This design comes from an exercise in tuning for small area and few clock cycles on the open sky130 flow, not from production work.
At most, simulation tests tie the RTL to the original design; equivalence was not proved.
Some runs may be left out. An edit can pass the tests and still lose a function that they never use.
No functional check of the RTL was part of run 3.

### Nets reached from selected ports, run 1

The bar under the picture is 100 um long.
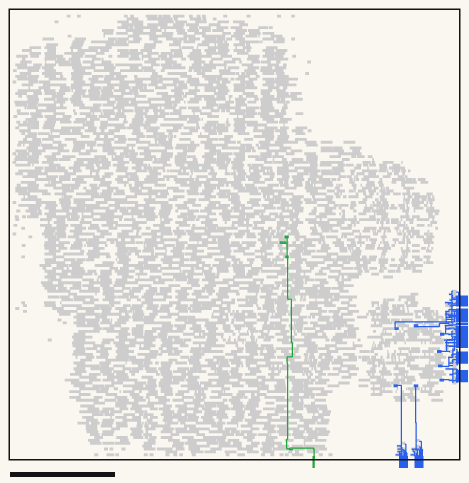
### Selected gate families, run 1

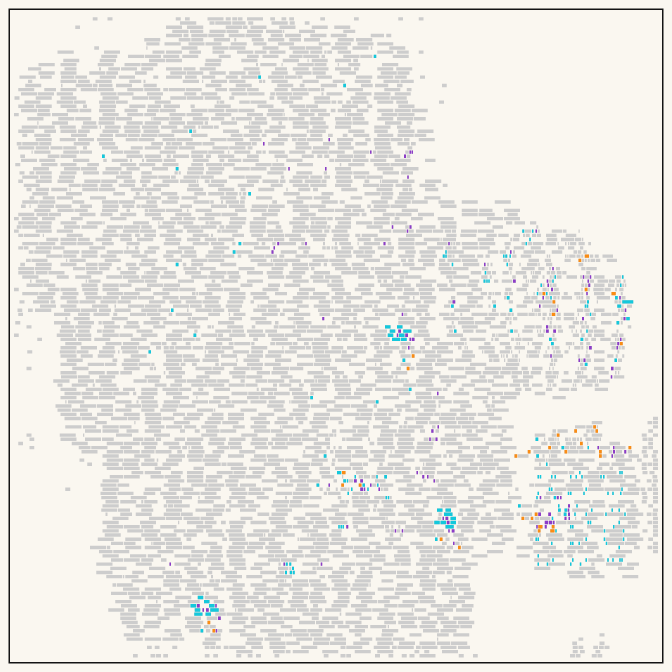
### Met1 routing, run 1

The bar under the picture is 100 um long.
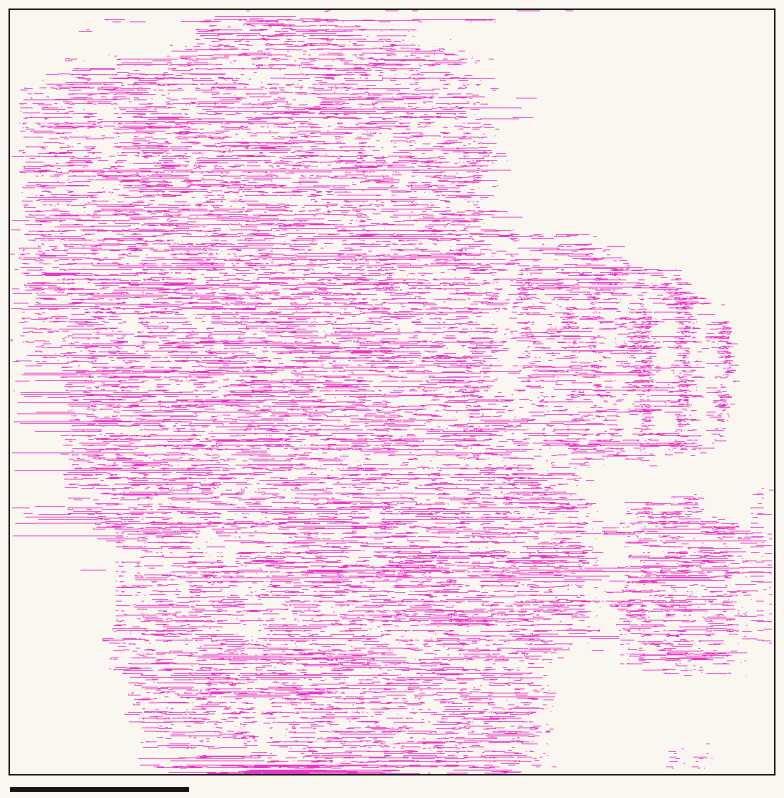
**flow/run.sh**
```bash
#!/bin/bash
# synth_recipe.tcl (not shown) runs the flow's synth.tcl, then flattens the netlist and writes it again
# the make line also repeats each setting of config.mk as NAME=value (left out here)
make -C /OpenROAD-flow-scripts/flow DESIGN_CONFIG=/design/flow/config.mk WORK_HOME=/design/flow/orfs CLKGATE_MAP_FILE= SYNTH_SCRIPT=/design/flow/synth_recipe.tcl finish
```
**flow/config.mk**
```make
export PLATFORM = sky130hd
export DESIGN_NAME = sobel_top
export DESIGN_NICKNAME = sobel_top
export VERILOG_FILES = /design/flow/design.v
export SDC_FILE = /design/flow/constraint.sdc
export NUM_CORES = 4
export LEC_CHECK = 0
export CAP_MARGIN = 20
export CORE_MARGIN = 2
export CORE_UTILIZATION = 40
export SLEW_MARGIN = 20
```
**flow/constraint.sdc**
```tcl
create_clock -name core_clock -period 5.0 [get_ports {i_clk}]
set_input_delay 1.0000 -clock core_clock [delete_from_list [all_inputs] [get_ports {i_clk}]]
set_output_delay 1.0000 -clock core_clock [all_outputs]
set_load 0.01 [all_outputs]
```
**flow/design.v**
```verilog
module line_buffer(
  clka,
  wea,
  addra,
  dina,
  clkb,
  addrb,
  doutb
);
input clka;
input [0 : 0] wea;
input [2 : 0] addra;
input [63 : 0] dina;
input clkb;
input [5 : 0] addrb;
output reg [7 : 0] doutb;
reg [63:0] mem [0:7];
always @(posedge clka)
begin
    if(wea)
        mem[addra] <= dina;
end
always @(posedge clkb)
begin
    doutb <= mem[addrb[5:3]][8*addrb[2:0] +: 8];
end
endmodule
module output_fifo(
  rst,
  wr_clk,
  rd_clk,
  din,
  wr_en,
  rd_en,
  dout,
  full,
  empty
);
input rst;
input wr_clk;
input rd_clk;
input [7 : 0] din;
input wr_en;
input rd_en;
output [63 : 0] dout;
output full;
output empty;
reg [7:0] mem [0:63];
reg [5:0] wr_ptr;
reg [2:0] rd_ptr;
reg [6:0] count;
wire do_wr = wr_en & ~full;
wire do_rd = rd_en & ~empty;
assign full  = (count == 7'd64);
assign empty = (count < 7'd8);
assign dout  = {mem[{rd_ptr,3'd0}], mem[{rd_ptr,3'd1}], mem[{rd_ptr,3'd2}], mem[{rd_ptr,3'd3}],
                mem[{rd_ptr,3'd4}], mem[{rd_ptr,3'd5}], mem[{rd_ptr,3'd6}], mem[{rd_ptr,3'd7}]};
always @(posedge wr_clk)
begin
    if(do_wr)
        mem[wr_ptr] <= din;
end
always @(posedge wr_clk)
begin
    if(rst)
    begin
        wr_ptr <= 0;
        rd_ptr <= 0;
        count  <= 0;
    end
    else
    begin
        if(do_wr)
            wr_ptr <= wr_ptr + 1'b1;
        if(do_rd)
            rd_ptr <= rd_ptr + 1'b1;
        count <= count + (do_wr ? 7'd1 : 7'd0) - (do_rd ? 7'd8 : 7'd0);
    end
end
endmodule
module filter_x(
input            i_clk,
input            i_rst,
input [7:0]      i_pixel_1,
input [7:0]      i_pixel_2,
input [7:0]      i_pixel_3,
input            i_pixel_valid,
output           o_pixel_ack,
output reg       o_pixel_valid,
input            i_pixel_ack,
output  [9:0]    o_pixel
);
reg [23:0] line1;
reg [23:0] line2;
reg [23:0] line3;
reg        pix_val_int;
reg        pix_val_int_1;
reg [9:0]  line1_filt;
reg [9:0]  line3_filt;
reg [9:0]  int_pixel;
assign o_pixel_ack = i_pixel_ack;
assign o_pixel = int_pixel;
always @(posedge i_clk)
begin
    if(i_pixel_valid)
	 begin
	     line1  <=  {i_pixel_1,i_pixel_2,i_pixel_3};
		  line2  <=  line1;
		  line3  <=  line2;
	 end
end
always @(posedge i_clk)
begin
   line1_filt   <=  line1[23:16] + 2*line1[15:8] + line1[7:0];
   line3_filt   <=  line3[23:16] + 2*line3[15:8] + line3[7:0];
end
always @(posedge i_clk)
begin
    if(line1_filt > line3_filt)
        int_pixel  <=  line1_filt-line3_filt;
    else
	     int_pixel  <=  line3_filt-line1_filt;
end
always @(posedge i_clk)
begin
   if(!i_rst)
   begin
      pix_val_int    <=   1'b0;
      pix_val_int_1  <=   1'b0;
   end
   else
   begin
      pix_val_int    <=   i_pixel_valid & o_pixel_ack;  
      pix_val_int_1  <=   pix_val_int;
   end
end
always @(posedge i_clk)
begin
    if(!i_rst)
        o_pixel_valid   <=    1'b0;
    else if(pix_val_int_1)
	     o_pixel_valid   <=    1'b1;
	  else if(o_pixel_valid & i_pixel_ack)
        o_pixel_valid   <=    1'b0;
end		  
endmodule
module filter_y(
input            i_clk,
input            i_rst,
input [7:0]      i_pixel_1,
input [7:0]      i_pixel_2,
input [7:0]      i_pixel_3,
input            i_pixel_valid,
output           o_pixel_ack,
output reg       o_pixel_valid,
input            i_pixel_ack,
output  [9:0]    o_pixel
);
reg [23:0] line1;
reg [23:0] line2;
reg [23:0] line3;
reg        pix_val_int;
reg        pix_val_int_1;
reg [9:0]  line1_filt;
reg [9:0]  line3_filt;
reg [9:0]  int_pixel;
assign o_pixel_ack = i_pixel_ack;
assign o_pixel = int_pixel;
always @(posedge i_clk)
begin
    if(i_pixel_valid)
	 begin
	     line1  <=  {i_pixel_1,i_pixel_2,i_pixel_3};
		  line2  <=  line1;
		  line3  <=  line2;
	 end
end
always @(posedge i_clk)
begin
   line1_filt   <=  line1[23:16] + 2*line2[23:16] + line3[23:16];
   line3_filt   <=  line1[7:0] + 2*line2[7:0] + line3[7:0];
end
always @(posedge i_clk)
begin
    if(line1_filt > line3_filt)
        int_pixel  <=  line1_filt-line3_filt;
    else
	     int_pixel  <=  line3_filt-line1_filt;
end
always @(posedge i_clk)
begin
   if(!i_rst)
   begin
      pix_val_int    <=   1'b0;
      pix_val_int_1  <=   1'b0;
   end
   else
   begin
      pix_val_int    <=   i_pixel_valid & o_pixel_ack;  
      pix_val_int_1  <=   pix_val_int;
   end
end
always @(posedge i_clk)
begin
    if(!i_rst)
        o_pixel_valid   <=    1'b0;
    else if(pix_val_int_1)
	     o_pixel_valid   <=    1'b1;
	  else if(o_pixel_valid & i_pixel_ack)
        o_pixel_valid   <=    1'b0;
end		  
endmodule
module sobel_top(
input        i_clk,
input        i_rst,
input        i_line1_data_valid,
input [63:0] i_line1_data,
output       o_line1_data_ack,
input        i_line2_data_valid,
input [63:0] i_line2_data,
output       o_line2_data_ack,
input        i_line3_data_valid,
input [63:0] i_line3_data,
output       o_line3_data_ack,
output       o_sobel_data_valid,
output [63:0]o_sobel_data,
input        i_sobel_data_ack,
input        i_filter
);
reg [2:0]  line1_wr_addr;
reg [2:0]  line2_wr_addr;
reg [2:0]  line3_wr_addr;
reg [5:0]  line_rd_addr;
wire [7:0] line1_data;
wire [7:0] line2_data;
wire [7:0] line3_data;
wire [7:0] filt_out_pixel;
wire [9:0] x_filt_out_pixel;
wire [9:0] y_filt_out_pixel;
reg        line_data_valid;
wire       filter_rdy;
wire       filt_pixel_valid;
wire       out_fifo_full;
wire       out_fifo_empty;
localparam IDLE    = 'b0,
           RD_LINE = 'b1;
reg    rd_state;
assign o_line1_data_ack =  filter_rdy;
assign o_line2_data_ack =  filter_rdy;
assign o_line3_data_ack =  filter_rdy;
assign o_sobel_data_valid =  !out_fifo_empty;
assign filt_out_pixel =  ((x_filt_out_pixel +  y_filt_out_pixel)>>1) > 60 ? 8'h00 : 8'hFF;
always @(posedge i_clk)
begin
    if(!i_rst)
    begin
	     rd_state    <=    IDLE;
	     line_rd_addr  <=  0;
	     line_data_valid <=   1'b0;
    end
	 else
    begin	 
		case(rd_state)
			IDLE:begin
					line_rd_addr  <=  0;
					line_data_valid <=   1'b0;
					if(i_filter)
					begin
						line_data_valid <=   1'b1;
						line_rd_addr    <=   line_rd_addr + 1'b1;
						rd_state        <=   RD_LINE;
					end
			end
			RD_LINE:begin
					if((line_rd_addr != 0) & filter_rdy)
						line_rd_addr    <=   line_rd_addr + 1'b1;
					if(line_rd_addr == 0)
					begin
						line_data_valid <=   1'b0;
						if(!i_filter)
							rd_state    <=   IDLE;
					end	 
			end
		endcase
	end
end
always @(posedge i_clk)
begin
   if(!i_rst)
	begin
		line1_wr_addr <=  0;
      line2_wr_addr <=  0;
      line3_wr_addr <=  0;
	end
	else
	begin
		if(i_line1_data_valid)
			line1_wr_addr <= line1_wr_addr + 1'b1;
		if(i_line2_data_valid)
			line2_wr_addr <= line2_wr_addr + 1'b1;	 
		if(i_line3_data_valid)
			line3_wr_addr <= line3_wr_addr + 1'b1;	 
	end
end	
line_buffer lb1 (
  .clka(i_clk),  
  .wea(i_line1_data_valid),  
  .addra(line1_wr_addr),  
  .dina({i_line1_data[31:24],i_line1_data[23:16],i_line1_data[15:8],i_line1_data[7:0],i_line1_data[63:56],i_line1_data[55:48],i_line1_data[47:40],i_line1_data[39:32]}),  
  .clkb(i_clk),  
  .addrb(line_rd_addr),  
  .doutb(line1_data)  
);
line_buffer lb2 (
  .clka(i_clk),  
  .wea(i_line2_data_valid),  
  .addra(line2_wr_addr),  
  .dina({i_line2_data[31:24],i_line2_data[23:16],i_line2_data[15:8],i_line2_data[7:0],i_line2_data[63:56],i_line2_data[55:48],i_line2_data[47:40],i_line2_data[39:32]}),  
  .clkb(i_clk),  
  .addrb(line_rd_addr),  
  .doutb(line2_data)  
);
line_buffer lb3 (
  .clka(i_clk),  
  .wea(i_line3_data_valid),  
  .addra(line3_wr_addr),  
  .dina({i_line3_data[31:24],i_line3_data[23:16],i_line3_data[15:8],i_line3_data[7:0],i_line3_data[63:56],i_line3_data[55:48],i_line3_data[47:40],i_line3_data[39:32]}),  
  .clkb(i_clk),  
  .addrb(line_rd_addr),  
  .doutb(line3_data)  
);
filter_x filtx (
    .i_clk(i_clk), 
    .i_rst(i_rst), 
    .i_pixel_1(line1_data), 
    .i_pixel_2(line2_data), 
    .i_pixel_3(line3_data), 
    .i_pixel_valid(line_data_valid), 
    .o_pixel_ack(filter_rdy), 
    .o_pixel_valid(filt_pixel_valid), 
    .i_pixel_ack(~out_fifo_full), 
    .o_pixel(x_filt_out_pixel)
    );
filter_y filty (
    .i_clk(i_clk), 
    .i_rst(i_rst), 
    .i_pixel_1(line1_data), 
    .i_pixel_2(line2_data), 
    .i_pixel_3(line3_data), 
    .i_pixel_valid(line_data_valid), 
    .o_pixel_ack(), 
    .o_pixel_valid(), 
    .i_pixel_ack(~out_fifo_full), 
    .o_pixel(y_filt_out_pixel)
    );	 
output_fifo op_fifo (
  .wr_clk(i_clk),  
  .rd_clk(i_clk),  
  .rst(~i_rst),
  .din(filt_out_pixel),  
  .wr_en(filt_pixel_valid),  
  .rd_en(i_sobel_data_ack),  
  .dout({o_sobel_data[39:32],o_sobel_data[47:40],o_sobel_data[55:48],o_sobel_data[63:56],o_sobel_data[7:0],o_sobel_data[15:8],o_sobel_data[23:16],o_sobel_data[31:24]}),  
  .full(out_fifo_full),  
  .empty(out_fifo_empty)  
);	 
endmodule
```
==> reports/summary.md, run 1 <==
The flow ran to the end and the layout has no timing, DRC or antenna violations. Counting the buffers created by CTS gives 182. Of the available clock period, the critical path in the final layout requires 79.3%. The routability congestion estimate from global placement is 0.775. Detailed placement finished with a half-perimeter wire length of 106000 um. Among all flip-flop cells after synthesis, the most frequent one is sky130_fd_sc_hd__edfxtp_1. For this run, the number of standard cells in the final layout without fillers is 6258.

The end of the critical path was o_sobel_data[42]. In the post-synthesis netlist, the biggest area contributors are sky130_fd_sc_hd__edfxtp_1 70%, sky130_fd_sc_hd__mux4_2 14%, sky130_fd_sc_hd__dfxtp_1 3.5%, sky130_fd_sc_hd__ha_1 1.8%, sky130_fd_sc_hd__fa_1 1.0%. For met3 alone, demand over resource in global routing was 3.58%. The insertion delay to the later sink of the worst-skew pair is 840 ps, and the number of nets in the finished design is 4086.

After floorplanning, the core was sized to cover 176000 sq um. The cell family contributing the most delay on the critical path is flip-flops. By instance count, the leading cell after synthesis is sky130_fd_sc_hd__edfxtp_1. The ratio of routed vias to standard cells works out to 5.37. In this run the worst hold path is classified as reg2reg.

The layout sequential cell count was 1798; the register clock-pin slew on the reported worst setup and hold paths was 60 ps. The logs give 242000 um for the first-pass GRT wire length and 84600 um for the total length of routed met2 wires. Floorplan die area: 182000 sq um. The post-synthesis area per instance is 20.8 sq um. The tools report the overall overflow remaining after global route as 0. Number of global-route vias before repair: 34548. The tools report the post-synth net total as 3758.

The number of buffers inserted by port buffering is 266. The share of Yosys cell area claimed by the top area cell type came out at 70.5%. The busiest metal layer after global routing was met2.

The clock passes through at most 3 buffers. Setup repair after global routing left no endpoint under its margin. After synthesis, flip-flops and latches occupy 74.0% of the total area.

Hold timing on the final database bottoms out at a slack of 403 ps. The logs give 71200 sq um for the area of the mapped netlist and 1030 ps for the final worst slack. The worst slack after detailed placement is 1230 ps. The detailed router finished its first iteration with 3025 violations. Clock skew on the completed layout was measured at 53.5 ps. The logs give 47.0% for the end-of-flow core utilization and 5 for the total number of yosys warnings. In the routed design, unresolved DRC markers number 0. The finished cells cover 83000 sq um. In the final layout, flip-flops and latches take up 63.6% of the cell area. The tools report the count of antenna diodes in the layout as 15.

The run gives 24.1% as the global routing met1 resource utilization. For the required time of the worst setup path, the log shows 4000 ps. Row generation in the floorplan step produced 154 rows. Once the floorplan was initialized, standard cells occupied 40.4% of the core. The run gives 1331 as the multi-input gate count. TritonCTS built the clock tree.

Area of the multi-input gates: 17200 sq um. The final hold violation count is 0. For the cell count after synthesis, the log shows 3421. In this run the clock root is driven by a sky130_fd_sc_hd__clkbuf_16.

In this run the register-to-register setup slack is 1800 ps. After clock tree synthesis, the flow added hold-fix buffers numbering 0. In this run the critical register-to-register path is captured at lb1.doutb[1]$_DFF_P_. Setup violations remaining at the end of the flow were counted as 0.

Leaving out the clock tree, the finished layout contains an inverter count of 84. For the pin with the worst max-slew slack, the measured transition is 1030 ps. The critical path crosses 3 cells after its start point.

In the final routing, the length of wire on met1 measures 68100 um. The H-tree was split into 4 levels. The commonest cells after synthesis are 1672 x sky130_fd_sc_hd__edfxtp_1, 454 x sky130_fd_sc_hd__mux4_2, 126 x sky130_fd_sc_hd__dfxtp_1. The tools report the total of fill cells in the finished design as 14610.

For this run, the top clock speed supported by timing is 252 MHz. The master of the slowest instance on the critical path was sky130_fd_sc_hd__dfxtp_1. In this run the top signal layer used is met5. The met2 routing resource usage after global routing is 31.2%, and the amount of wire on met3 after detailed routing is 9050 um.

The worst hold endpoint was filtx.line1[5]$_DFFE_PP_. The I/O pin count was 267; the final-layout non-clock buffer area share was 4.43%. The tools report the number of violations of the max-capacitance limit as 0. By startpoint and endpoint, the worst setup path is classified as reg2out. Traced cell by cell, the critical path runs through mux4_2 > mux2_2 > clkdlybuf4s50_1. In this run, synthesis inferred 1672 flip-flops with an integrated enable.

The data arrival at the endpoint of the critical path came out at 2970 ps. The total cell area at the placement stage is 76900 sq um. Across every metal layer, demand over resource in global routing totals 18.6%.
Testbench counts for the RTL of run 1, summed over its fixed seeds: cycles 14,784.
## Picture notes: 'Nets reached from selected ports'
Blue is o_sobel_data, bits 64, direction output, end cells 8, wire 940 um. Green is i_line1_data_valid, bits 1, direction input, end cells 5, wire 262 um.

## Picture notes: 'Selected gate families'
Orange is AND and OR gates, cells 36. Cyan is NOR gates, cells 188. Purple is NAND gates, cells 113.

## Picture notes: 'Met1 routing'
The wires run mostly horizontal. The layer carries 68.1 mm of wire. The longest straight run is 167 um. 3913 nets have wire on it. The layer holds 41% of the routed length.

run 1: placed cells by master, fill, tap and decap left out, drive strengths merged, types with 26 or more instances in the layout:
| master | Yosys | final |
|---|---|---|
| xor2 | 26 | 26 |
| dfxtp | 126 | 126 |
| xnor2 | 39 | 39 |
| inv | 84 | 90 |
| o21ai | 28 | 28 |
| clkinv | 0 | 75 |
| mux2i | 62 | 62 |
| mux2 | 28 | 28 |
| a21oi | 69 | 69 |
| ha | 101 | 101 |
| nor2 | 124 | 124 |
| mux4 | 454 | 454 |
| nand2 | 67 | 67 |
| clkbuf | 66 | 239 |
| buf | 142 | 86 |
| clkdlybuf4s50 | 0 | 266 |
| nor2b | 41 | 41 |
| edfxtp | 1672 | 1672 |
| fa | 37 | 37 |
run 1: cell families (layout without fill, tap and decap cells):
logic type,Yosys count,in the layout,synth area share [%]
adder cells (fa/ha/maj),138,138,2.81
AO/OA/AOI/OAI,247,247,2.36
other,0,15,0
XOR/XNOR,65,65,0.799
AND/OR/NAND/NOR,337,337,2.24
flip-flops,1798,1798,74.0
multiplexers,544,544,15.7
buffers and inverters,292,774,2.11
==> run 2: changes to the inputs <==
==> flow/design.v (replaced) <==
module line_buffer(
  input             i_clk,
  input             i_shift,
  input      [63:0] i_word,
  input             i_take_prev,
  output     [63:0] o_cur,
  output     [15:0] o_prev
);
reg [63:0] w0, w1, w2, w3, w4, w5, w6, w7;
reg [15:0] prev;
always @(posedge i_clk)
begin
    if(i_shift)
    begin
        w0 <= i_word;
        w1 <= w0;
        w2 <= w1;
        w3 <= w2;
        w4 <= w3;
        w5 <= w4;
        w6 <= w5;
        w7 <= w6;
    end
end
always @(posedge i_clk)
begin
    if(i_take_prev)
        prev <= w7[63:48];
end
assign o_cur  = w7;
assign o_prev = prev;
endmodule
module filter_x(
input      [7:0] a0, b0, c0,
input      [7:0] a1, c1,
input      [7:0] a2, b2, c2,
output     [7:0] o_pixel
);
wire [10:0] p = {3'd0,a0} + {3'd0,b0} + {3'd0,a1} + 11'd60
              - {3'd0,b2} - {3'd0,c1} - {3'd0,c2};
wire [10:0] q = {3'd0,b0} + {3'd0,c0} + {3'd0,c1} + 11'd60
              - {3'd0,a1} - {3'd0,a2} - {3'd0,b2};
wire edge_p = (p > 11'd120);
wire edge_q = (q > 11'd120);
assign o_pixel = (edge_p | edge_q) ? 8'h00 : 8'hFF;
endmodule
module sobel_top(
input        i_clk,
input        i_rst,
input        i_line1_data_valid,
input [63:0] i_line1_data,
output       o_line1_data_ack,
input        i_line2_data_valid,
input [63:0] i_line2_data,
output       o_line2_data_ack,
input        i_line3_data_valid,
input [63:0] i_line3_data,
output       o_line3_data_ack,
output       o_sobel_data_valid,
output [63:0]o_sobel_data,
input        i_sobel_data_ack,
input        i_filter
);
reg  [2:0] rd_word;     
reg        rd_done;     
wire out_valid = i_filter & ~rd_done;
wire out_take  = out_valid & i_sobel_data_ack;
always @(posedge i_clk)
begin
    if(!i_rst)
    begin
        rd_word <= 3'd0;
        rd_done <= 1'b0;
    end
    else
    begin
        if(out_take)
        begin
            rd_word <= rd_word + 1'b1;
            if(rd_word == 3'd7)
                rd_done <= 1'b1;
        end
        if(!i_filter)
            rd_done <= 1'b0;
    end
end
wire all_waiting = out_valid & (rd_word == 3'd0);
assign o_line1_data_ack   = ~all_waiting;
assign o_line2_data_ack   = ~all_waiting;
assign o_line3_data_ack   = ~all_waiting;
assign o_sobel_data_valid = out_valid;
function [63:0] lanes_to_pixels(input [63:0] d);
    lanes_to_pixels = {d[31:0], d[63:32]};
endfunction
wire [63:0] cur1, cur2, cur3;
wire [15:0] prev1, prev2, prev3;
line_buffer lb1 (
  .i_clk(i_clk),
  .i_shift(i_line1_data_valid | out_take),
  .i_word(lanes_to_pixels(i_line1_data)),
  .i_take_prev(out_take),
  .o_cur(cur1),
  .o_prev(prev1)
);
line_buffer lb2 (
  .i_clk(i_clk),
  .i_shift(i_line2_data_valid | out_take),
  .i_word(lanes_to_pixels(i_line2_data)),
  .i_take_prev(out_take),
  .o_cur(cur2),
  .o_prev(prev2)
);
line_buffer lb3 (
  .i_clk(i_clk),
  .i_shift(i_line3_data_valid | out_take),
  .i_word(lanes_to_pixels(i_line3_data)),
  .i_take_prev(out_take),
  .o_cur(cur3),
  .o_prev(prev3)
);
wire [79:0] col1 = {cur1, prev1};
wire [79:0] col2 = {cur2, prev2};
wire [79:0] col3 = {cur3, prev3};
wire [63:0] res;    
genvar i;
generate
for(i = 0; i < 8; i = i + 1)
begin : lane
    filter_x f (
        .a0(col1[8*i+16 +: 8]), .b0(col2[8*i+16 +: 8]), .c0(col3[8*i+16 +: 8]),
        .a1(col1[8*i+8  +: 8]),                          .c1(col3[8*i+8  +: 8]),
        .a2(col1[8*i    +: 8]), .b2(col2[8*i    +: 8]), .c2(col3[8*i    +: 8]),
        .o_pixel(res[8*i +: 8])
    );
end
endgenerate
assign o_sobel_data = {res[31:0], res[63:32]};
endmodule
==> run 2 against run 1 <==
  * Setup slack got worse by 3200 ps
  * Register-to-register slack improved by 1000 ps
  * Highest routed layer is now met4
  * Sequential share of layout area fell by 10 points
  * Worst hold slack got worse by 15 ps
  * The layout now fails its checks (negative setup slack)
  * Clock-buffer cell count fell by 52
  * Core utilization rose by 4.1 points
  * Critical path depth rose by 18
  * Fmax fell by 44%
  * Sequential cell count fell by 210
==> reports/summary.md, run 2 <==
Among all flip-flop cells after synthesis, the most frequent one is sky130_fd_sc_hd__edfxtp_1. In the global route stage, met1 resource usage came out at 22.4%. The amount of wire on met3 after detailed routing is 6440 um. TritonCTS built the clock tree. The run gives 0 as the DRC violation count after routing. After clock tree synthesis, the setup repair step added 93 buffers. The routed design has 145000 um of wire. The run finished, with violations left.

The tools report the number of DRC markers in iteration 0 as 2107. The row count is 153.

In this design, the largest share of critical-path delay is due to adder cells. The final hold violation count was 0; the residual antenna-violating net count after detailed routing was 0.

The transition at the pin with the smallest max-transition slack is 782 ps, and the number of violations of the max-capacitance limit is 0. The register clock-pin slew on the reported worst setup and hold paths was 60 ps. Required time of the worst setup path: 4000 ps. The routability congestion estimate from global placement is 0.922. For this block, wires on met1 add up to 64600 um. In this design, the stage delay of the slowest critical-path cell is 500 ps. In the final routed layout, each cell accounts on average for 18.7 um. The clock tree synthesis step divided the H-tree into 4 levels. Wire segments on met2 add up to 69200 um in the final route.

The number of nets in the finished design is 6311. The number of global-route vias before repair came out at 37252. The run gives 179000 sq um as the floorplan die area. In this run the cell area measured after placement is 80400 sq um. The run gives 88900 sq um as the total non-filler cell area in the finished layout. The number of different library cells used by synthesis comes to 69. The violated checks flagged are negative setup slack.

The tools report the sequential area share after synthesis as 68.0%. STA classifies the critical path endpoint as an output port. In the synthesized netlist, the cells that appear most often are 1584 x sky130_fd_sc_hd__edfxtp_1, 780 x sky130_fd_sc_hd__inv_1, 419 x sky130_fd_sc_hd__ha_1. For this run, the number of Yosys warnings is 2.

For this run, global-route usage on met2 was measured as 26.3%. sky130_fd_sc_hd__edfxtp_1 is the most common cell in the netlist. The maximum clock frequency was 140 MHz. The top cell types in the final layout, fill and taps aside, are 1584 x sky130_fd_sc_hd__edfxtp_1, 729 x sky130_fd_sc_hd__inv_1, 658 x sky130_fd_sc_hd__buf_4.

Using the TritonRoute via totals, the vias-per-cell ratio works out to 4.57. The tools report the quantity of gates resized following cts as 644. Adding up every negative setup slack in the final design gives -123450 ps. The largest individual stage delay along the critical path comes from the cell sky130_fd_sc_hd__or4_4.

In this run the tightest slew margin relative to its limit is 47.8%. The logs give 107000 um for the half-perimeter wire length of the detailed placement result and 267 for the I/O pin count. The final worst clock skew is 56.6 ps. The repair_antennas step left the layout with diodes totalling 0. The iteration count of the initial detailed-routing pass was 5. For the worst slack after detailed placement, the log shows -1970 ps. Data on the critical path arrives at its endpoint at 6150 ps. The clock root buffer is sky130_fd_sc_hd__clkbuf_16.

Counting buffers and inverters, the worst setup path is 21 cells deep. The overall overflow remaining after global route is 0. The number of buffers inserted by port buffering came out at 266. Sorting the synthesized cells by area gives the leading types as sky130_fd_sc_hd__edfxtp_1 68%, sky130_fd_sc_hd__fa_1 11%, sky130_fd_sc_hd__ha_1 7.5%, sky130_fd_sc_hd__inv_1 4.2%, sky130_fd_sc_hd__xnor2_1 1.2%. The synthesized netlist occupies a cell area of 70100 sq um. The synthesized design contains 1584 enable-type register cells. In this run the register-to-register setup slack is 2840 ps. The startpoint identified for the worst register-to-register timing path is rd_done$_SDFFE_PN0P_. In this run the top signal layer used is met4. Setup repair after global routing could not meet its margin everywhere.

For the cell count after synthesis, the log shows 4179. After synthesis, the mean cell area works out to 16.8 sq um. The worst hold path class was reg2reg. Counting I/O delays and the setup requirement, the final critical path takes 7150 ps. Setup violations remaining at the end of the flow were counted as 64. The tools report the final worst slack as -2150 ps. The critical path in this run is classified as reg2out.

The run gives 3 as the buffer levels on the longest clock path. The global routing stage identified its most utilized layer as met2. The library cell used most frequently in the layout, excluding fill and tap cells, is sky130_fd_sc_hd__edfxtp_1. In the global route stage, overall resource usage came out at 16.4%.

After clock tree synthesis, the flow added hold-fix buffers numbering 0. The first global-routing pass estimated 219000 um of wire. The tools report the initial cell density of the core as 40.3%.

The tools report the number of antenna violations at the first check in global routing as 6. Walking the worst path, the cells encountered are ha_2 > inv_2 > fa_2 > buf_4 > xnor2_2 > fa_1 > inv_1 > fa_1 > inv_1 > fa_1 > ha_2 > inv_1 > fa_2 > xor2_2 > nor4_2 > a221o_1 > or4_4 > nor4b_4 > buf_4 > buf_6 > buf_6. Across all hold checks on the routed design, the worst slack comes to 388 ps.

Counting every net in the synthesized netlist gives 5197. Entering global routing, the biggest net connects 103 pins. The tools report the area inside the core boundary as 174000 sq um.

The endpoint identified for the worst register-to-register timing path is lb2.w2[33]$_DFFE_PP_. The tools report the critical hold path startpoint as lb1.w6[11]$_DFFE_PP_. For this run, global-route usage on met3 was measured as 2.95%. TritonCTS created 161 clock buffers. The end of the critical path was o_sobel_data[57].

The worst path uses 143% of the clock period. In this run the biggest area consumer among cell types represents 67.9% of the synthesized area. The path with the worst hold slack has its endpoint at lb1.w7[11]$_DFFE_PP_.
Testbench counts for the RTL of run 2, summed over its fixed seeds: cycles 3,072.
## run 2: logic make-up after synthesis
family                     count (synthesis)  synth area share, %
DFF                                     1588                 68.0
muxes                                     14                0.204
AOI/OAI and AO/OA                        384                 3.64
and+or+nand+nor                          406                 2.83
adders and majority gates                819                 18.9
buffers and inverters                    838                 4.80
xor gates and xnor gates                 130                 1.62
## run 2: final cells by class
cell class	instances	area (sq um)
sequential	1588	47600
clock inverter	96	905
clock buffer	187	4170
tap	2325	2910
timing repair buffer	1009	8930
fill	14433	85100
inverter	780	2930
multi-input combinational	1753	21400
## run 2: metrics by stage
step | utilization [%] | cells
after CTS | 50.4 | 7700
after global routing | 51.1 | 7738
final | 51.1 | 7738
after detailed placement | 46.2 | 7327
after global placement | 46.2 | 7327
after floorplan | - | 4179
### The clock network, run 2

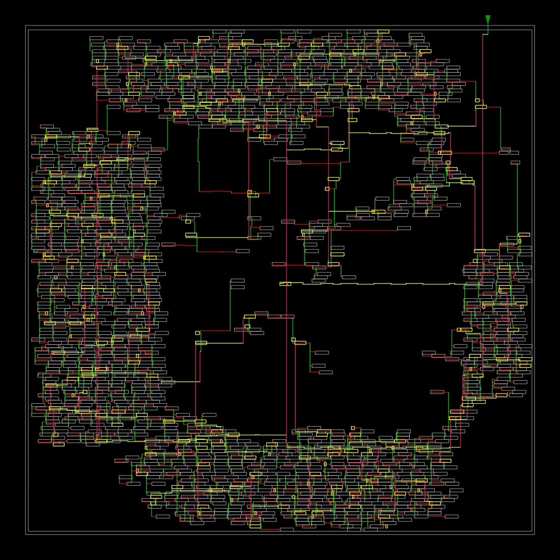
count of flip-flops and latches: 1588
number of clock-tree buffers in the layout: 187
CTS Sinks: 1588
Skew-Pair Late Insertion Delay: 830 ps

### Nets reached from selected ports, run 2

The bar under the picture is 100 um long.
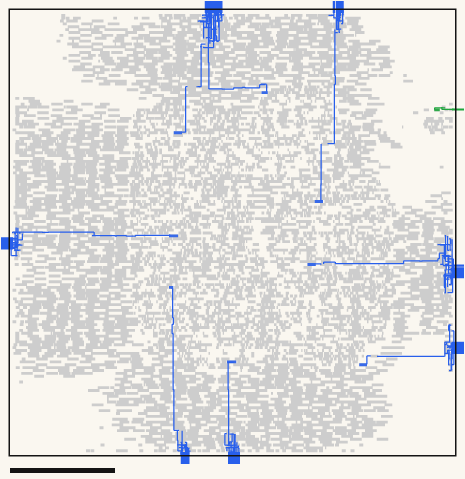
Blue is o_sobel_data, bits 64, direction output, end cells 8, wire 2600 um. Green is i_line1_data_valid, bits 1, direction input, end cells 1, wire 25.8 um.

### Clock network drawn from the DEF, run 2

The bar under the picture is 100 um long.
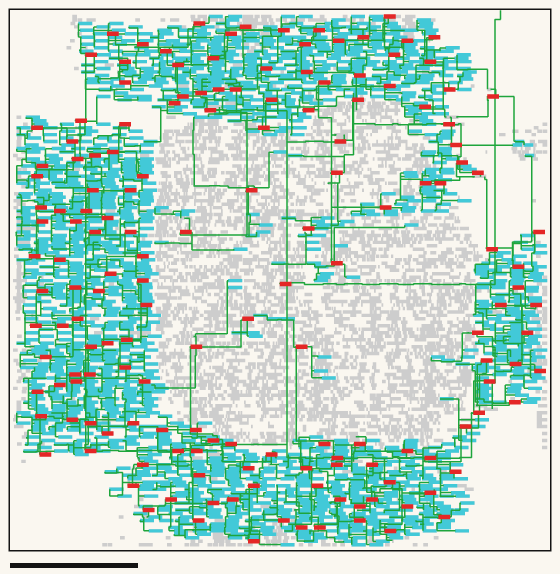
Red is cells driving clock nets, count 161. Green is clock wires, length 18500 um. Cyan is flip-flops, count 1588.
There are 162 routed clock nets.

==> run 3: changes to the inputs <==
--- a/flow/design.v
+++ b/flow/design.v
@@ -31,18 +31,70 @@
 assign o_prev = prev;
 endmodule
 module filter_x(
-input      [7:0] a0, b0, c0,
-input      [7:0] a1, c1,
-input      [7:0] a2, b2, c2,
-output     [7:0] o_pixel
+input      [79:0] i_a,       
+input      [79:0] i_b,
+input      [79:0] i_c,
+output     [63:0] o_pixel    
 );
-wire [10:0] p = {3'd0,a0} + {3'd0,b0} + {3'd0,a1} + 11'd60
-              - {3'd0,b2} - {3'd0,c1} - {3'd0,c2};
-wire [10:0] q = {3'd0,b0} + {3'd0,c0} + {3'd0,c1} + 11'd60
-              - {3'd0,a1} - {3'd0,a2} - {3'd0,b2};
-wire edge_p = (p > 11'd120);
-wire edge_q = (q > 11'd120);
-assign o_pixel = (edge_p | edge_q) ? 8'h00 : 8'hFF;
+wire [8:0] u [0:9];
+wire [8:0] v [0:9];
+wire [8:0] e [0:9];    
+genvar j;
+generate
+for(j = 0; j < 10; j = j + 1)
+begin : colsum
+    y_filter #(.W(8)) add_u (.i_x(i_a[8*j +: 8]), .i_y(i_b[8*j +: 8]), .i_ci(1'b0), .o_s(u[j][7:0]), .o_co(u[j][8]));
+    y_filter #(.W(8)) add_v (.i_x(i_b[8*j +: 8]), .i_y(i_c[8*j +: 8]), .i_ci(1'b0), .o_s(v[j][7:0]), .o_co(v[j][8]));
+    if(j >= 1 && j <= 8)
+    begin : diff
+        wire co;
+        y_filter #(.W(8)) sub_e (.i_x(i_a[8*j +: 8]), .i_y(~i_c[8*j +: 8]), .i_ci(1'b1), .o_s(e[j][7:0]), .o_co(co));
+        assign e[j][8] = ~co;
+    end
+end
+for(j = 0; j < 8; j = j + 1)
+begin : col
+    wire [10:0] p, q;
+    sum3 sp (.i_x({2'b00, u[j+2]}), .i_y(~{2'b00, v[j]}), .i_z({{2{e[j+1][8]}}, e[j+1]}), .o_s(p));
+    sum3 sq (.i_x({2'b00, v[j+2]}), .i_y(~{2'b00, u[j]}), .i_z(~{{2{e[j+1][8]}}, e[j+1]}), .o_s(q));
+    wire big_p = p[10] ? (p[9:0] < 10'd964) : (p[9:0] > 10'd60);    
+    wire big_q = q[10] ? (q[9:0] < 10'd963) : (q[9:0] > 10'd59);    
+    assign o_pixel[8*j +: 8] = (big_p | big_q) ? 8'h00 : 8'hFF;
+end
+endgenerate
+endmodule
+module sum3(
+input  [10:0] i_x, i_y, i_z,
+output [10:0] o_s
+);
+wire [10:0] s, c;
+wire        co;
+genvar i;
+generate
+for(i = 0; i < 11; i = i + 1)
+begin : csa
+    assign {c[i], s[i]} = i_x[i] + i_y[i] + i_z[i];
+end
+endgenerate
+y_filter #(.W(11)) add (.i_x(s), .i_y({c[9:0], 1'b1}), .i_ci(1'b0), .o_s(o_s), .o_co(co));
+endmodule
+module y_filter #(parameter W = 8) (
+input  [W-1:0] i_x,
+input  [W-1:0] i_y,
+input          i_ci,
+output [W-1:0] o_s,
+output         o_co
+);
+wire [W:0] c;
+assign c[0] = i_ci;
+genvar i;
+generate
+for(i = 0; i < W; i = i + 1)
+begin : bit_
+    assign {c[i+1], o_s[i]} = i_x[i] + i_y[i] + c[i];
+end
+endgenerate
+assign o_co = c[W];
 endmodule
 module sobel_top(
 input        i_clk,
@@ -118,21 +170,12 @@
   .o_cur(cur3),
   .o_prev(prev3)
 );
-wire [79:0] col1 = {cur1, prev1};
-wire [79:0] col2 = {cur2, prev2};
-wire [79:0] col3 = {cur3, prev3};
 wire [63:0] res;    
-genvar i;
-generate
-for(i = 0; i < 8; i = i + 1)
-begin : lane
-    filter_x f (
-        .a0(col1[8*i+16 +: 8]), .b0(col2[8*i+16 +: 8]), .c0(col3[8*i+16 +: 8]),
-        .a1(col1[8*i+8  +: 8]),                          .c1(col3[8*i+8  +: 8]),
-        .a2(col1[8*i    +: 8]), .b2(col2[8*i    +: 8]), .c2(col3[8*i    +: 8]),
-        .o_pixel(res[8*i +: 8])
-    );
-end
-endgenerate
+filter_x filt (
+    .i_a({cur1, prev1}),
+    .i_b({cur2, prev2}),
+    .i_c({cur3, prev3}),
+    .o_pixel(res)
+);
 assign o_sobel_data = {res[31:0], res[63:32]};
 endmodule
==> run 3 against run 2 <==
  * The layout still fails its checks (negative setup slack)
  * Via count decreased by 29%
  * Sequential cell count stayed put
  * Fmax down 16%
  * Register-to-register slack worse by 390 ps
  * Die area shrank 12%
  * Clock-buffer cell count grew 21
  * Critical path type unchanged
  * Critical endpoint is now o_sobel_data[46]
  * Highest routed layer unchanged
==> reports/summary.md, run 3 <==
The flow ran to the end, but the layout failed its checks. A clean result was blocked by negative setup slack. The busiest metal layer after global routing is met2. For this run, the number of standard cells in the final layout without fillers is 5802.

After detailed routing, no signal wire sits above met4. The worst path uses 171% of the clock period. The run gives 0 as the number of violations of the max-capacitance limit.

After detailed routing, the total wire length is 111000 um. After synthesis, the largest area contributor takes up 76.9% of total cell area. The count of antenna diodes in the layout was 0; the post-CTS repair timing setup buffer count was 63.

The placed instances occupy a cell area of 69400 sq um. The logs give 5 for the iteration count of the initial detailed-routing pass and 168000 um for the first-pass GRT wire length. The buffer levels on the longest clock path is 3, and the initial cell density of the core is 40.2%.

In the synthesized netlist, the number of instances is 2931. In this run the number of H-tree levels came out at 4. Summing all flip-flop and latch instances after layout gives 47600 sq um. In the synthesized netlist, the cells that appear most often are 1584 x sky130_fd_sc_hd__edfxtp_1, 535 x sky130_fd_sc_hd__inv_1, 484 x sky130_fd_sc_hd__fa_1. A synthesized cell averages 21.1 sq um. The final hold violation count came out at 0. Simple logic cell fraction of the synthesized area: 1.32%.

In the detailed route, the total length drawn on met2 is 53000 um. TritonCTS built the clock tree. The maximum clock frequency is 117 MHz.

The adder and majority cell fraction of the synthesized area works out to 16.8%. Walking the worst path, the cells encountered are ha_4 > fa_2 > fa_2 > fa_2 > fa_1 > inv_1 > fa_1 > fa_2 > fa_2 > fa_2 > fa_2 > fa_2 > fa_2 > nand3_2 > or4_4 > a22oi_2 > buf_12 > buf_8 > buf_6 > buf_6. The tools report the final-report setup violation count as 64. Global routing used 3.40% of the available met3 tracks. The tightest min-delay check is of the reg2reg type. In the routed design, unresolved DRC markers number 0.

Of the total synthesized cell area, the portion taken by XOR and XNOR cells is 0.410%. The residual antenna-violating net count after detailed routing came out at 0. The run gives 49.4% as the end-of-flow core utilization. The number of global-route vias before repair was 27374; the final worst clock skew was 41.9 ps. Summing all multi-input logic gate instances after layout gives 12700 sq um. The master of the slowest instance on the critical path is sky130_fd_sc_hd__fa_2. The critical path's largest stage delay works out to 580 ps. After synthesis the cells add up to 61900 sq um. The overall overflow remaining after global route was 0.

The final layout contains 4375 nets. The quantity of gates resized following cts was 469; the proportion of synthesized area in mux cells was 0%. Counting every net in the synthesized netlist gives 3673. After synthesis, the largest family of logic cells by area is adder cells. The layout has 12578 filler cells.

The logs give 0 for the number of antenna violations at the first check in global routing and 389 ps for the worst hold slack across all endpoints. Ratio of routed vias to standard cells: 4.33. Clock-pin slew was measured on the worst setup and hold paths at 60 ps. After the first detailed-routing iteration, the DRC count stood at 1503. Summing the areas of all compound-gate instances in the mapped netlist gives 0.489% of the synthesized area.

The endpoint kind of the worst setup timing path is an output port. The smallest clock period supported by the final layout is computed as 8560 ps. Global routing used 14.5% of the available tracks across all layers. Global routing used 22.7% of the available met2 tracks. The number of buffers added by the clock tree synthesis step is 161, and the number of buffers inserted by port buffering is 266. The top cell types in the final layout, fill and taps aside, are 1584 x sky130_fd_sc_hd__edfxtp_1, 495 x sky130_fd_sc_hd__inv_1, 259 x sky130_fd_sc_hd__fa_1. Category of the critical setup timing path: reg2out. Setup repair after global routing could not meet its margin everywhere. The run gives 5010 um as the amount of wire on met3 after detailed routing.

At the pin with the least slew margin, the transition time is 798 ps. The floorplan has 144 rows. The count of hold-fix buffers inserted at cts is 0. Sequential elements use 77.0% of the synthesized area. The clock root buffer was sky130_fd_sc_hd__clkbuf_16.

Global routing consumed, on the met1 layer, 20.2% of the routing resources. Summed over all failing endpoints, the final setup total negative slack is -210730 ps. After detailed routing, the average wire length per cell comes to 19.1 um.

After legalization and detailed placement, the total HPWL measured 80200 um. The most repeated cell in the gate-level netlist after synthesis was sky130_fd_sc_hd__edfxtp_1. After synthesis, the cell types taking the most area are sky130_fd_sc_hd__edfxtp_1 77%, sky130_fd_sc_hd__fa_1 16%, sky130_fd_sc_hd__inv_1 3.2%, sky130_fd_sc_hd__ha_1 1.2%, sky130_fd_sc_hd__buf_4 0.70%.

The tools report the final worst slack as -3560 ps. The die covers 158000 sq um. The worst-case headroom to the max-slew limit came out at 46.7%.
-- run 3: final timing paths --
path | start | to | slack (ps) | depth (start not counted)
worst min register to register | lb1.w5[3]$_DFFE_PP_ | lb1.w6[3]$_DFFE_PP_ | 390 | 0
worst max register to register | rd_done$_SDFFE_PN0P_ | lb3.w5[55]$_DFFE_PP_ | 2450 | 4
worst min-delay path | lb1.w5[3]$_DFFE_PP_ | lb1.w6[3]$_DFFE_PP_ | 390 | 0
worst max-delay path | lb3.w7[0]$_DFFE_PP_ | o_sobel_data[46] | -3560 | 20
-- run 3: layout make-up --
| class | count | share of cell area [%] |
|---|---|---|
| Multi-Input combinational cell | 750 | 16.7 |
| Clock inverter | 80 | 1.30 |
| Tap cell | 2044 | 3.37 |
| Inverter | 535 | 2.66 |
| Timing Repair Buffer | 597 | 7.71 |
| Clock buffer | 208 | 5.53 |
| Sequential cell | 1588 | 62.7 |
### Nets reached from selected ports, run 3

The bar under the picture is 100 um long.
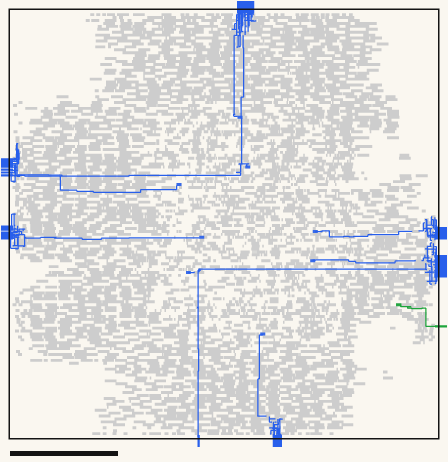
Blue is o_sobel_data, bits 64, direction output, end cells 8, wire 2700 um. Green is i_line1_data_valid, bits 1, direction input, end cells 1, wire 61.5 um.

### Clock network drawn from the DEF, run 3

The bar under the picture is 100 um long.
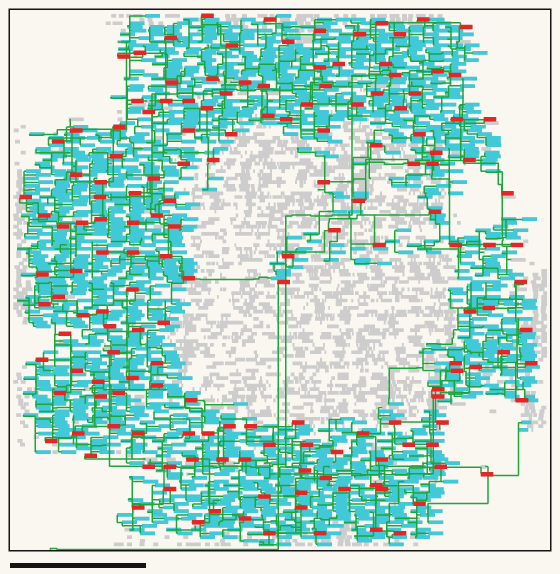
Cyan is flip-flops, count 1588. Green is clock wires, length 17800 um. Red is cells driving clock nets, count 161.
Position of the flops: all over the die. There are 162 routed clock nets.

### Selected gate families, run 3

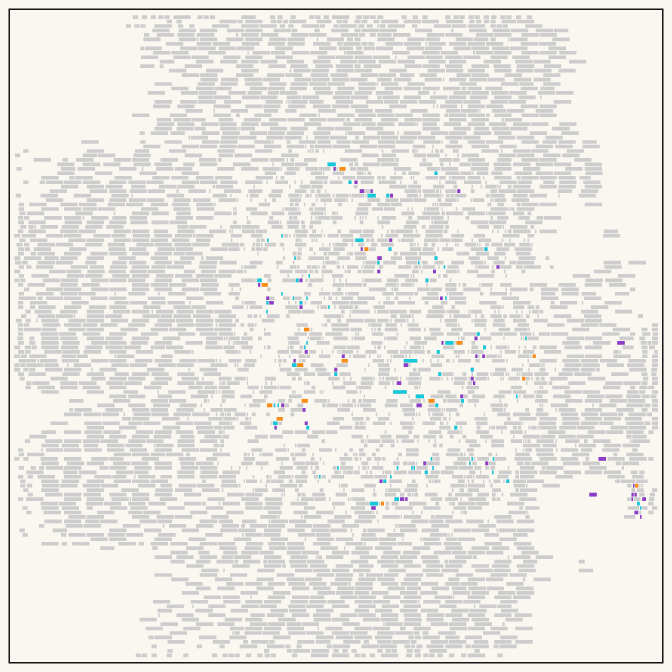
Purple is NAND gates, cells 52. Orange is AND and OR gates, cells 15, where middle. Cyan is NOR gates, cells 68.

## Run 4: files that changed since run 3, shown whole
==> flow/design.v <==
module line_buffer(
  input             i_clk,
  input             i_load,
  input      [63:0] i_word,
  input             i_rot,
  output     [63:0] o_next,    
  output     [15:0] o_top,     
  output     [15:0] o_prev
);
reg [63:0] w0, w1, w2, w3, w4, w5, w6, w7;
reg [15:0] prev;
always @(posedge i_clk)
begin
    if(i_load | i_rot)
    begin
        w0 <= i_load ? i_word : w7;
        w1 <= w0;
        w2 <= w1;
        w3 <= w2;
        w4 <= w3;
        w5 <= w4;
        w6 <= w5;
        w7 <= w6;
    end
end
always @(posedge i_clk)
begin
    if(i_load)
        prev <= w7[63:48];
end
assign o_next = w6;
assign o_top  = w7[63:48];
assign o_prev = prev;
endmodule
module filter_x(
input      [79:0] i_a,       
input      [79:0] i_b,
input      [79:0] i_c,
output     [7:0]  o_flat
);
genvar j;
generate
for(j = 0; j < 8; j = j + 1)
begin : col
    wire [7:0] a0 = i_a[8*(j+2) +: 8], a1 = i_a[8*(j+1) +: 8], a2 = i_a[8*j +: 8];
    wire [7:0] b0 = i_b[8*(j+2) +: 8],                           b2 = i_b[8*j +: 8];
    wire [7:0] c0 = i_c[8*(j+2) +: 8], c1 = i_c[8*(j+1) +: 8], c2 = i_c[8*j +: 8];
    wire p_in, q_in;
    y_filter sp (.x0(a0), .x1(b0), .x2(a1), .y0(b2), .y1(c1), .y2(c2), .o_in(p_in));
    y_filter sq (.x0(b0), .x1(c0), .x2(c1), .y0(a1), .y1(a2), .y2(b2), .o_in(q_in));
    assign o_flat[j] = p_in & q_in;
end
endgenerate
endmodule
module y_filter(
input  [7:0] x0, x1, x2,
input  [7:0] y0, y1, y2,
output       o_in
);
wire [7:0] sx, cx, sy, cy;
genvar i;
generate
for(i = 0; i < 8; i = i + 1)
begin : l1
    assign {cx[i], sx[i]} = x0[i] + x1[i] + x2[i];
    assign {cy[i], sy[i]} = y0[i] + y1[i] + y2[i];
end
endgenerate
wire [10:0] v0 = {3'b000, sx};
wire [10:0] v1 = {2'b00, cx, 1'b0};
wire [10:0] v2 = ~{3'b000, sy};
wire [10:0] v3 = ~{2'b00, cy, 1'b0};
wire [10:0] s2, c2, s3, c3;
generate
for(i = 0; i < 11; i = i + 1)
begin : l2
    assign {c2[i], s2[i]} = v0[i] + v1[i] + v2[i];
end
endgenerate
wire [10:0] c2s = {c2[9:0], 1'b0};
generate
for(i = 0; i < 11; i = i + 1)
begin : l3
    assign {c3[i], s3[i]} = s2[i] + c2s[i] + v3[i];
end
endgenerate
wire [10:0] d = s3 + {c3[9:0], 1'b0} + 11'd62;
assign o_in = (d <= 11'd120);
endmodule
module sobel_top(
input        i_clk,
input        i_rst,
input        i_line1_data_valid,
input [63:0] i_line1_data,
output       o_line1_data_ack,
input        i_line2_data_valid,
input [63:0] i_line2_data,
output       o_line2_data_ack,
input        i_line3_data_valid,
input [63:0] i_line3_data,
output       o_line3_data_ack,
output       o_sobel_data_valid,
output [63:0]o_sobel_data,
input        i_sobel_data_ack,
input        i_filter
);
reg  [2:0] rd_word;     
reg        rd_done;     
reg        res_ok;      
reg        recov;       
reg  [7:0] res;
wire out_valid = i_filter & ~rd_done & res_ok & ~recov;
wire out_take  = out_valid & i_sobel_data_ack;
wire rot       = out_take | recov;
wire shift1 = i_line1_data_valid | rot;
wire shift2 = i_line2_data_valid | rot;
wire shift3 = i_line3_data_valid | rot;
wire all_shift = shift1 & shift2 & shift3;
wire any_shift = shift1 | shift2 | shift3;
always @(posedge i_clk)
begin
    if(!i_rst)
    begin
        rd_word <= 3'd0;
        rd_done <= 1'b0;
        res_ok  <= 1'b0;
        recov   <= 1'b0;
    end
    else
    begin
        if(rot)
            rd_word <= rd_word + 1'b1;
        if(out_take && rd_word == 3'd7)
            rd_done <= 1'b1;
        if(!i_filter)
            rd_done <= 1'b0;
        if(all_shift)
            res_ok <= 1'b1;
        else if(any_shift)
            res_ok <= 1'b0;
        if(i_filter & ~rd_done & ~res_ok & ~recov)
            recov <= 1'b1;
        else if(recov && rd_word == 3'd7)
            recov <= 1'b0;
    end
end
wire all_waiting = out_valid & (rd_word == 3'd0);
assign o_line1_data_ack   = ~all_waiting;
assign o_line2_data_ack   = ~all_waiting;
assign o_line3_data_ack   = ~all_waiting;
assign o_sobel_data_valid = out_valid;
function [63:0] lanes_to_pixels(input [63:0] d);
    lanes_to_pixels = {d[31:0], d[63:32]};
endfunction
wire [63:0] next1, next2, next3;
wire [15:0] top1, top2, top3;
wire [15:0] prev1, prev2, prev3;
line_buffer lb1 (
  .i_clk(i_clk),
  .i_load(i_line1_data_valid),
  .i_word(lanes_to_pixels(i_line1_data)),
  .i_rot(rot),
  .o_next(next1),
  .o_top(top1),
  .o_prev(prev1)
);
line_buffer lb2 (
  .i_clk(i_clk),
  .i_load(i_line2_data_valid),
  .i_word(lanes_to_pixels(i_line2_data)),
  .i_rot(rot),
  .o_next(next2),
  .o_top(top2),
  .o_prev(prev2)
);
line_buffer lb3 (
  .i_clk(i_clk),
  .i_load(i_line3_data_valid),
  .i_word(lanes_to_pixels(i_line3_data)),
  .i_rot(rot),
  .o_next(next3),
  .o_top(top3),
  .o_prev(prev3)
);
wire [7:0] res_next;
filter_x filt (
    .i_a({next1, recov ? prev1 : top1}),
    .i_b({next2, recov ? prev2 : top2}),
    .i_c({next3, recov ? prev3 : top3}),
    .o_flat(res_next)
);
always @(posedge i_clk)
begin
    if(all_shift)
        res <= res_next;
end
wire [63:0] res_bytes = {{8{res[7]}}, {8{res[6]}}, {8{res[5]}}, {8{res[4]}},
                         {8{res[3]}}, {8{res[2]}}, {8{res[1]}}, {8{res[0]}}};
assign o_sobel_data = {res_bytes[31:0], res_bytes[63:32]};
endmodule
==> run 4 against run 3 <==
  * Now clean on timing, DRC and antenna
  * Sequential cell count rose by 10
  * Cell area up 12%
  * Worst hold slack lost 6.3 ps
  * Die area rose by 16%
  * Routed wire length rose by 44%
  * Critical path type is now reg2reg
  * Critical endpoint is now res[0]$_DFFE_PP_
==> reports/summary.md, run 4 <==
The H-tree depth is 4. For the total number of yosys warnings, the log shows 2. The worst hold path class is reg2reg.

The tools report the end of the critical path as res[0]$_DFFE_PP_. CTS placed an instance of sky130_fd_sc_hd__clkbuf_16 at the clock tree root.

The tools report the worst hold endpoint as lb2.w6[6]$_DFFE_PP_. Simple logic cell fraction of the synthesized area: 2.01%. Clock tree synthesis inserted a total of 166 buffers. The worst setup path is captured at a flop. Maximum clock frequency: 203 MHz. Clock tree synthesis found a total of 1598 sinks. Yosys instantiated no cell more often than sky130_fd_sc_hd__edfxtp_1.

For the pin with the worst max-slew slack, the measured transition is 997 ps. The flow ran to the end and the layout has no timing, DRC or antenna violations. The die covers 183000 sq um. Summed over all layers, the global routing overflow is 0.

The endpoint identified for the worst register-to-register timing path is res[0]$_DFFE_PP_. The largest net degree at the start of global routing was 142; the critical path's largest stage delay was 550 ps. The overall fraction of global-route tracks in use came out at 17.6%.

The final wirelength came out at 160000 um. Once detail routing completed, the nets flagged for antenna violations numbered 0. Summed over its instances, the top area cell type makes up 66.5% of the synthesized netlist area. Hold timing on the final database bottoms out at a slack of 383 ps.

The post-synthesis area per instance came out at 17.3 sq um. The worst pin sits at a relative slew slack of 33.5%. Category of the critical setup timing path: reg2reg. In the final design database the tool counted 5718 nets. Among all stages on the critical path, the largest delay is contributed by sky130_fd_sc_hd__fa_1. The reg-to-reg startpoint was recov$_SDFFE_PN0P_.

The post-synth net total is 5146, and the area of the mapped netlist is 71900 sq um. Number of buffers inserted by port buffering: 266. The non-filler instance count after layout is 7227, and the I/O pin count is 267.

The cell count after synthesis is 4160. The library cells used most frequently in the layout, excluding fill and tap cells, are 1592 x sky130_fd_sc_hd__edfxtp_1, 841 x sky130_fd_sc_hd__inv_1, 506 x sky130_fd_sc_hd__fa_1. Clock-pin slew was measured on the worst setup and hold paths at 80 ps. On the final layout, the worst clock skew is 64.5 ps. The slack of the worst reg-to-reg path was 70 ps; the proportion of synthesized area in mux cells was 3.86%. The critical path crosses 19 cells after its start point. Clock latency on the worst-skew pair, taken at its later pin, is 840 ps. The wire length per cell works out to 22.2 um.
Testbench counts for the RTL of run 4, summed over its fixed seeds: cycles 3,072.
==> run 4: cell count changes after synthesis, sizes merged, moves of 28 or more <==
| cell | delta |
|---|---|
| inv | +314 |
| mux2 | +212 |
| fa | +28 |
| a21oi | +48 |
| mux2i | +39 |
| nand2b | +35 |
| o21ai | +61 |
| ha | +216 |
==> run 4: timing repair <==
action | 4_1_cts | 5_1_grt
resized for setup | 10 | 88
setup buffers | 3 | 26
pin swaps | 0 | 43
endpoints found under the setup margin | 2 | 7
==> run 4: cells by family (layout without fill, tap and decap cells) <==
group,count (synthesis),count (layout)
fa+ha+maj,787,787
buf+inv,937,1645
other cells,0,4
flops,1598,1598
mux,251,251
simple gates,259,259
xor+xnor,69,69
compound gates,259,259
==> run 4: layer usage <==
layer / vias to the layer above / track usage (%) / part of all wire (%)
met2: 751 / 28.9 / 49
met3: 244 / 3.31 / 4.4
met1: 17570 / 23.8 / 44
li1: 15572 / - / -
met4: 4 / 5.59 / 2.8
met5: - / 0 / 0.016
==> run 4: final cells by class <==
cell class	count	area (sq um)
inverter	849	3190
multi-input combinational	1625	20700
fill	15182	93200
tap	2355	2950
sequential	1598	47900
antenna	4	10.0
timing repair buffer	492	4790
clock buffer	200	4300
clock inverter	104	1340
### Path with the least slack, run 4

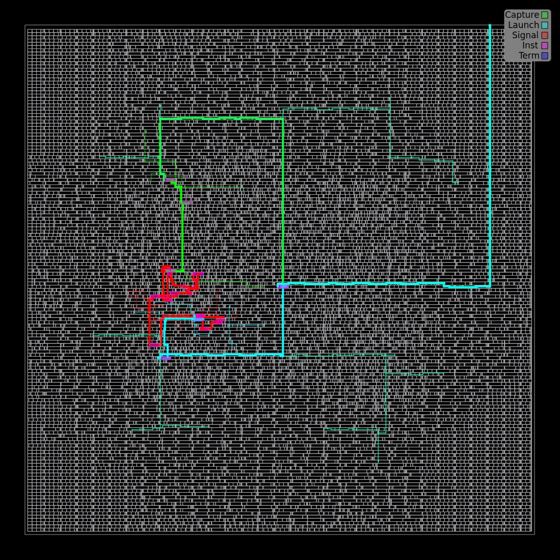
final worst setup slack: 69.4 ps
final worst path period need: 4930 ps

### Clock network drawn from the DEF, run 4

The bar under the picture is 100 um long.
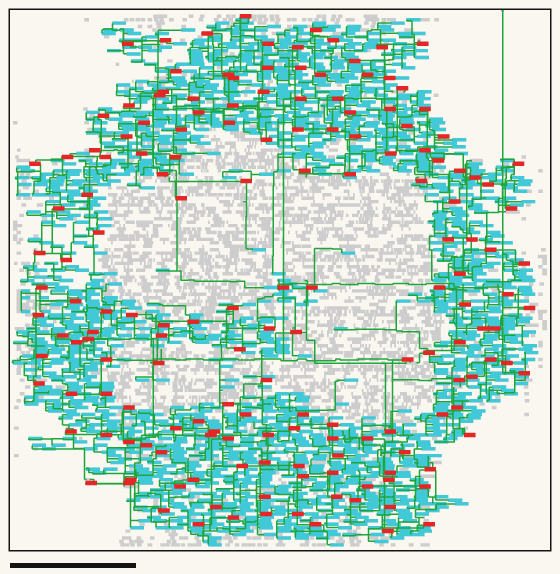
Red is cells driving clock nets, count 166. Cyan is flip-flops, count 1598. Green is clock wires, length 19600 um.
There are 167 routed clock nets.

### Met1 routing, run 4

The bar under the picture is 100 um long.
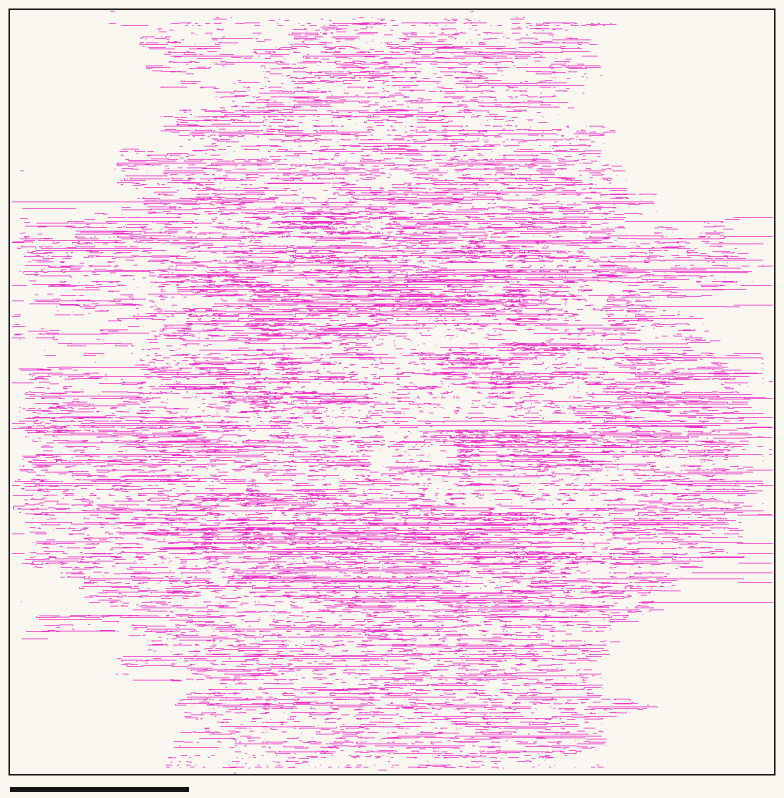
The longest straight run is 120 um. 5534 nets have wire on it.

==> run 5: changes to the inputs <==
--- a/flow/design.v
+++ b/flow/design.v
@@ -66,26 +66,26 @@
     assign {cy[i], sy[i]} = y0[i] + y1[i] + y2[i];
 end
 endgenerate
-wire [10:0] v0 = {3'b000, sx};
-wire [10:0] v1 = {2'b00, cx, 1'b0};
-wire [10:0] v2 = ~{3'b000, sy};
-wire [10:0] v3 = ~{2'b00, cy, 1'b0};
-wire [10:0] s2, c2, s3, c3;
-generate
-for(i = 0; i < 11; i = i + 1)
+wire [9:0] v0 = {2'b00, sx};
+wire [9:0] v1 = {1'b0, cx, 1'b0};
+wire [9:0] v2 = {2'b00, ~sy};
+wire [9:0] v3 = {1'b0, ~cy, 1'b0};
+wire [9:0] s2, c2, s3, c3;
+generate
+for(i = 0; i < 10; i = i + 1)
 begin : l2
     assign {c2[i], s2[i]} = v0[i] + v1[i] + v2[i];
 end
 endgenerate
-wire [10:0] c2s = {c2[9:0], 1'b0};
-generate
-for(i = 0; i < 11; i = i + 1)
+wire [9:0] c2s = {c2[8:0], 1'b0};
+generate
+for(i = 0; i < 10; i = i + 1)
 begin : l3
     assign {c3[i], s3[i]} = s2[i] + c2s[i] + v3[i];
 end
 endgenerate
-wire [10:0] d = s3 + {c3[9:0], 1'b0} + 11'd62;
-assign o_in = (d <= 11'd120);
+wire [10:0] r = {1'b0, s3} + {c3, 1'b0};
+assign o_in = (r >= 11'd705) && (r <= 11'd825);
 endmodule
 module sobel_top(
 input        i_clk,
--- a/flow/config.mk
+++ b/flow/config.mk
@@ -7,5 +7,8 @@
 export LEC_CHECK = 0
 export CAP_MARGIN = 20
 export CORE_MARGIN = 2
-export CORE_UTILIZATION = 40
+export CORE_UTILIZATION = 60
+export CTS_BUF_LIST = sky130_fd_sc_hd__clkbuf_8
+export CTS_CLUSTER_DIAMETER = 60
+export CTS_CLUSTER_SIZE = 18
 export SLEW_MARGIN = 20
==> run 5 against run 4 <==
  * Non-clock buffer count shrank 133
  * Fmax is 5.0% higher
  * Highest routed layer is now met4
  * Core utilization increased by 19 points
  * Worst hold slack improved by 24 ps
  * Largest cell class unchanged
  * Routed wire length shrank 14%
==> reports/summary.md, run 5 <==
The run finished with no timing, DRC or antenna violations. Row generation in the floorplan step produced 125 rows. The most repeated cell in the gate-level netlist after synthesis was sky130_fd_sc_hd__edfxtp_1. The area of the multi-input gates is 18800 sq um. In the final design, more cell area goes to registers than to any other class.

At the placement stage, the worst setup path has a slack of 158 ps. The reg-to-reg startpoint is recov$_SDFFE_PN0P_. The run gives 138000 um as the final wirelength. The detailed router finished its first iteration with 2820 violations. Across the run, the number of max-cap violations was 0. The cell count after synthesis is 3861. The worst hold slack across all endpoints is 407 ps. The repair_antennas step left the layout with diodes totalling 4. TritonCTS built the clock tree. The transition at the pin with the smallest max-transition slack came out at 902 ps.

CTS saw 1598 sinks. The number of different library cells used by synthesis comes to 83. At the end of routability-driven placement, the weighted congestion stood at 0.919. The most common flop cell mapped by yosys was sky130_fd_sc_hd__edfxtp_1. The maximum clock frequency is 213 MHz.

The first global-routing pass estimated 202000 um of wire. The number of non-clock inverters in the layout was 682. The signal on the critical path passes through buf_4 > mux2_2 > fa_1 > inv_1 > fa_1 > fa_1 > inv_1 > ha_1 > o21ai_0 > nand2b_1 > a221oi_1 > o2111ai_1 > mux2_2 > nor4_2. The run gives 1524 as the count of inserted tapcells.

The H-tree was split into 3 levels. The clock root buffer is sky130_fd_sc_hd__clkbuf_8. The critical path ends at res[0]$_DFFE_PP_. The critical path in this run is classified as reg2reg.

Number of cell instances on the worst register-to-register path: 14. Counting instances in the post-synthesis netlist gives the leading cell types as 1592 x sky130_fd_sc_hd__edfxtp_1, 682 x sky130_fd_sc_hd__inv_1, 512 x sky130_fd_sc_hd__fa_1. The total non-filler cell area in the finished layout is 76800 sq um. The layout contains a multi-input combinational cell count of 1494. Leaving out fill and tap cells, the most frequent cell in the layout is sky130_fd_sc_hd__edfxtp_1.

Hold repair after CTS inserted 0 buffers. The ratio of routed vias to standard cells came out at 5.45. The number of antenna violations at the first check in global routing was 8; the area inside the core boundary was 116000 sq um. The worst setup path is captured at a flop. Clock tree buffers and inverters occupy 2.74% of the routed design's cell area.

The path with the worst hold slack has its endpoint at lb3.w4[27]$_DFFE_PP_. The logs give 1598 for the layout sequential cell count and 102000 um for the half-perimeter wire length of the detailed placement result. The total number of yosys warnings is 2.

After filler insertion, the fill cell instance count of the layout stands at 8009. The worst path uses 93.9% of the clock period. The count of buffers added on input and output ports is 266. The tools report the critical hold path startpoint as lb3.w3[27]$_DFFE_PP_. The post-CTS repair timing setup buffer count was 0; the register clock-pin slew on the reported worst setup and hold paths was 100 ps. Count of placed standard cells including taps: 5657. Worst hold path class: reg2reg. Non-clock buffers in the final layout number 359. The overall overflow remaining after global route came out at 0.

The run gives 4703 as the post-synth net total. The slowest stage of the critical path is the sky130_fd_sc_hd__fa_1 cell. The placed instances occupy a cell area of 74700 sq um.

Number of buffers added by the clock tree synthesis step: 112. The logs give 0 for the DRC violation count after routing and 3 for the buffer levels on the longest clock path.

At the later pin of the worst-skew pair, clock insertion delay measures 840 ps. In the layout the commonest cells are 1592 x sky130_fd_sc_hd__edfxtp_1, 700 x sky130_fd_sc_hd__inv_1, 512 x sky130_fd_sc_hd__fa_1. Setup repair after global routing left no endpoint under its margin.

The initial utilization of the core area, before any placement, comes to 60.3%. The tools report the number of nets in the finished design as 5089. Gates resized during post-CTS repair numbered 0. Data on the critical path is required at its endpoint by 5660 ps.

Yosys mapped a number of flops with a built-in enable equal to 1592. Once detail routing completed, the nets flagged for antenna violations numbered 0. Along the worst hold path, the cell count comes to 0. The die covers 119000 sq um.

The average instance in the mapped netlist occupies 18.1 sq um. Setup violations remaining at the end of the flow were counted as 0. The wire length per cell was 23.7 um. The fraction of area in multi-input gates came out at 24.4%.

The run gives 53.3 ps as the final worst clock skew. Grouping stages by cell kind, the critical path spends the most delay in adder cells. The slack of the worst reg-to-reg path was 310 ps; the final-layout non-clock buffer area share was 4.64%. In the final layout, flip-flops and latches take up 62.4% of the cell area. Leaving out filler cells and counting taps, the final layout contains 5831. By area the synthesized netlist is led by sky130_fd_sc_hd__edfxtp_1 69%, sky130_fd_sc_hd__fa_1 15%, sky130_fd_sc_hd__inv_1 3.7%, sky130_fd_sc_hd__mux2_2 3.5%, sky130_fd_sc_hd__ha_1 2.4%. The share of Yosys cell area claimed by the top area cell type is 68.5%, and the data arrival at the endpoint of the critical path is 5360 ps. The run gives 47900 sq um as the area of all sequential standard cells.
Testbench counts for the RTL of run 5, summed over its fixed seeds: cycles 3,072.
run 5: worst register-to-register path, stage by stage, from the launching register on:
cell and delay (ps):
sky130_fd_sc_hd__dfxtp_4 460, sky130_fd_sc_hd__buf_4 350, sky130_fd_sc_hd__mux2_2 450, sky130_fd_sc_hd__fa_1 490
sky130_fd_sc_hd__inv_1 50, sky130_fd_sc_hd__fa_1 490, sky130_fd_sc_hd__fa_1 510, sky130_fd_sc_hd__inv_1 50
sky130_fd_sc_hd__ha_1 350, sky130_fd_sc_hd__o21ai_0 150, sky130_fd_sc_hd__nand2b_1 180, sky130_fd_sc_hd__a221oi_1 340
sky130_fd_sc_hd__o2111ai_1 150, sky130_fd_sc_hd__mux2_2 300, sky130_fd_sc_hd__nor4_2 190
run 5: logic make-up after synthesis:
| family | synth area share, % |
|---|---|
| AOI/OAI and AO/OA | 3.16 |
| xor gates and xnor gates | 0.527 |
| adders and majority gates | 17.0 |
| buffers and inverters | 4.45 |
| DFF | 68.7 |
| muxes | 4.06 |
| and+or+nand+nor | 2.04 |
run 5: routing by layer:
layer,track usage (%),part of all wire [%]
met1,36.5,46
met2,37.4,47
met3,3.15,5.2
met4,5.22,2.1
met5,0,0
### Path with the least slack, run 5

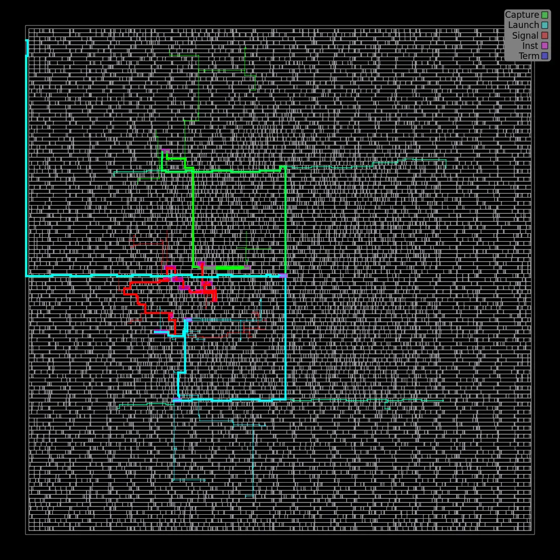
final worst setup slack: 306 ps
final worst path period need: 4690 ps
utilization after layout: 66.4%
total negative slack for setup checks: 0 ps

### Clock network drawn from the DEF, run 5

The bar under the picture is 100 um long.
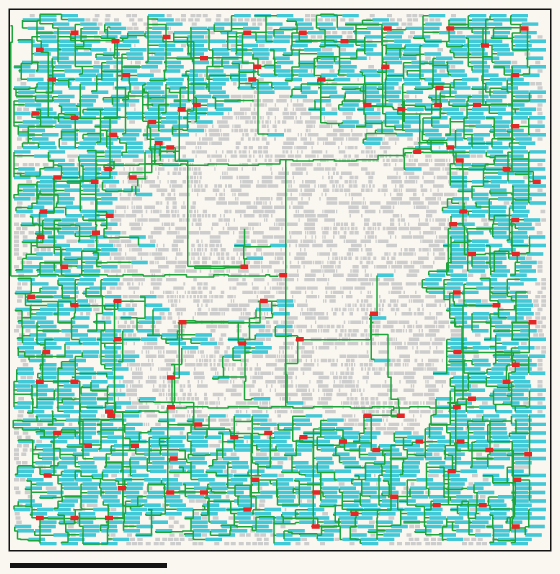
Green is clock wires, length 16000 um. Red is cells driving clock nets, count 112. Cyan is flip-flops, count 1598.
There are 113 routed clock nets.

### Nets reached from selected ports, run 5

The bar under the picture is 100 um long.
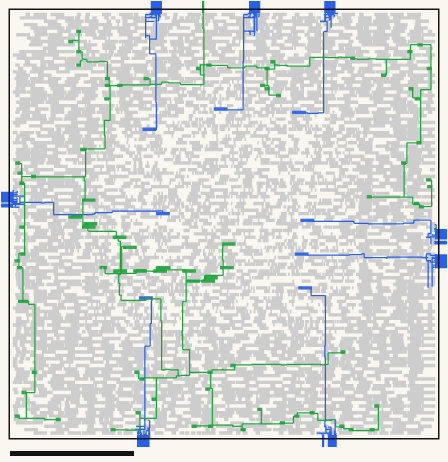
Green is i_line1_data_valid, bits 1, direction input, end cells 83, wire 2240 um. Blue is o_sobel_data, bits 64, direction output, end cells 8, wire 1550 um.

==> run 6: changes to the inputs <==
==> flow/config.mk (replaced) <==
export PLATFORM = sky130hd
export DESIGN_NAME = sobel_top
export DESIGN_NICKNAME = sobel_top
export VERILOG_FILES = /design/flow/design.v
export SDC_FILE = /design/flow/constraint.sdc
export NUM_CORES = 4
export LEC_CHECK = 0
export CAP_MARGIN = 20
export CORE_MARGIN = 2
export CORE_UTILIZATION = 75
export CTS_BUF_LIST = sky130_fd_sc_hd__clkbuf_16
export CTS_CLUSTER_DIAMETER = 100
export CTS_CLUSTER_SIZE = 30
export SLEW_MARGIN = 20
==> run 6 against run 5 <==
  * Routed wire length increased by 7.0%
  * Global-route usage up 8.1 points
  * Clock skew shrank 13 ps
  * First-iteration DRC count grew 45%
  * Cell area down 0.84%
  * Sequential cell count is the same
  * Register-to-register slack lost 60 ps
  * Still clean
==> reports/summary.md, run 6 <==
Entering global routing, the biggest net connects 125 pins. The worst path uses 95.1% of the clock period. The overall overflow remaining after global route was 0.

The run gives 700 ps as the insertion delay to the later sink of the worst-skew pair. In the final design database the tool counted 5027 nets. In the synthesized netlist, mux cells make up 4.06% of the area. Counting distinct cell types in the post-synthesis netlist gives 83.

The overall fraction of global-route tracks in use came out at 32.0%. For the final wirelength, the log shows 148000 um. Final hold violation count: 0.

The end-of-flow core utilization came out at 82.9%. The path with the worst hold slack has its endpoint at lb1.w4[5]$_DFFE_PP_. Once the floorplan was initialized, standard cells occupied 75.9% of the core. Leaving out fill and tap cells, the most frequent cells in the layout are 1592 x sky130_fd_sc_hd__edfxtp_1, 696 x sky130_fd_sc_hd__inv_1, 512 x sky130_fd_sc_hd__fa_1. The tools report the global routing met1 resource utilization as 45.6%.

In this run the register-to-register setup slack is 240 ps. The maximum clock frequency was 210 MHz; the post-synth net total was 4703. The run gives 0 as the number of violations of the max-capacitance limit. The critical path goes through buf_4 > mux2i_1 > fa_1 > fa_1 > fa_1 > inv_1 > ha_1 > nor2b_4 > o21a_1 > or3_1 > a221o_1 > mux2_2 > nor4_2. The endpoint kind of the worst setup timing path was a flop.

After synthesis, the largest area contributor takes up 68.5% of total cell area. Adding up every negative setup slack in the final design gives 0 ps.

After synthesis, the largest family of logic cells by area is adder cells. The worst-case headroom to the max-slew limit came out at 36.9%. 267 I/O pins were placed.

Category of the critical setup timing path: reg2reg. The run finished with no timing, DRC or antenna violations. For the pin with the worst max-slew slack, the measured transition is 947 ps. Launching instance or port of the critical path: recov$_SDFFE_PN0P_. The worst hold path begins at lb1.w3[5]$_DFFE_PP_. The most common library cell in the layout ignoring fill and taps is sky130_fd_sc_hd__edfxtp_1.

The first routing iteration left 4084 violations. Port buffering added 266 buffers. The number of gates resized after CTS was 0. The endpoint of the most critical register-to-register path was res[0]$_DFFE_PP_. For this run, the number of Yosys warnings is 2.

The required time of the worst setup path is 5520 ps. Most repeated cell in the gate-level netlist after synthesis: sky130_fd_sc_hd__edfxtp_1. Post-CTS timing repair inserted 0 buffers for setup. The finished cells cover 76200 sq um. The logs give 52.5% for the met2 routing resource usage after global routing and 5280 ps for the data arrival at the endpoint of the critical path. Clock-pin slew was measured on the worst setup and hold paths at 110 ps.

In this run, placement finished with an instance count of 5360. The routing usage on met3 was 4.71%; the first-pass GRT wire length was 214000 um. The worst hold slack across all endpoints was 412 ps. The clock period could shrink to 4760 ps.

For the number of antenna violations at the first check in global routing, the log shows 7. Each instance of the synthesized netlist takes up on average 18.1 sq um. In this run, synthesis inferred 1592 flip-flops with an integrated enable. The longest clock path from root to sink contains 3 buffers. For this block, wires on met1 add up to 57900 um. Synthesis handed over a netlist of 3861 instances. Clock tree synthesis inserted a total of 66 buffers. The mapped netlist covers 69700 sq um. Busiest metal layer after global routing: met2. The amount of wire on met3 after detailed routing is 11100 um, and the area inside the core boundary is 91900 sq um. Iteration count of the initial detailed-routing pass: 6.

For the final worst clock skew, the log shows 40.1 ps. Prior to clock tree synthesis, the placed netlist has a worst setup slack of 110 ps. Setup violations remaining at the end of the flow were counted as 0.

The synthesized netlist devotes 2.04% of its cell area to simple gates. In this run the cell area measured after placement is 74200 sq um. Dividing the detail-routed via count by the number of cells gives 6.06.

Master of the slowest instance on the critical path: sky130_fd_sc_hd__fa_1. The H-tree was split into 3 levels. The filler cells instantiated in the layout total 4313.

The sequential area share after synthesis is 68.7%. For the floorplan die area, the log shows 95400 sq um.
[run 6: cell counts after synthesis]
No cell type changed its count.
[run 6: final cells by class]
cell class / count / area (sq um) / area share, %
Sequential cell: 1598 / 47900 / 62.9
Clock buffer: 68 / 1700 / 2.23
Clock inverter: 26 / 251 / 0.330
Multi-Input combinational cell: 1494 / 18800 / 24.6
Tap cell: 1243 / 1560 / 2.04
Antenna cell: 2 / 5.00 / 0.00657
Inverter: 682 / 2560 / 3.36
Timing Repair Buffer: 343 / 3420 / 4.49
[run 6: cell families (layout without fill, tap and decap cells)]
logic type,Yosys count,count (layout)
buffers and inverters,769,1119
adder cells (fa/ha/maj),643,643
AND/OR/NAND/NOR,251,251
XOR/XNOR,42,42
other,0,2
multiplexers,256,256
AO/OA/AOI/OAI,302,302
flip-flops,1598,1598
[run 6: worst max path at each step]
stage                                  end  slack [ps]  cells past startpoint
after floorplan           res[0]$_DFFE_PP_       -1090                      4
after global placement    res[0]$_DFFE_PP_         250                     15
after detailed placement  res[0]$_DFFE_PP_         110                     12
after CTS                 res[0]$_DFFE_PP_         100                     12
after global routing      res[0]$_DFFE_PP_         -30                     13
final                     res[0]$_DFFE_PP_         240                     13
### Path with the least slack, run 6

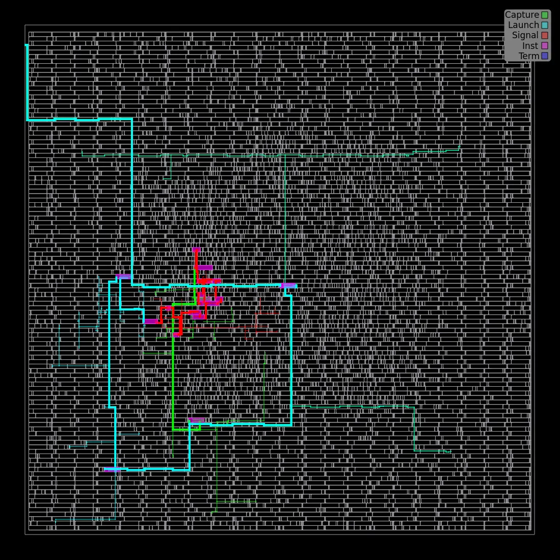
final worst setup slack: 243 ps
number of standard cells in the layout, taps in and fillers out: 5456

### Selected gate families, run 6

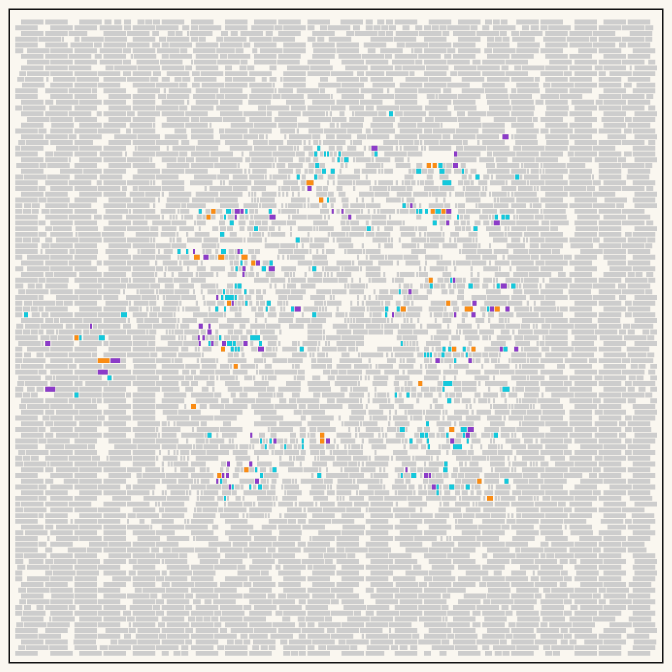
Orange is AND and OR gates, cells 33. Cyan is NOR gates, cells 147. Purple is NAND gates, cells 71.

### Nets reached from selected ports, run 6

The bar under the picture is 100 um long.
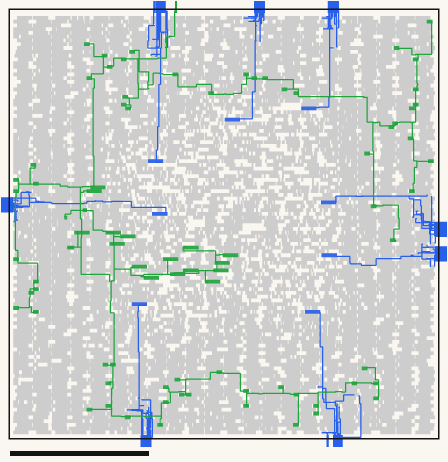
Green is i_line1_data_valid, bits 1, direction input, end cells 83, wire 1990 um. Blue is o_sobel_data, bits 64, direction output, end cells 8, wire 2020 um.

==> run 7: changes to the inputs <==
--- a/flow/config.mk
+++ b/flow/config.mk
@@ -7,7 +7,7 @@
 export LEC_CHECK = 0
 export CAP_MARGIN = 20
 export CORE_MARGIN = 2
-export CORE_UTILIZATION = 75
+export CORE_UTILIZATION = 60
 export CTS_BUF_LIST = sky130_fd_sc_hd__clkbuf_16
 export CTS_CLUSTER_DIAMETER = 100
 export CTS_CLUSTER_SIZE = 30
==> run 7 against run 6 <==
  * First-iteration DRC count is 23% lower
  * Clock-buffer cell count is 1 higher
  * Cell area is 0.73% higher
  * Setup slack better by 84 ps
==> reports/summary.md, run 7 <==
The logic depth of the worst path, buffers included works out to 17. The worst path meets setup with 327 ps of slack. The number of global-route vias before repair is 31131, and the count of antenna diodes in the layout is 0. In this design, the stage delay of the slowest critical-path cell is 500 ps. At the worst endpoint, the required time is 5410 ps. Setup repair after global routing left no endpoint under its margin.

TritonCTS built the clock tree. At the worst endpoint, the arrival time is 5080 ps. met2 is the most crowded layer. The final layout contains routed wiring with a total length of 137000 um. Setup total negative slack on the finished layout was measured at 0 ps. The netlist uses 83 different library cells. In this run the post-CTS setup repair buffer count came out at 0.

The main combinational cell family by area after synthesis was adder cells. The run finished with no timing, DRC or antenna violations. Summed over all nets, wire length on met2 after detailed routing comes to 64600 um. In the global route stage, met1 resource usage came out at 36.3%. The congestion estimate from routability-driven global placement came to 0.919. For this design, the CTS-stage hold fixing added 0 buffers.

By startpoint and endpoint, the worst setup path is classified as reg2reg. After detailed routing, the number of remaining DRC violations is 0. The I/O pin count is 267, and the row count is 125.

The top routing layer in use is met5. The worst path in the final design needs a cycle of 4670 ps, including I/O delays and setup. The number of violations of the max-capacitance limit is 0, and the non-filler instance count after layout is 5748. For the worst-skew pair, the clock arrives at the later sink with an insertion delay of 700 ps. STA classifies the critical path endpoint as a flop. The tightest min-delay check is of the reg2reg type. In the post-synthesis netlist, the cell with the most instances is sky130_fd_sc_hd__edfxtp_1. By count the netlist is led by 1592 x sky130_fd_sc_hd__edfxtp_1, 682 x sky130_fd_sc_hd__inv_1, 512 x sky130_fd_sc_hd__fa_1. After Yosys synthesis, and, or, nand and nor cells account for 2.04% of the synthesized area.

After filler insertion, the fill cell instance count of the layout stands at 7979. The total non-filler cell area in the finished layout was 76800 sq um. In this run, the number of DRC markers left after iteration 0 of detailed routing was 3153. The run gives 119000 sq um as the floorplan die area. Counting flops with a built-in enable in the synthesized netlist gives 1592.

For the initial cell density of the core, the log shows 60.3%. The library cell used most frequently in the layout, excluding fill and tap cells, is sky130_fd_sc_hd__edfxtp_1. By area the synthesized netlist is led by sky130_fd_sc_hd__edfxtp_1 69%, sky130_fd_sc_hd__fa_1 15%, sky130_fd_sc_hd__inv_1 3.7%, sky130_fd_sc_hd__mux2_2 3.5%, sky130_fd_sc_hd__ha_1 2.4%. For the total cell area at the placement stage, the log shows 74700 sq um. Master of the slowest instance on the critical path: sky130_fd_sc_hd__fa_1. The cell count after synthesis came out at 3861.

Across every metal layer, demand over resource in global routing totals 23.7%. The number of buffers added by the clock tree synthesis step was 68. Global routing consumed, on the met2 layer, 37.2% of the routing resources. Between clock sinks in the finished design, the worst skew comes to 39.0 ps. Summed over its instances, the top area cell type makes up 68.5% of the synthesized netlist area.

After detailed routing, the average wire length per cell comes to 23.9 um. The run gives 2 as the total number of yosys warnings. Global routing used 2.95% of the available met3 tracks. The maximum clock frequency is 214 MHz.

Before CTS, the worst setup slack after placement is 158 ps. Dominant delay contributor by cell family on the critical path: adder cells. The clock tree synthesis step divided the H-tree into 3 levels.

The run gives 6800 um as the amount of wire on met3 after detailed routing. The top cell types in the final layout, fill and taps aside, are 1592 x sky130_fd_sc_hd__edfxtp_1, 691 x sky130_fd_sc_hd__inv_1, 512 x sky130_fd_sc_hd__fa_1. The sequential area share after synthesis was 68.7%.
==> run 7: cell counts after synthesis <==
No cell type changed its count.
==> run 7: worst paths after layout <==
check	startpoint	endpoint
setup / recovery	recov$_SDFFE_PN0P_	res[0]$_DFFE_PP_
hold / removal	lb1.w3[13]$_DFFE_PP_	lb1.w4[13]$_DFFE_PP_
hold reg to reg	lb1.w3[13]$_DFFE_PP_	lb1.w4[13]$_DFFE_PP_
setup reg to reg	recov$_SDFFE_PN0P_	res[0]$_DFFE_PP_
==> run 7: repair_timing <==
item                                    4_1_cts  5_1_grt
endpoints found under the setup margin        0        2
gates resized for setup                       0        5
endpoints found under the hold margin         0        0
==> run 7: cell type report <==
| type | instances | area, sq um | share of cell area [%] |
|---|---|---|---|
| sequential | 1598 | 47900 | 62.4 |
| timing repair buffer | 359 | 3570 | 4.65 |
| multi-input combinational | 1494 | 18800 | 24.4 |
| inverter | 682 | 2560 | 3.34 |
| tap | 1524 | 1910 | 2.48 |
| clock inverter | 22 | 295 | 0.385 |
| clock buffer | 69 | 1730 | 2.25 |
### Met1 routing, run 7

The bar under the picture is 100 um long.
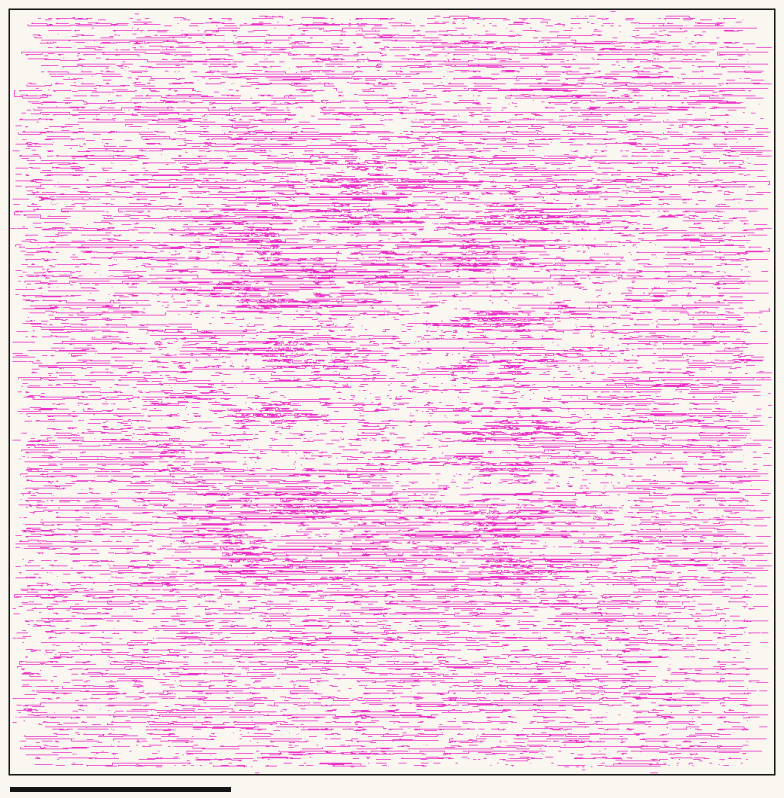
4864 nets have wire on it. The layer holds 46% of the routed length. The layer carries 63.3 mm of wire. The wires run mostly horizontal.

### Nets reached from selected ports, run 7

The bar under the picture is 100 um long.
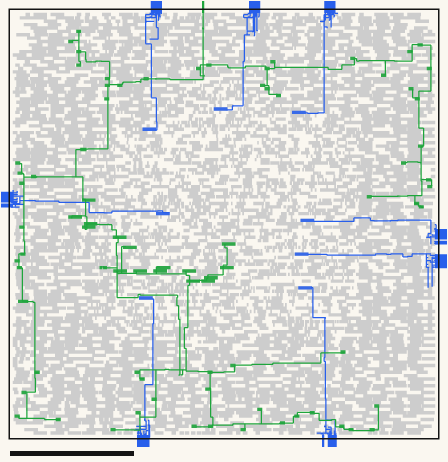
Blue is o_sobel_data, bits 64, direction output, end cells 8, wire 1560 um. Green is i_line1_data_valid, bits 1, direction input, end cells 83, wire 2240 um.

### Clock network drawn from the DEF, run 7

The bar under the picture is 100 um long.
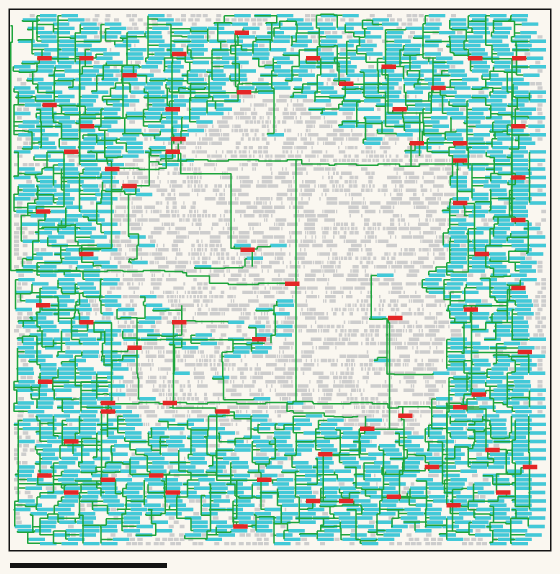
Red is cells driving clock nets, count 68. Green is clock wires, length 15000 um. Cyan is flip-flops, count 1598.
There are 69 routed clock nets.

==> run 8: changes to the inputs <==
--- a/flow/design.v
+++ b/flow/design.v
@@ -13,7 +13,7 @@
 begin
     if(i_load | i_rot)
     begin
-        w0 <= i_load ? i_word : w7;
+        w0 <= ({64{i_load}} & i_word) | ({64{i_rot}} & w7);
         w1 <= w0;
         w2 <= w1;
         w3 <= w2;
==> run 8 against run 7 <==
  * Still clean on timing, DRC and antenna
  * Area after synthesis fell by 0.70%
  * Clock skew fell by 2.7 ps
  * Synthesized cell count rose by 0.39%
  * Clock-buffer cell count rose by 3
  * Critical path type unchanged
  * Critical endpoint is now res[2]$_DFFE_PP_
  * Largest cell class unchanged
==> reports/summary.md, run 8 <==
The flow ran to the end and the layout has no timing, DRC or antenna violations. The number of different library cells used by synthesis comes to 83. TritonCTS built the clock tree. By area the synthesized netlist is led by sky130_fd_sc_hd__edfxtp_1 69%, sky130_fd_sc_hd__fa_1 15%, sky130_fd_sc_hd__inv_1 3.7%, sky130_fd_sc_hd__a22o_1 2.4%, sky130_fd_sc_hd__ha_1 2.4%. The worst hold path begins at lb3.w3[49]$_DFFE_PP_. The worst hold path class is reg2reg. For the non-filler instance count after layout, the log shows 5714. The number of non-clock inverters in the layout is 683. The tools report the final wirelength as 144000 um.

The number of DRC markers in iteration 0 was 3349; the adder and majority cell fraction of the synthesized area was 17.2%. For the routability congestion estimate from global placement, the log shows 0.907. The tools report the launching instance or port of the critical path as lb1.w6[10]$_DFFE_PP_. Leaving out fill and tap cells, the most frequent cell in the layout is sky130_fd_sc_hd__edfxtp_1. Among all cell types in the netlist, the one instantiated most often is sky130_fd_sc_hd__edfxtp_1.

The worst hold endpoint is lb3.w4[49]$_DFFE_PP_. The post-synth net total was 4718; the total of clock buffers placed in the layout was 72. The tools report the required time of the worst setup path as 5500 ps. At the later pin of the worst-skew pair, clock insertion delay measures 690 ps. Setup violations remaining at the end of the flow were counted as 0. The number of multi-input combinational cells in the layout is 1487. Summing the areas of all xor and xnor instances in the mapped netlist gives 0.594% of the synthesized area.

The ratio of routed vias to standard cells came out at 5.64. In the routed design, unresolved DRC markers number 0. Setup repair after global routing left no endpoint under its margin. Setup slack on the worst reg-to-reg path comes out at 280 ps. Largest net degree at the start of global routing: 156.

The most critical setup path has its endpoint at res[2]$_DFFE_PP_. The post-synthesis area per instance was 17.9 sq um. The count of hold-fix buffers inserted at cts was 0. The I/O pin count came out at 267. After synthesis, the largest family of logic cells by area is adder cells. Once the clock tree was built, the setup fixing pass inserted 0 buffers.

In the final layout, non-clock buffers account for 4.58% of the cell area. After clock tree synthesis, the clock-pin slew on the worst setup and hold paths is 110 ps. The proportion of synthesized area in mux cells is 0.892%. Once routing completed, OpenROAD measured the worst setup slack at 277 ps. Reg-to-reg startpoint: lb1.w6[10]$_DFFE_PP_.

The plain and repair buffers instantiated in the layout total 343. The number of buffers added by the clock tree synthesis step came out at 68. The floorplan die area came out at 118000 sq um.

CTS placed an instance of sky130_fd_sc_hd__clkbuf_16 at the clock tree root. The initial cell density of the core came out at 60.6%. The cell count after synthesis was 3876. The first TritonRoute pass finished after 5 iterations.

The kind of cell with the highest combined delay along the critical path is adder cells. The clock passes through at most 3 buffers. The fraction of area in multi-input gates works out to 23.9%. Max-cap violations in this run came to 0.

The area of the mapped netlist came out at 69300 sq um. Among all flip-flop cells after synthesis, the most frequent one is sky130_fd_sc_hd__edfxtp_1. Counting cells, the worst reg-to-reg path comes to 14. The logs give 2 for the total number of yosys warnings and 1512 for the count of inserted tapcells. Sequential elements use 69.2% of the synthesized area. The total of fill cells in the finished design is 7805, and the residual antenna-violating net count after detailed routing is 0.
Testbench counts for the RTL of run 8, summed over its fixed seeds: cycles 3,072.
==> run 8: cell count changes after synthesis, moves of 8 or more <==
| cell | before | now |
|---|---|---|
| sky130_fd_sc_hd__a21oi_1 | 41 | 61 |
| sky130_fd_sc_hd__mux2_2 | 217 | 22 |
| sky130_fd_sc_hd__o21bai_1 | 6 | 15 |
| sky130_fd_sc_hd__a22o_1 | 2 | 192 |
| sky130_fd_sc_hd__clkbuf_1 | 15 | 24 |
| sky130_fd_sc_hd__or2_2 | 3 | 11 |
| sky130_fd_sc_hd__buf_2 | 0 | 15 |
| sky130_fd_sc_hd__o21a_1 | 29 | 19 |
==> run 8: cells by family after synthesis <==
group,after synthesis
fa+ha+maj,643
compound gates,493
mux,59
flops,1598
simple gates,245
xor+xnor,47
buf+inv,791
### Met1 routing, run 8

The bar under the picture is 100 um long.
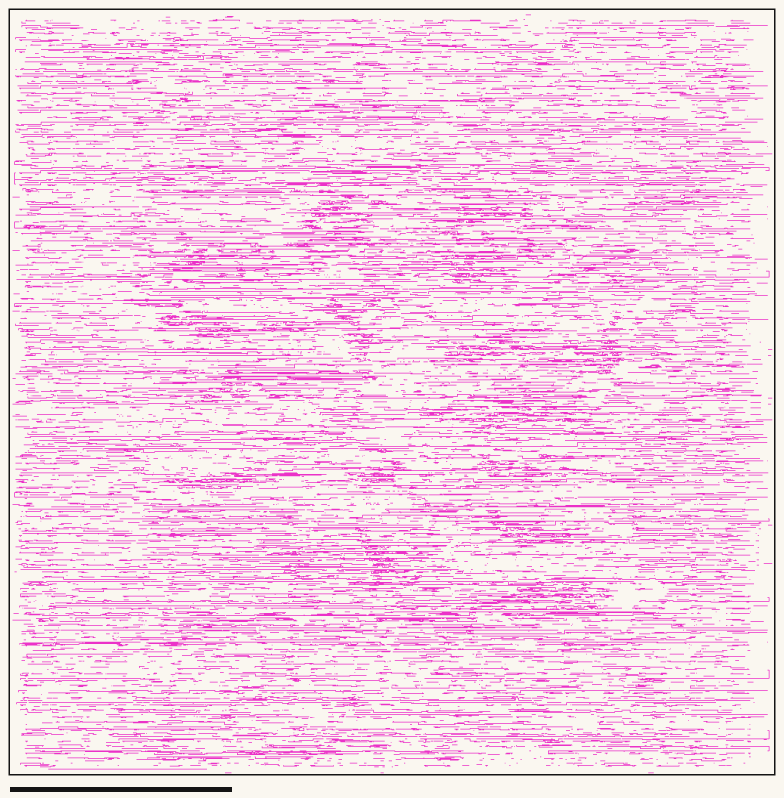
The layer holds 45% of the routed length. 4805 nets have wire on it.

### Clock network drawn from the DEF, run 8

The bar under the picture is 100 um long.
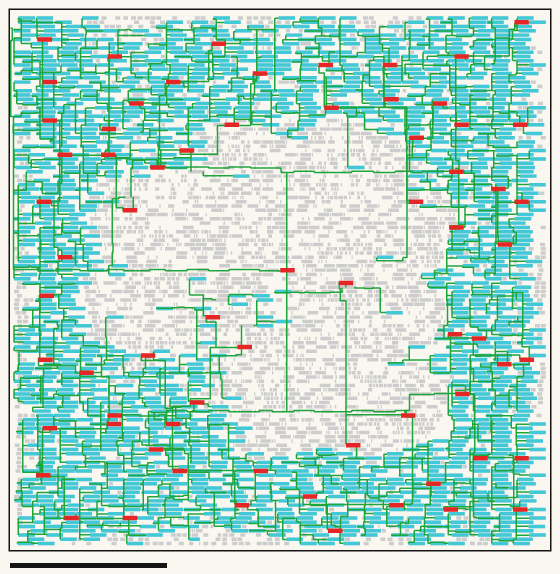
Red is cells driving clock nets, count 68. Green is clock wires, length 15000 um. Cyan is flip-flops, count 1598.
There are 69 routed clock nets.

### The clock network, run 8

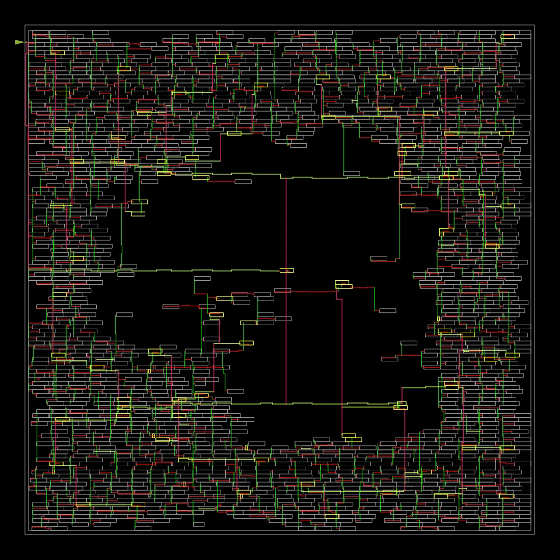
CTS Sinks: 1598
count of flip-flops and latches: 1598


==> gallery <==
The clock network.
shot_01.png
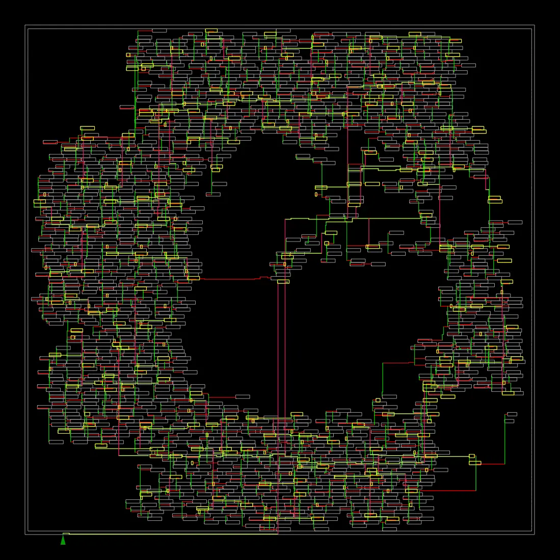
shot_02.png
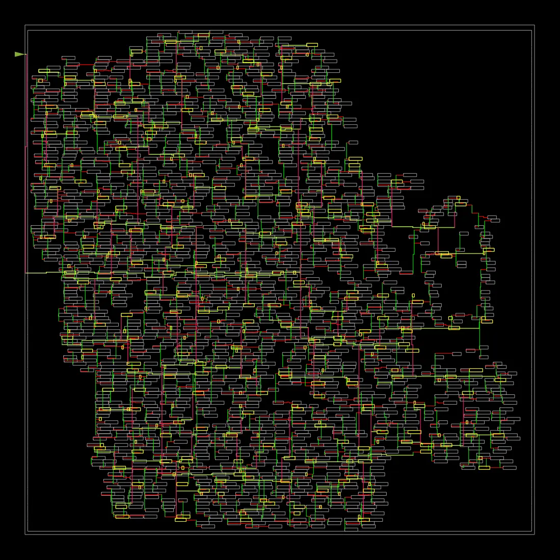
shot_03.png
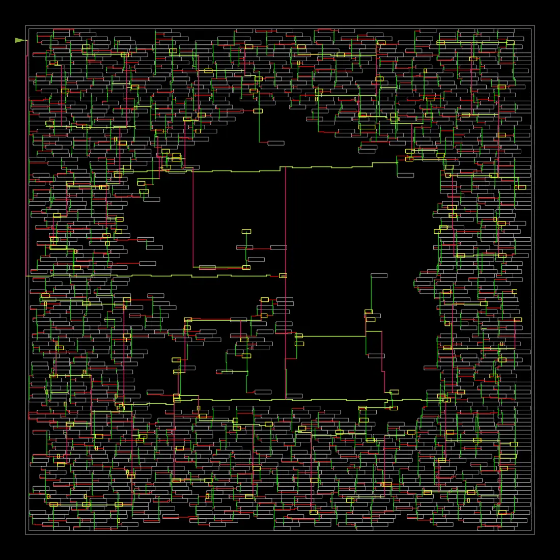
shot_04.png
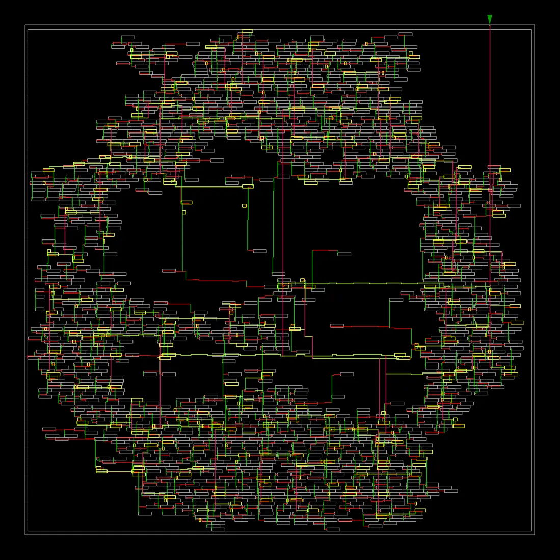
Of these, fewest clock buffers: shot_03.png
Run 1 is shot_02.png.
Run 3 is shot_01.png.
Run 4 is shot_04.png.
Run 5 is shot_03.png.


==> gallery <==
Path with the least slack.
panel A
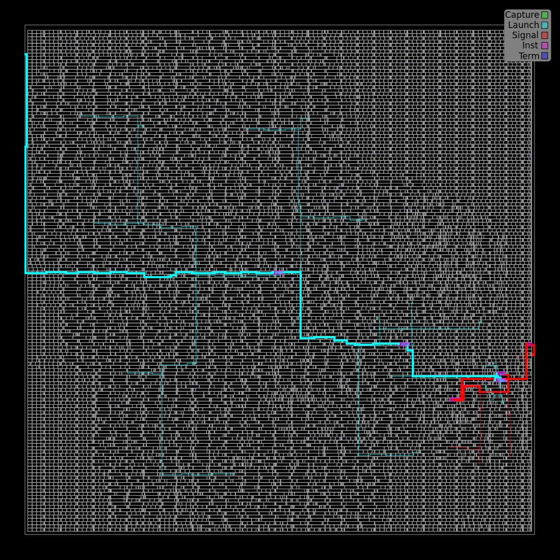
panel B
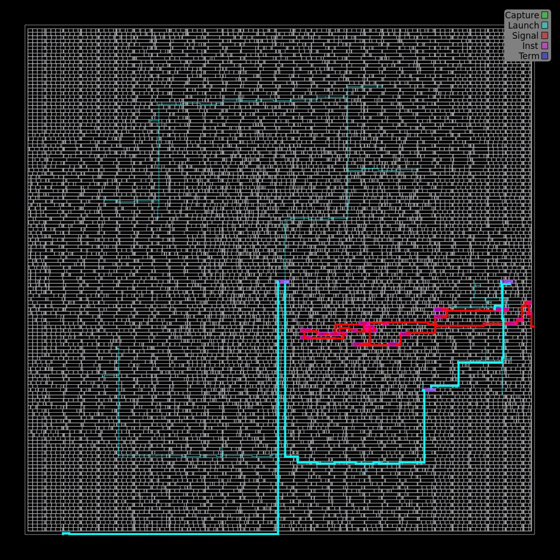
| picture | from |
|---|---|
| panel A | run 1 |
| panel B | run 3 |

[separate check: timing with driven ports]
The flow's constraints put no driver on any port. The routed layouts listed below were extracted and timed again, unchanged, in two steps. Step 1: set_driving_cell puts a clkbuf_16 on i_clk and a buf_2 on each other input, an assumption about the parent block. Step 2 times the ports against the registers' clock, not the clock port: input delays grow and output delays shrink by t, the midpoint of the rising clock arrivals with the driver on. Three values: ideal, step 1, step 2; two values: the first two.
run	shift t [ns]	slack for setup (ns)	worst hold slack (ns)	worst setup path at the end
run 1	0.897	1.033 / 0.948 / 1.242	0.403 / 0.403 / 0.403	input to register
run 2	0.877	-2.147 / -2.230 / -1.353	0.388 / 0.388 / 0.388	register to output
run 3	0.841	-3.559 / -3.628 / -2.787	0.389 / 0.389 / 0.389	register to output
run 4	0.895	0.069 / 0.069 / 0.069	0.383 / 0.383 / 0.383	register to register
run 5	0.888	0.306 / 0.306 / 0.306	0.407 / 0.407 / 0.407	register to register
run 6	0.756	0.243 / 0.243 / 0.243	0.412 / 0.412 / 0.412	register to register
run 7	0.748	0.327 / 0.327 / 0.327	0.405 / 0.405 / 0.405	register to register
run 8	0.750	0.277 / 0.277 / 0.277	0.397 / 0.397 / 0.397	register to register
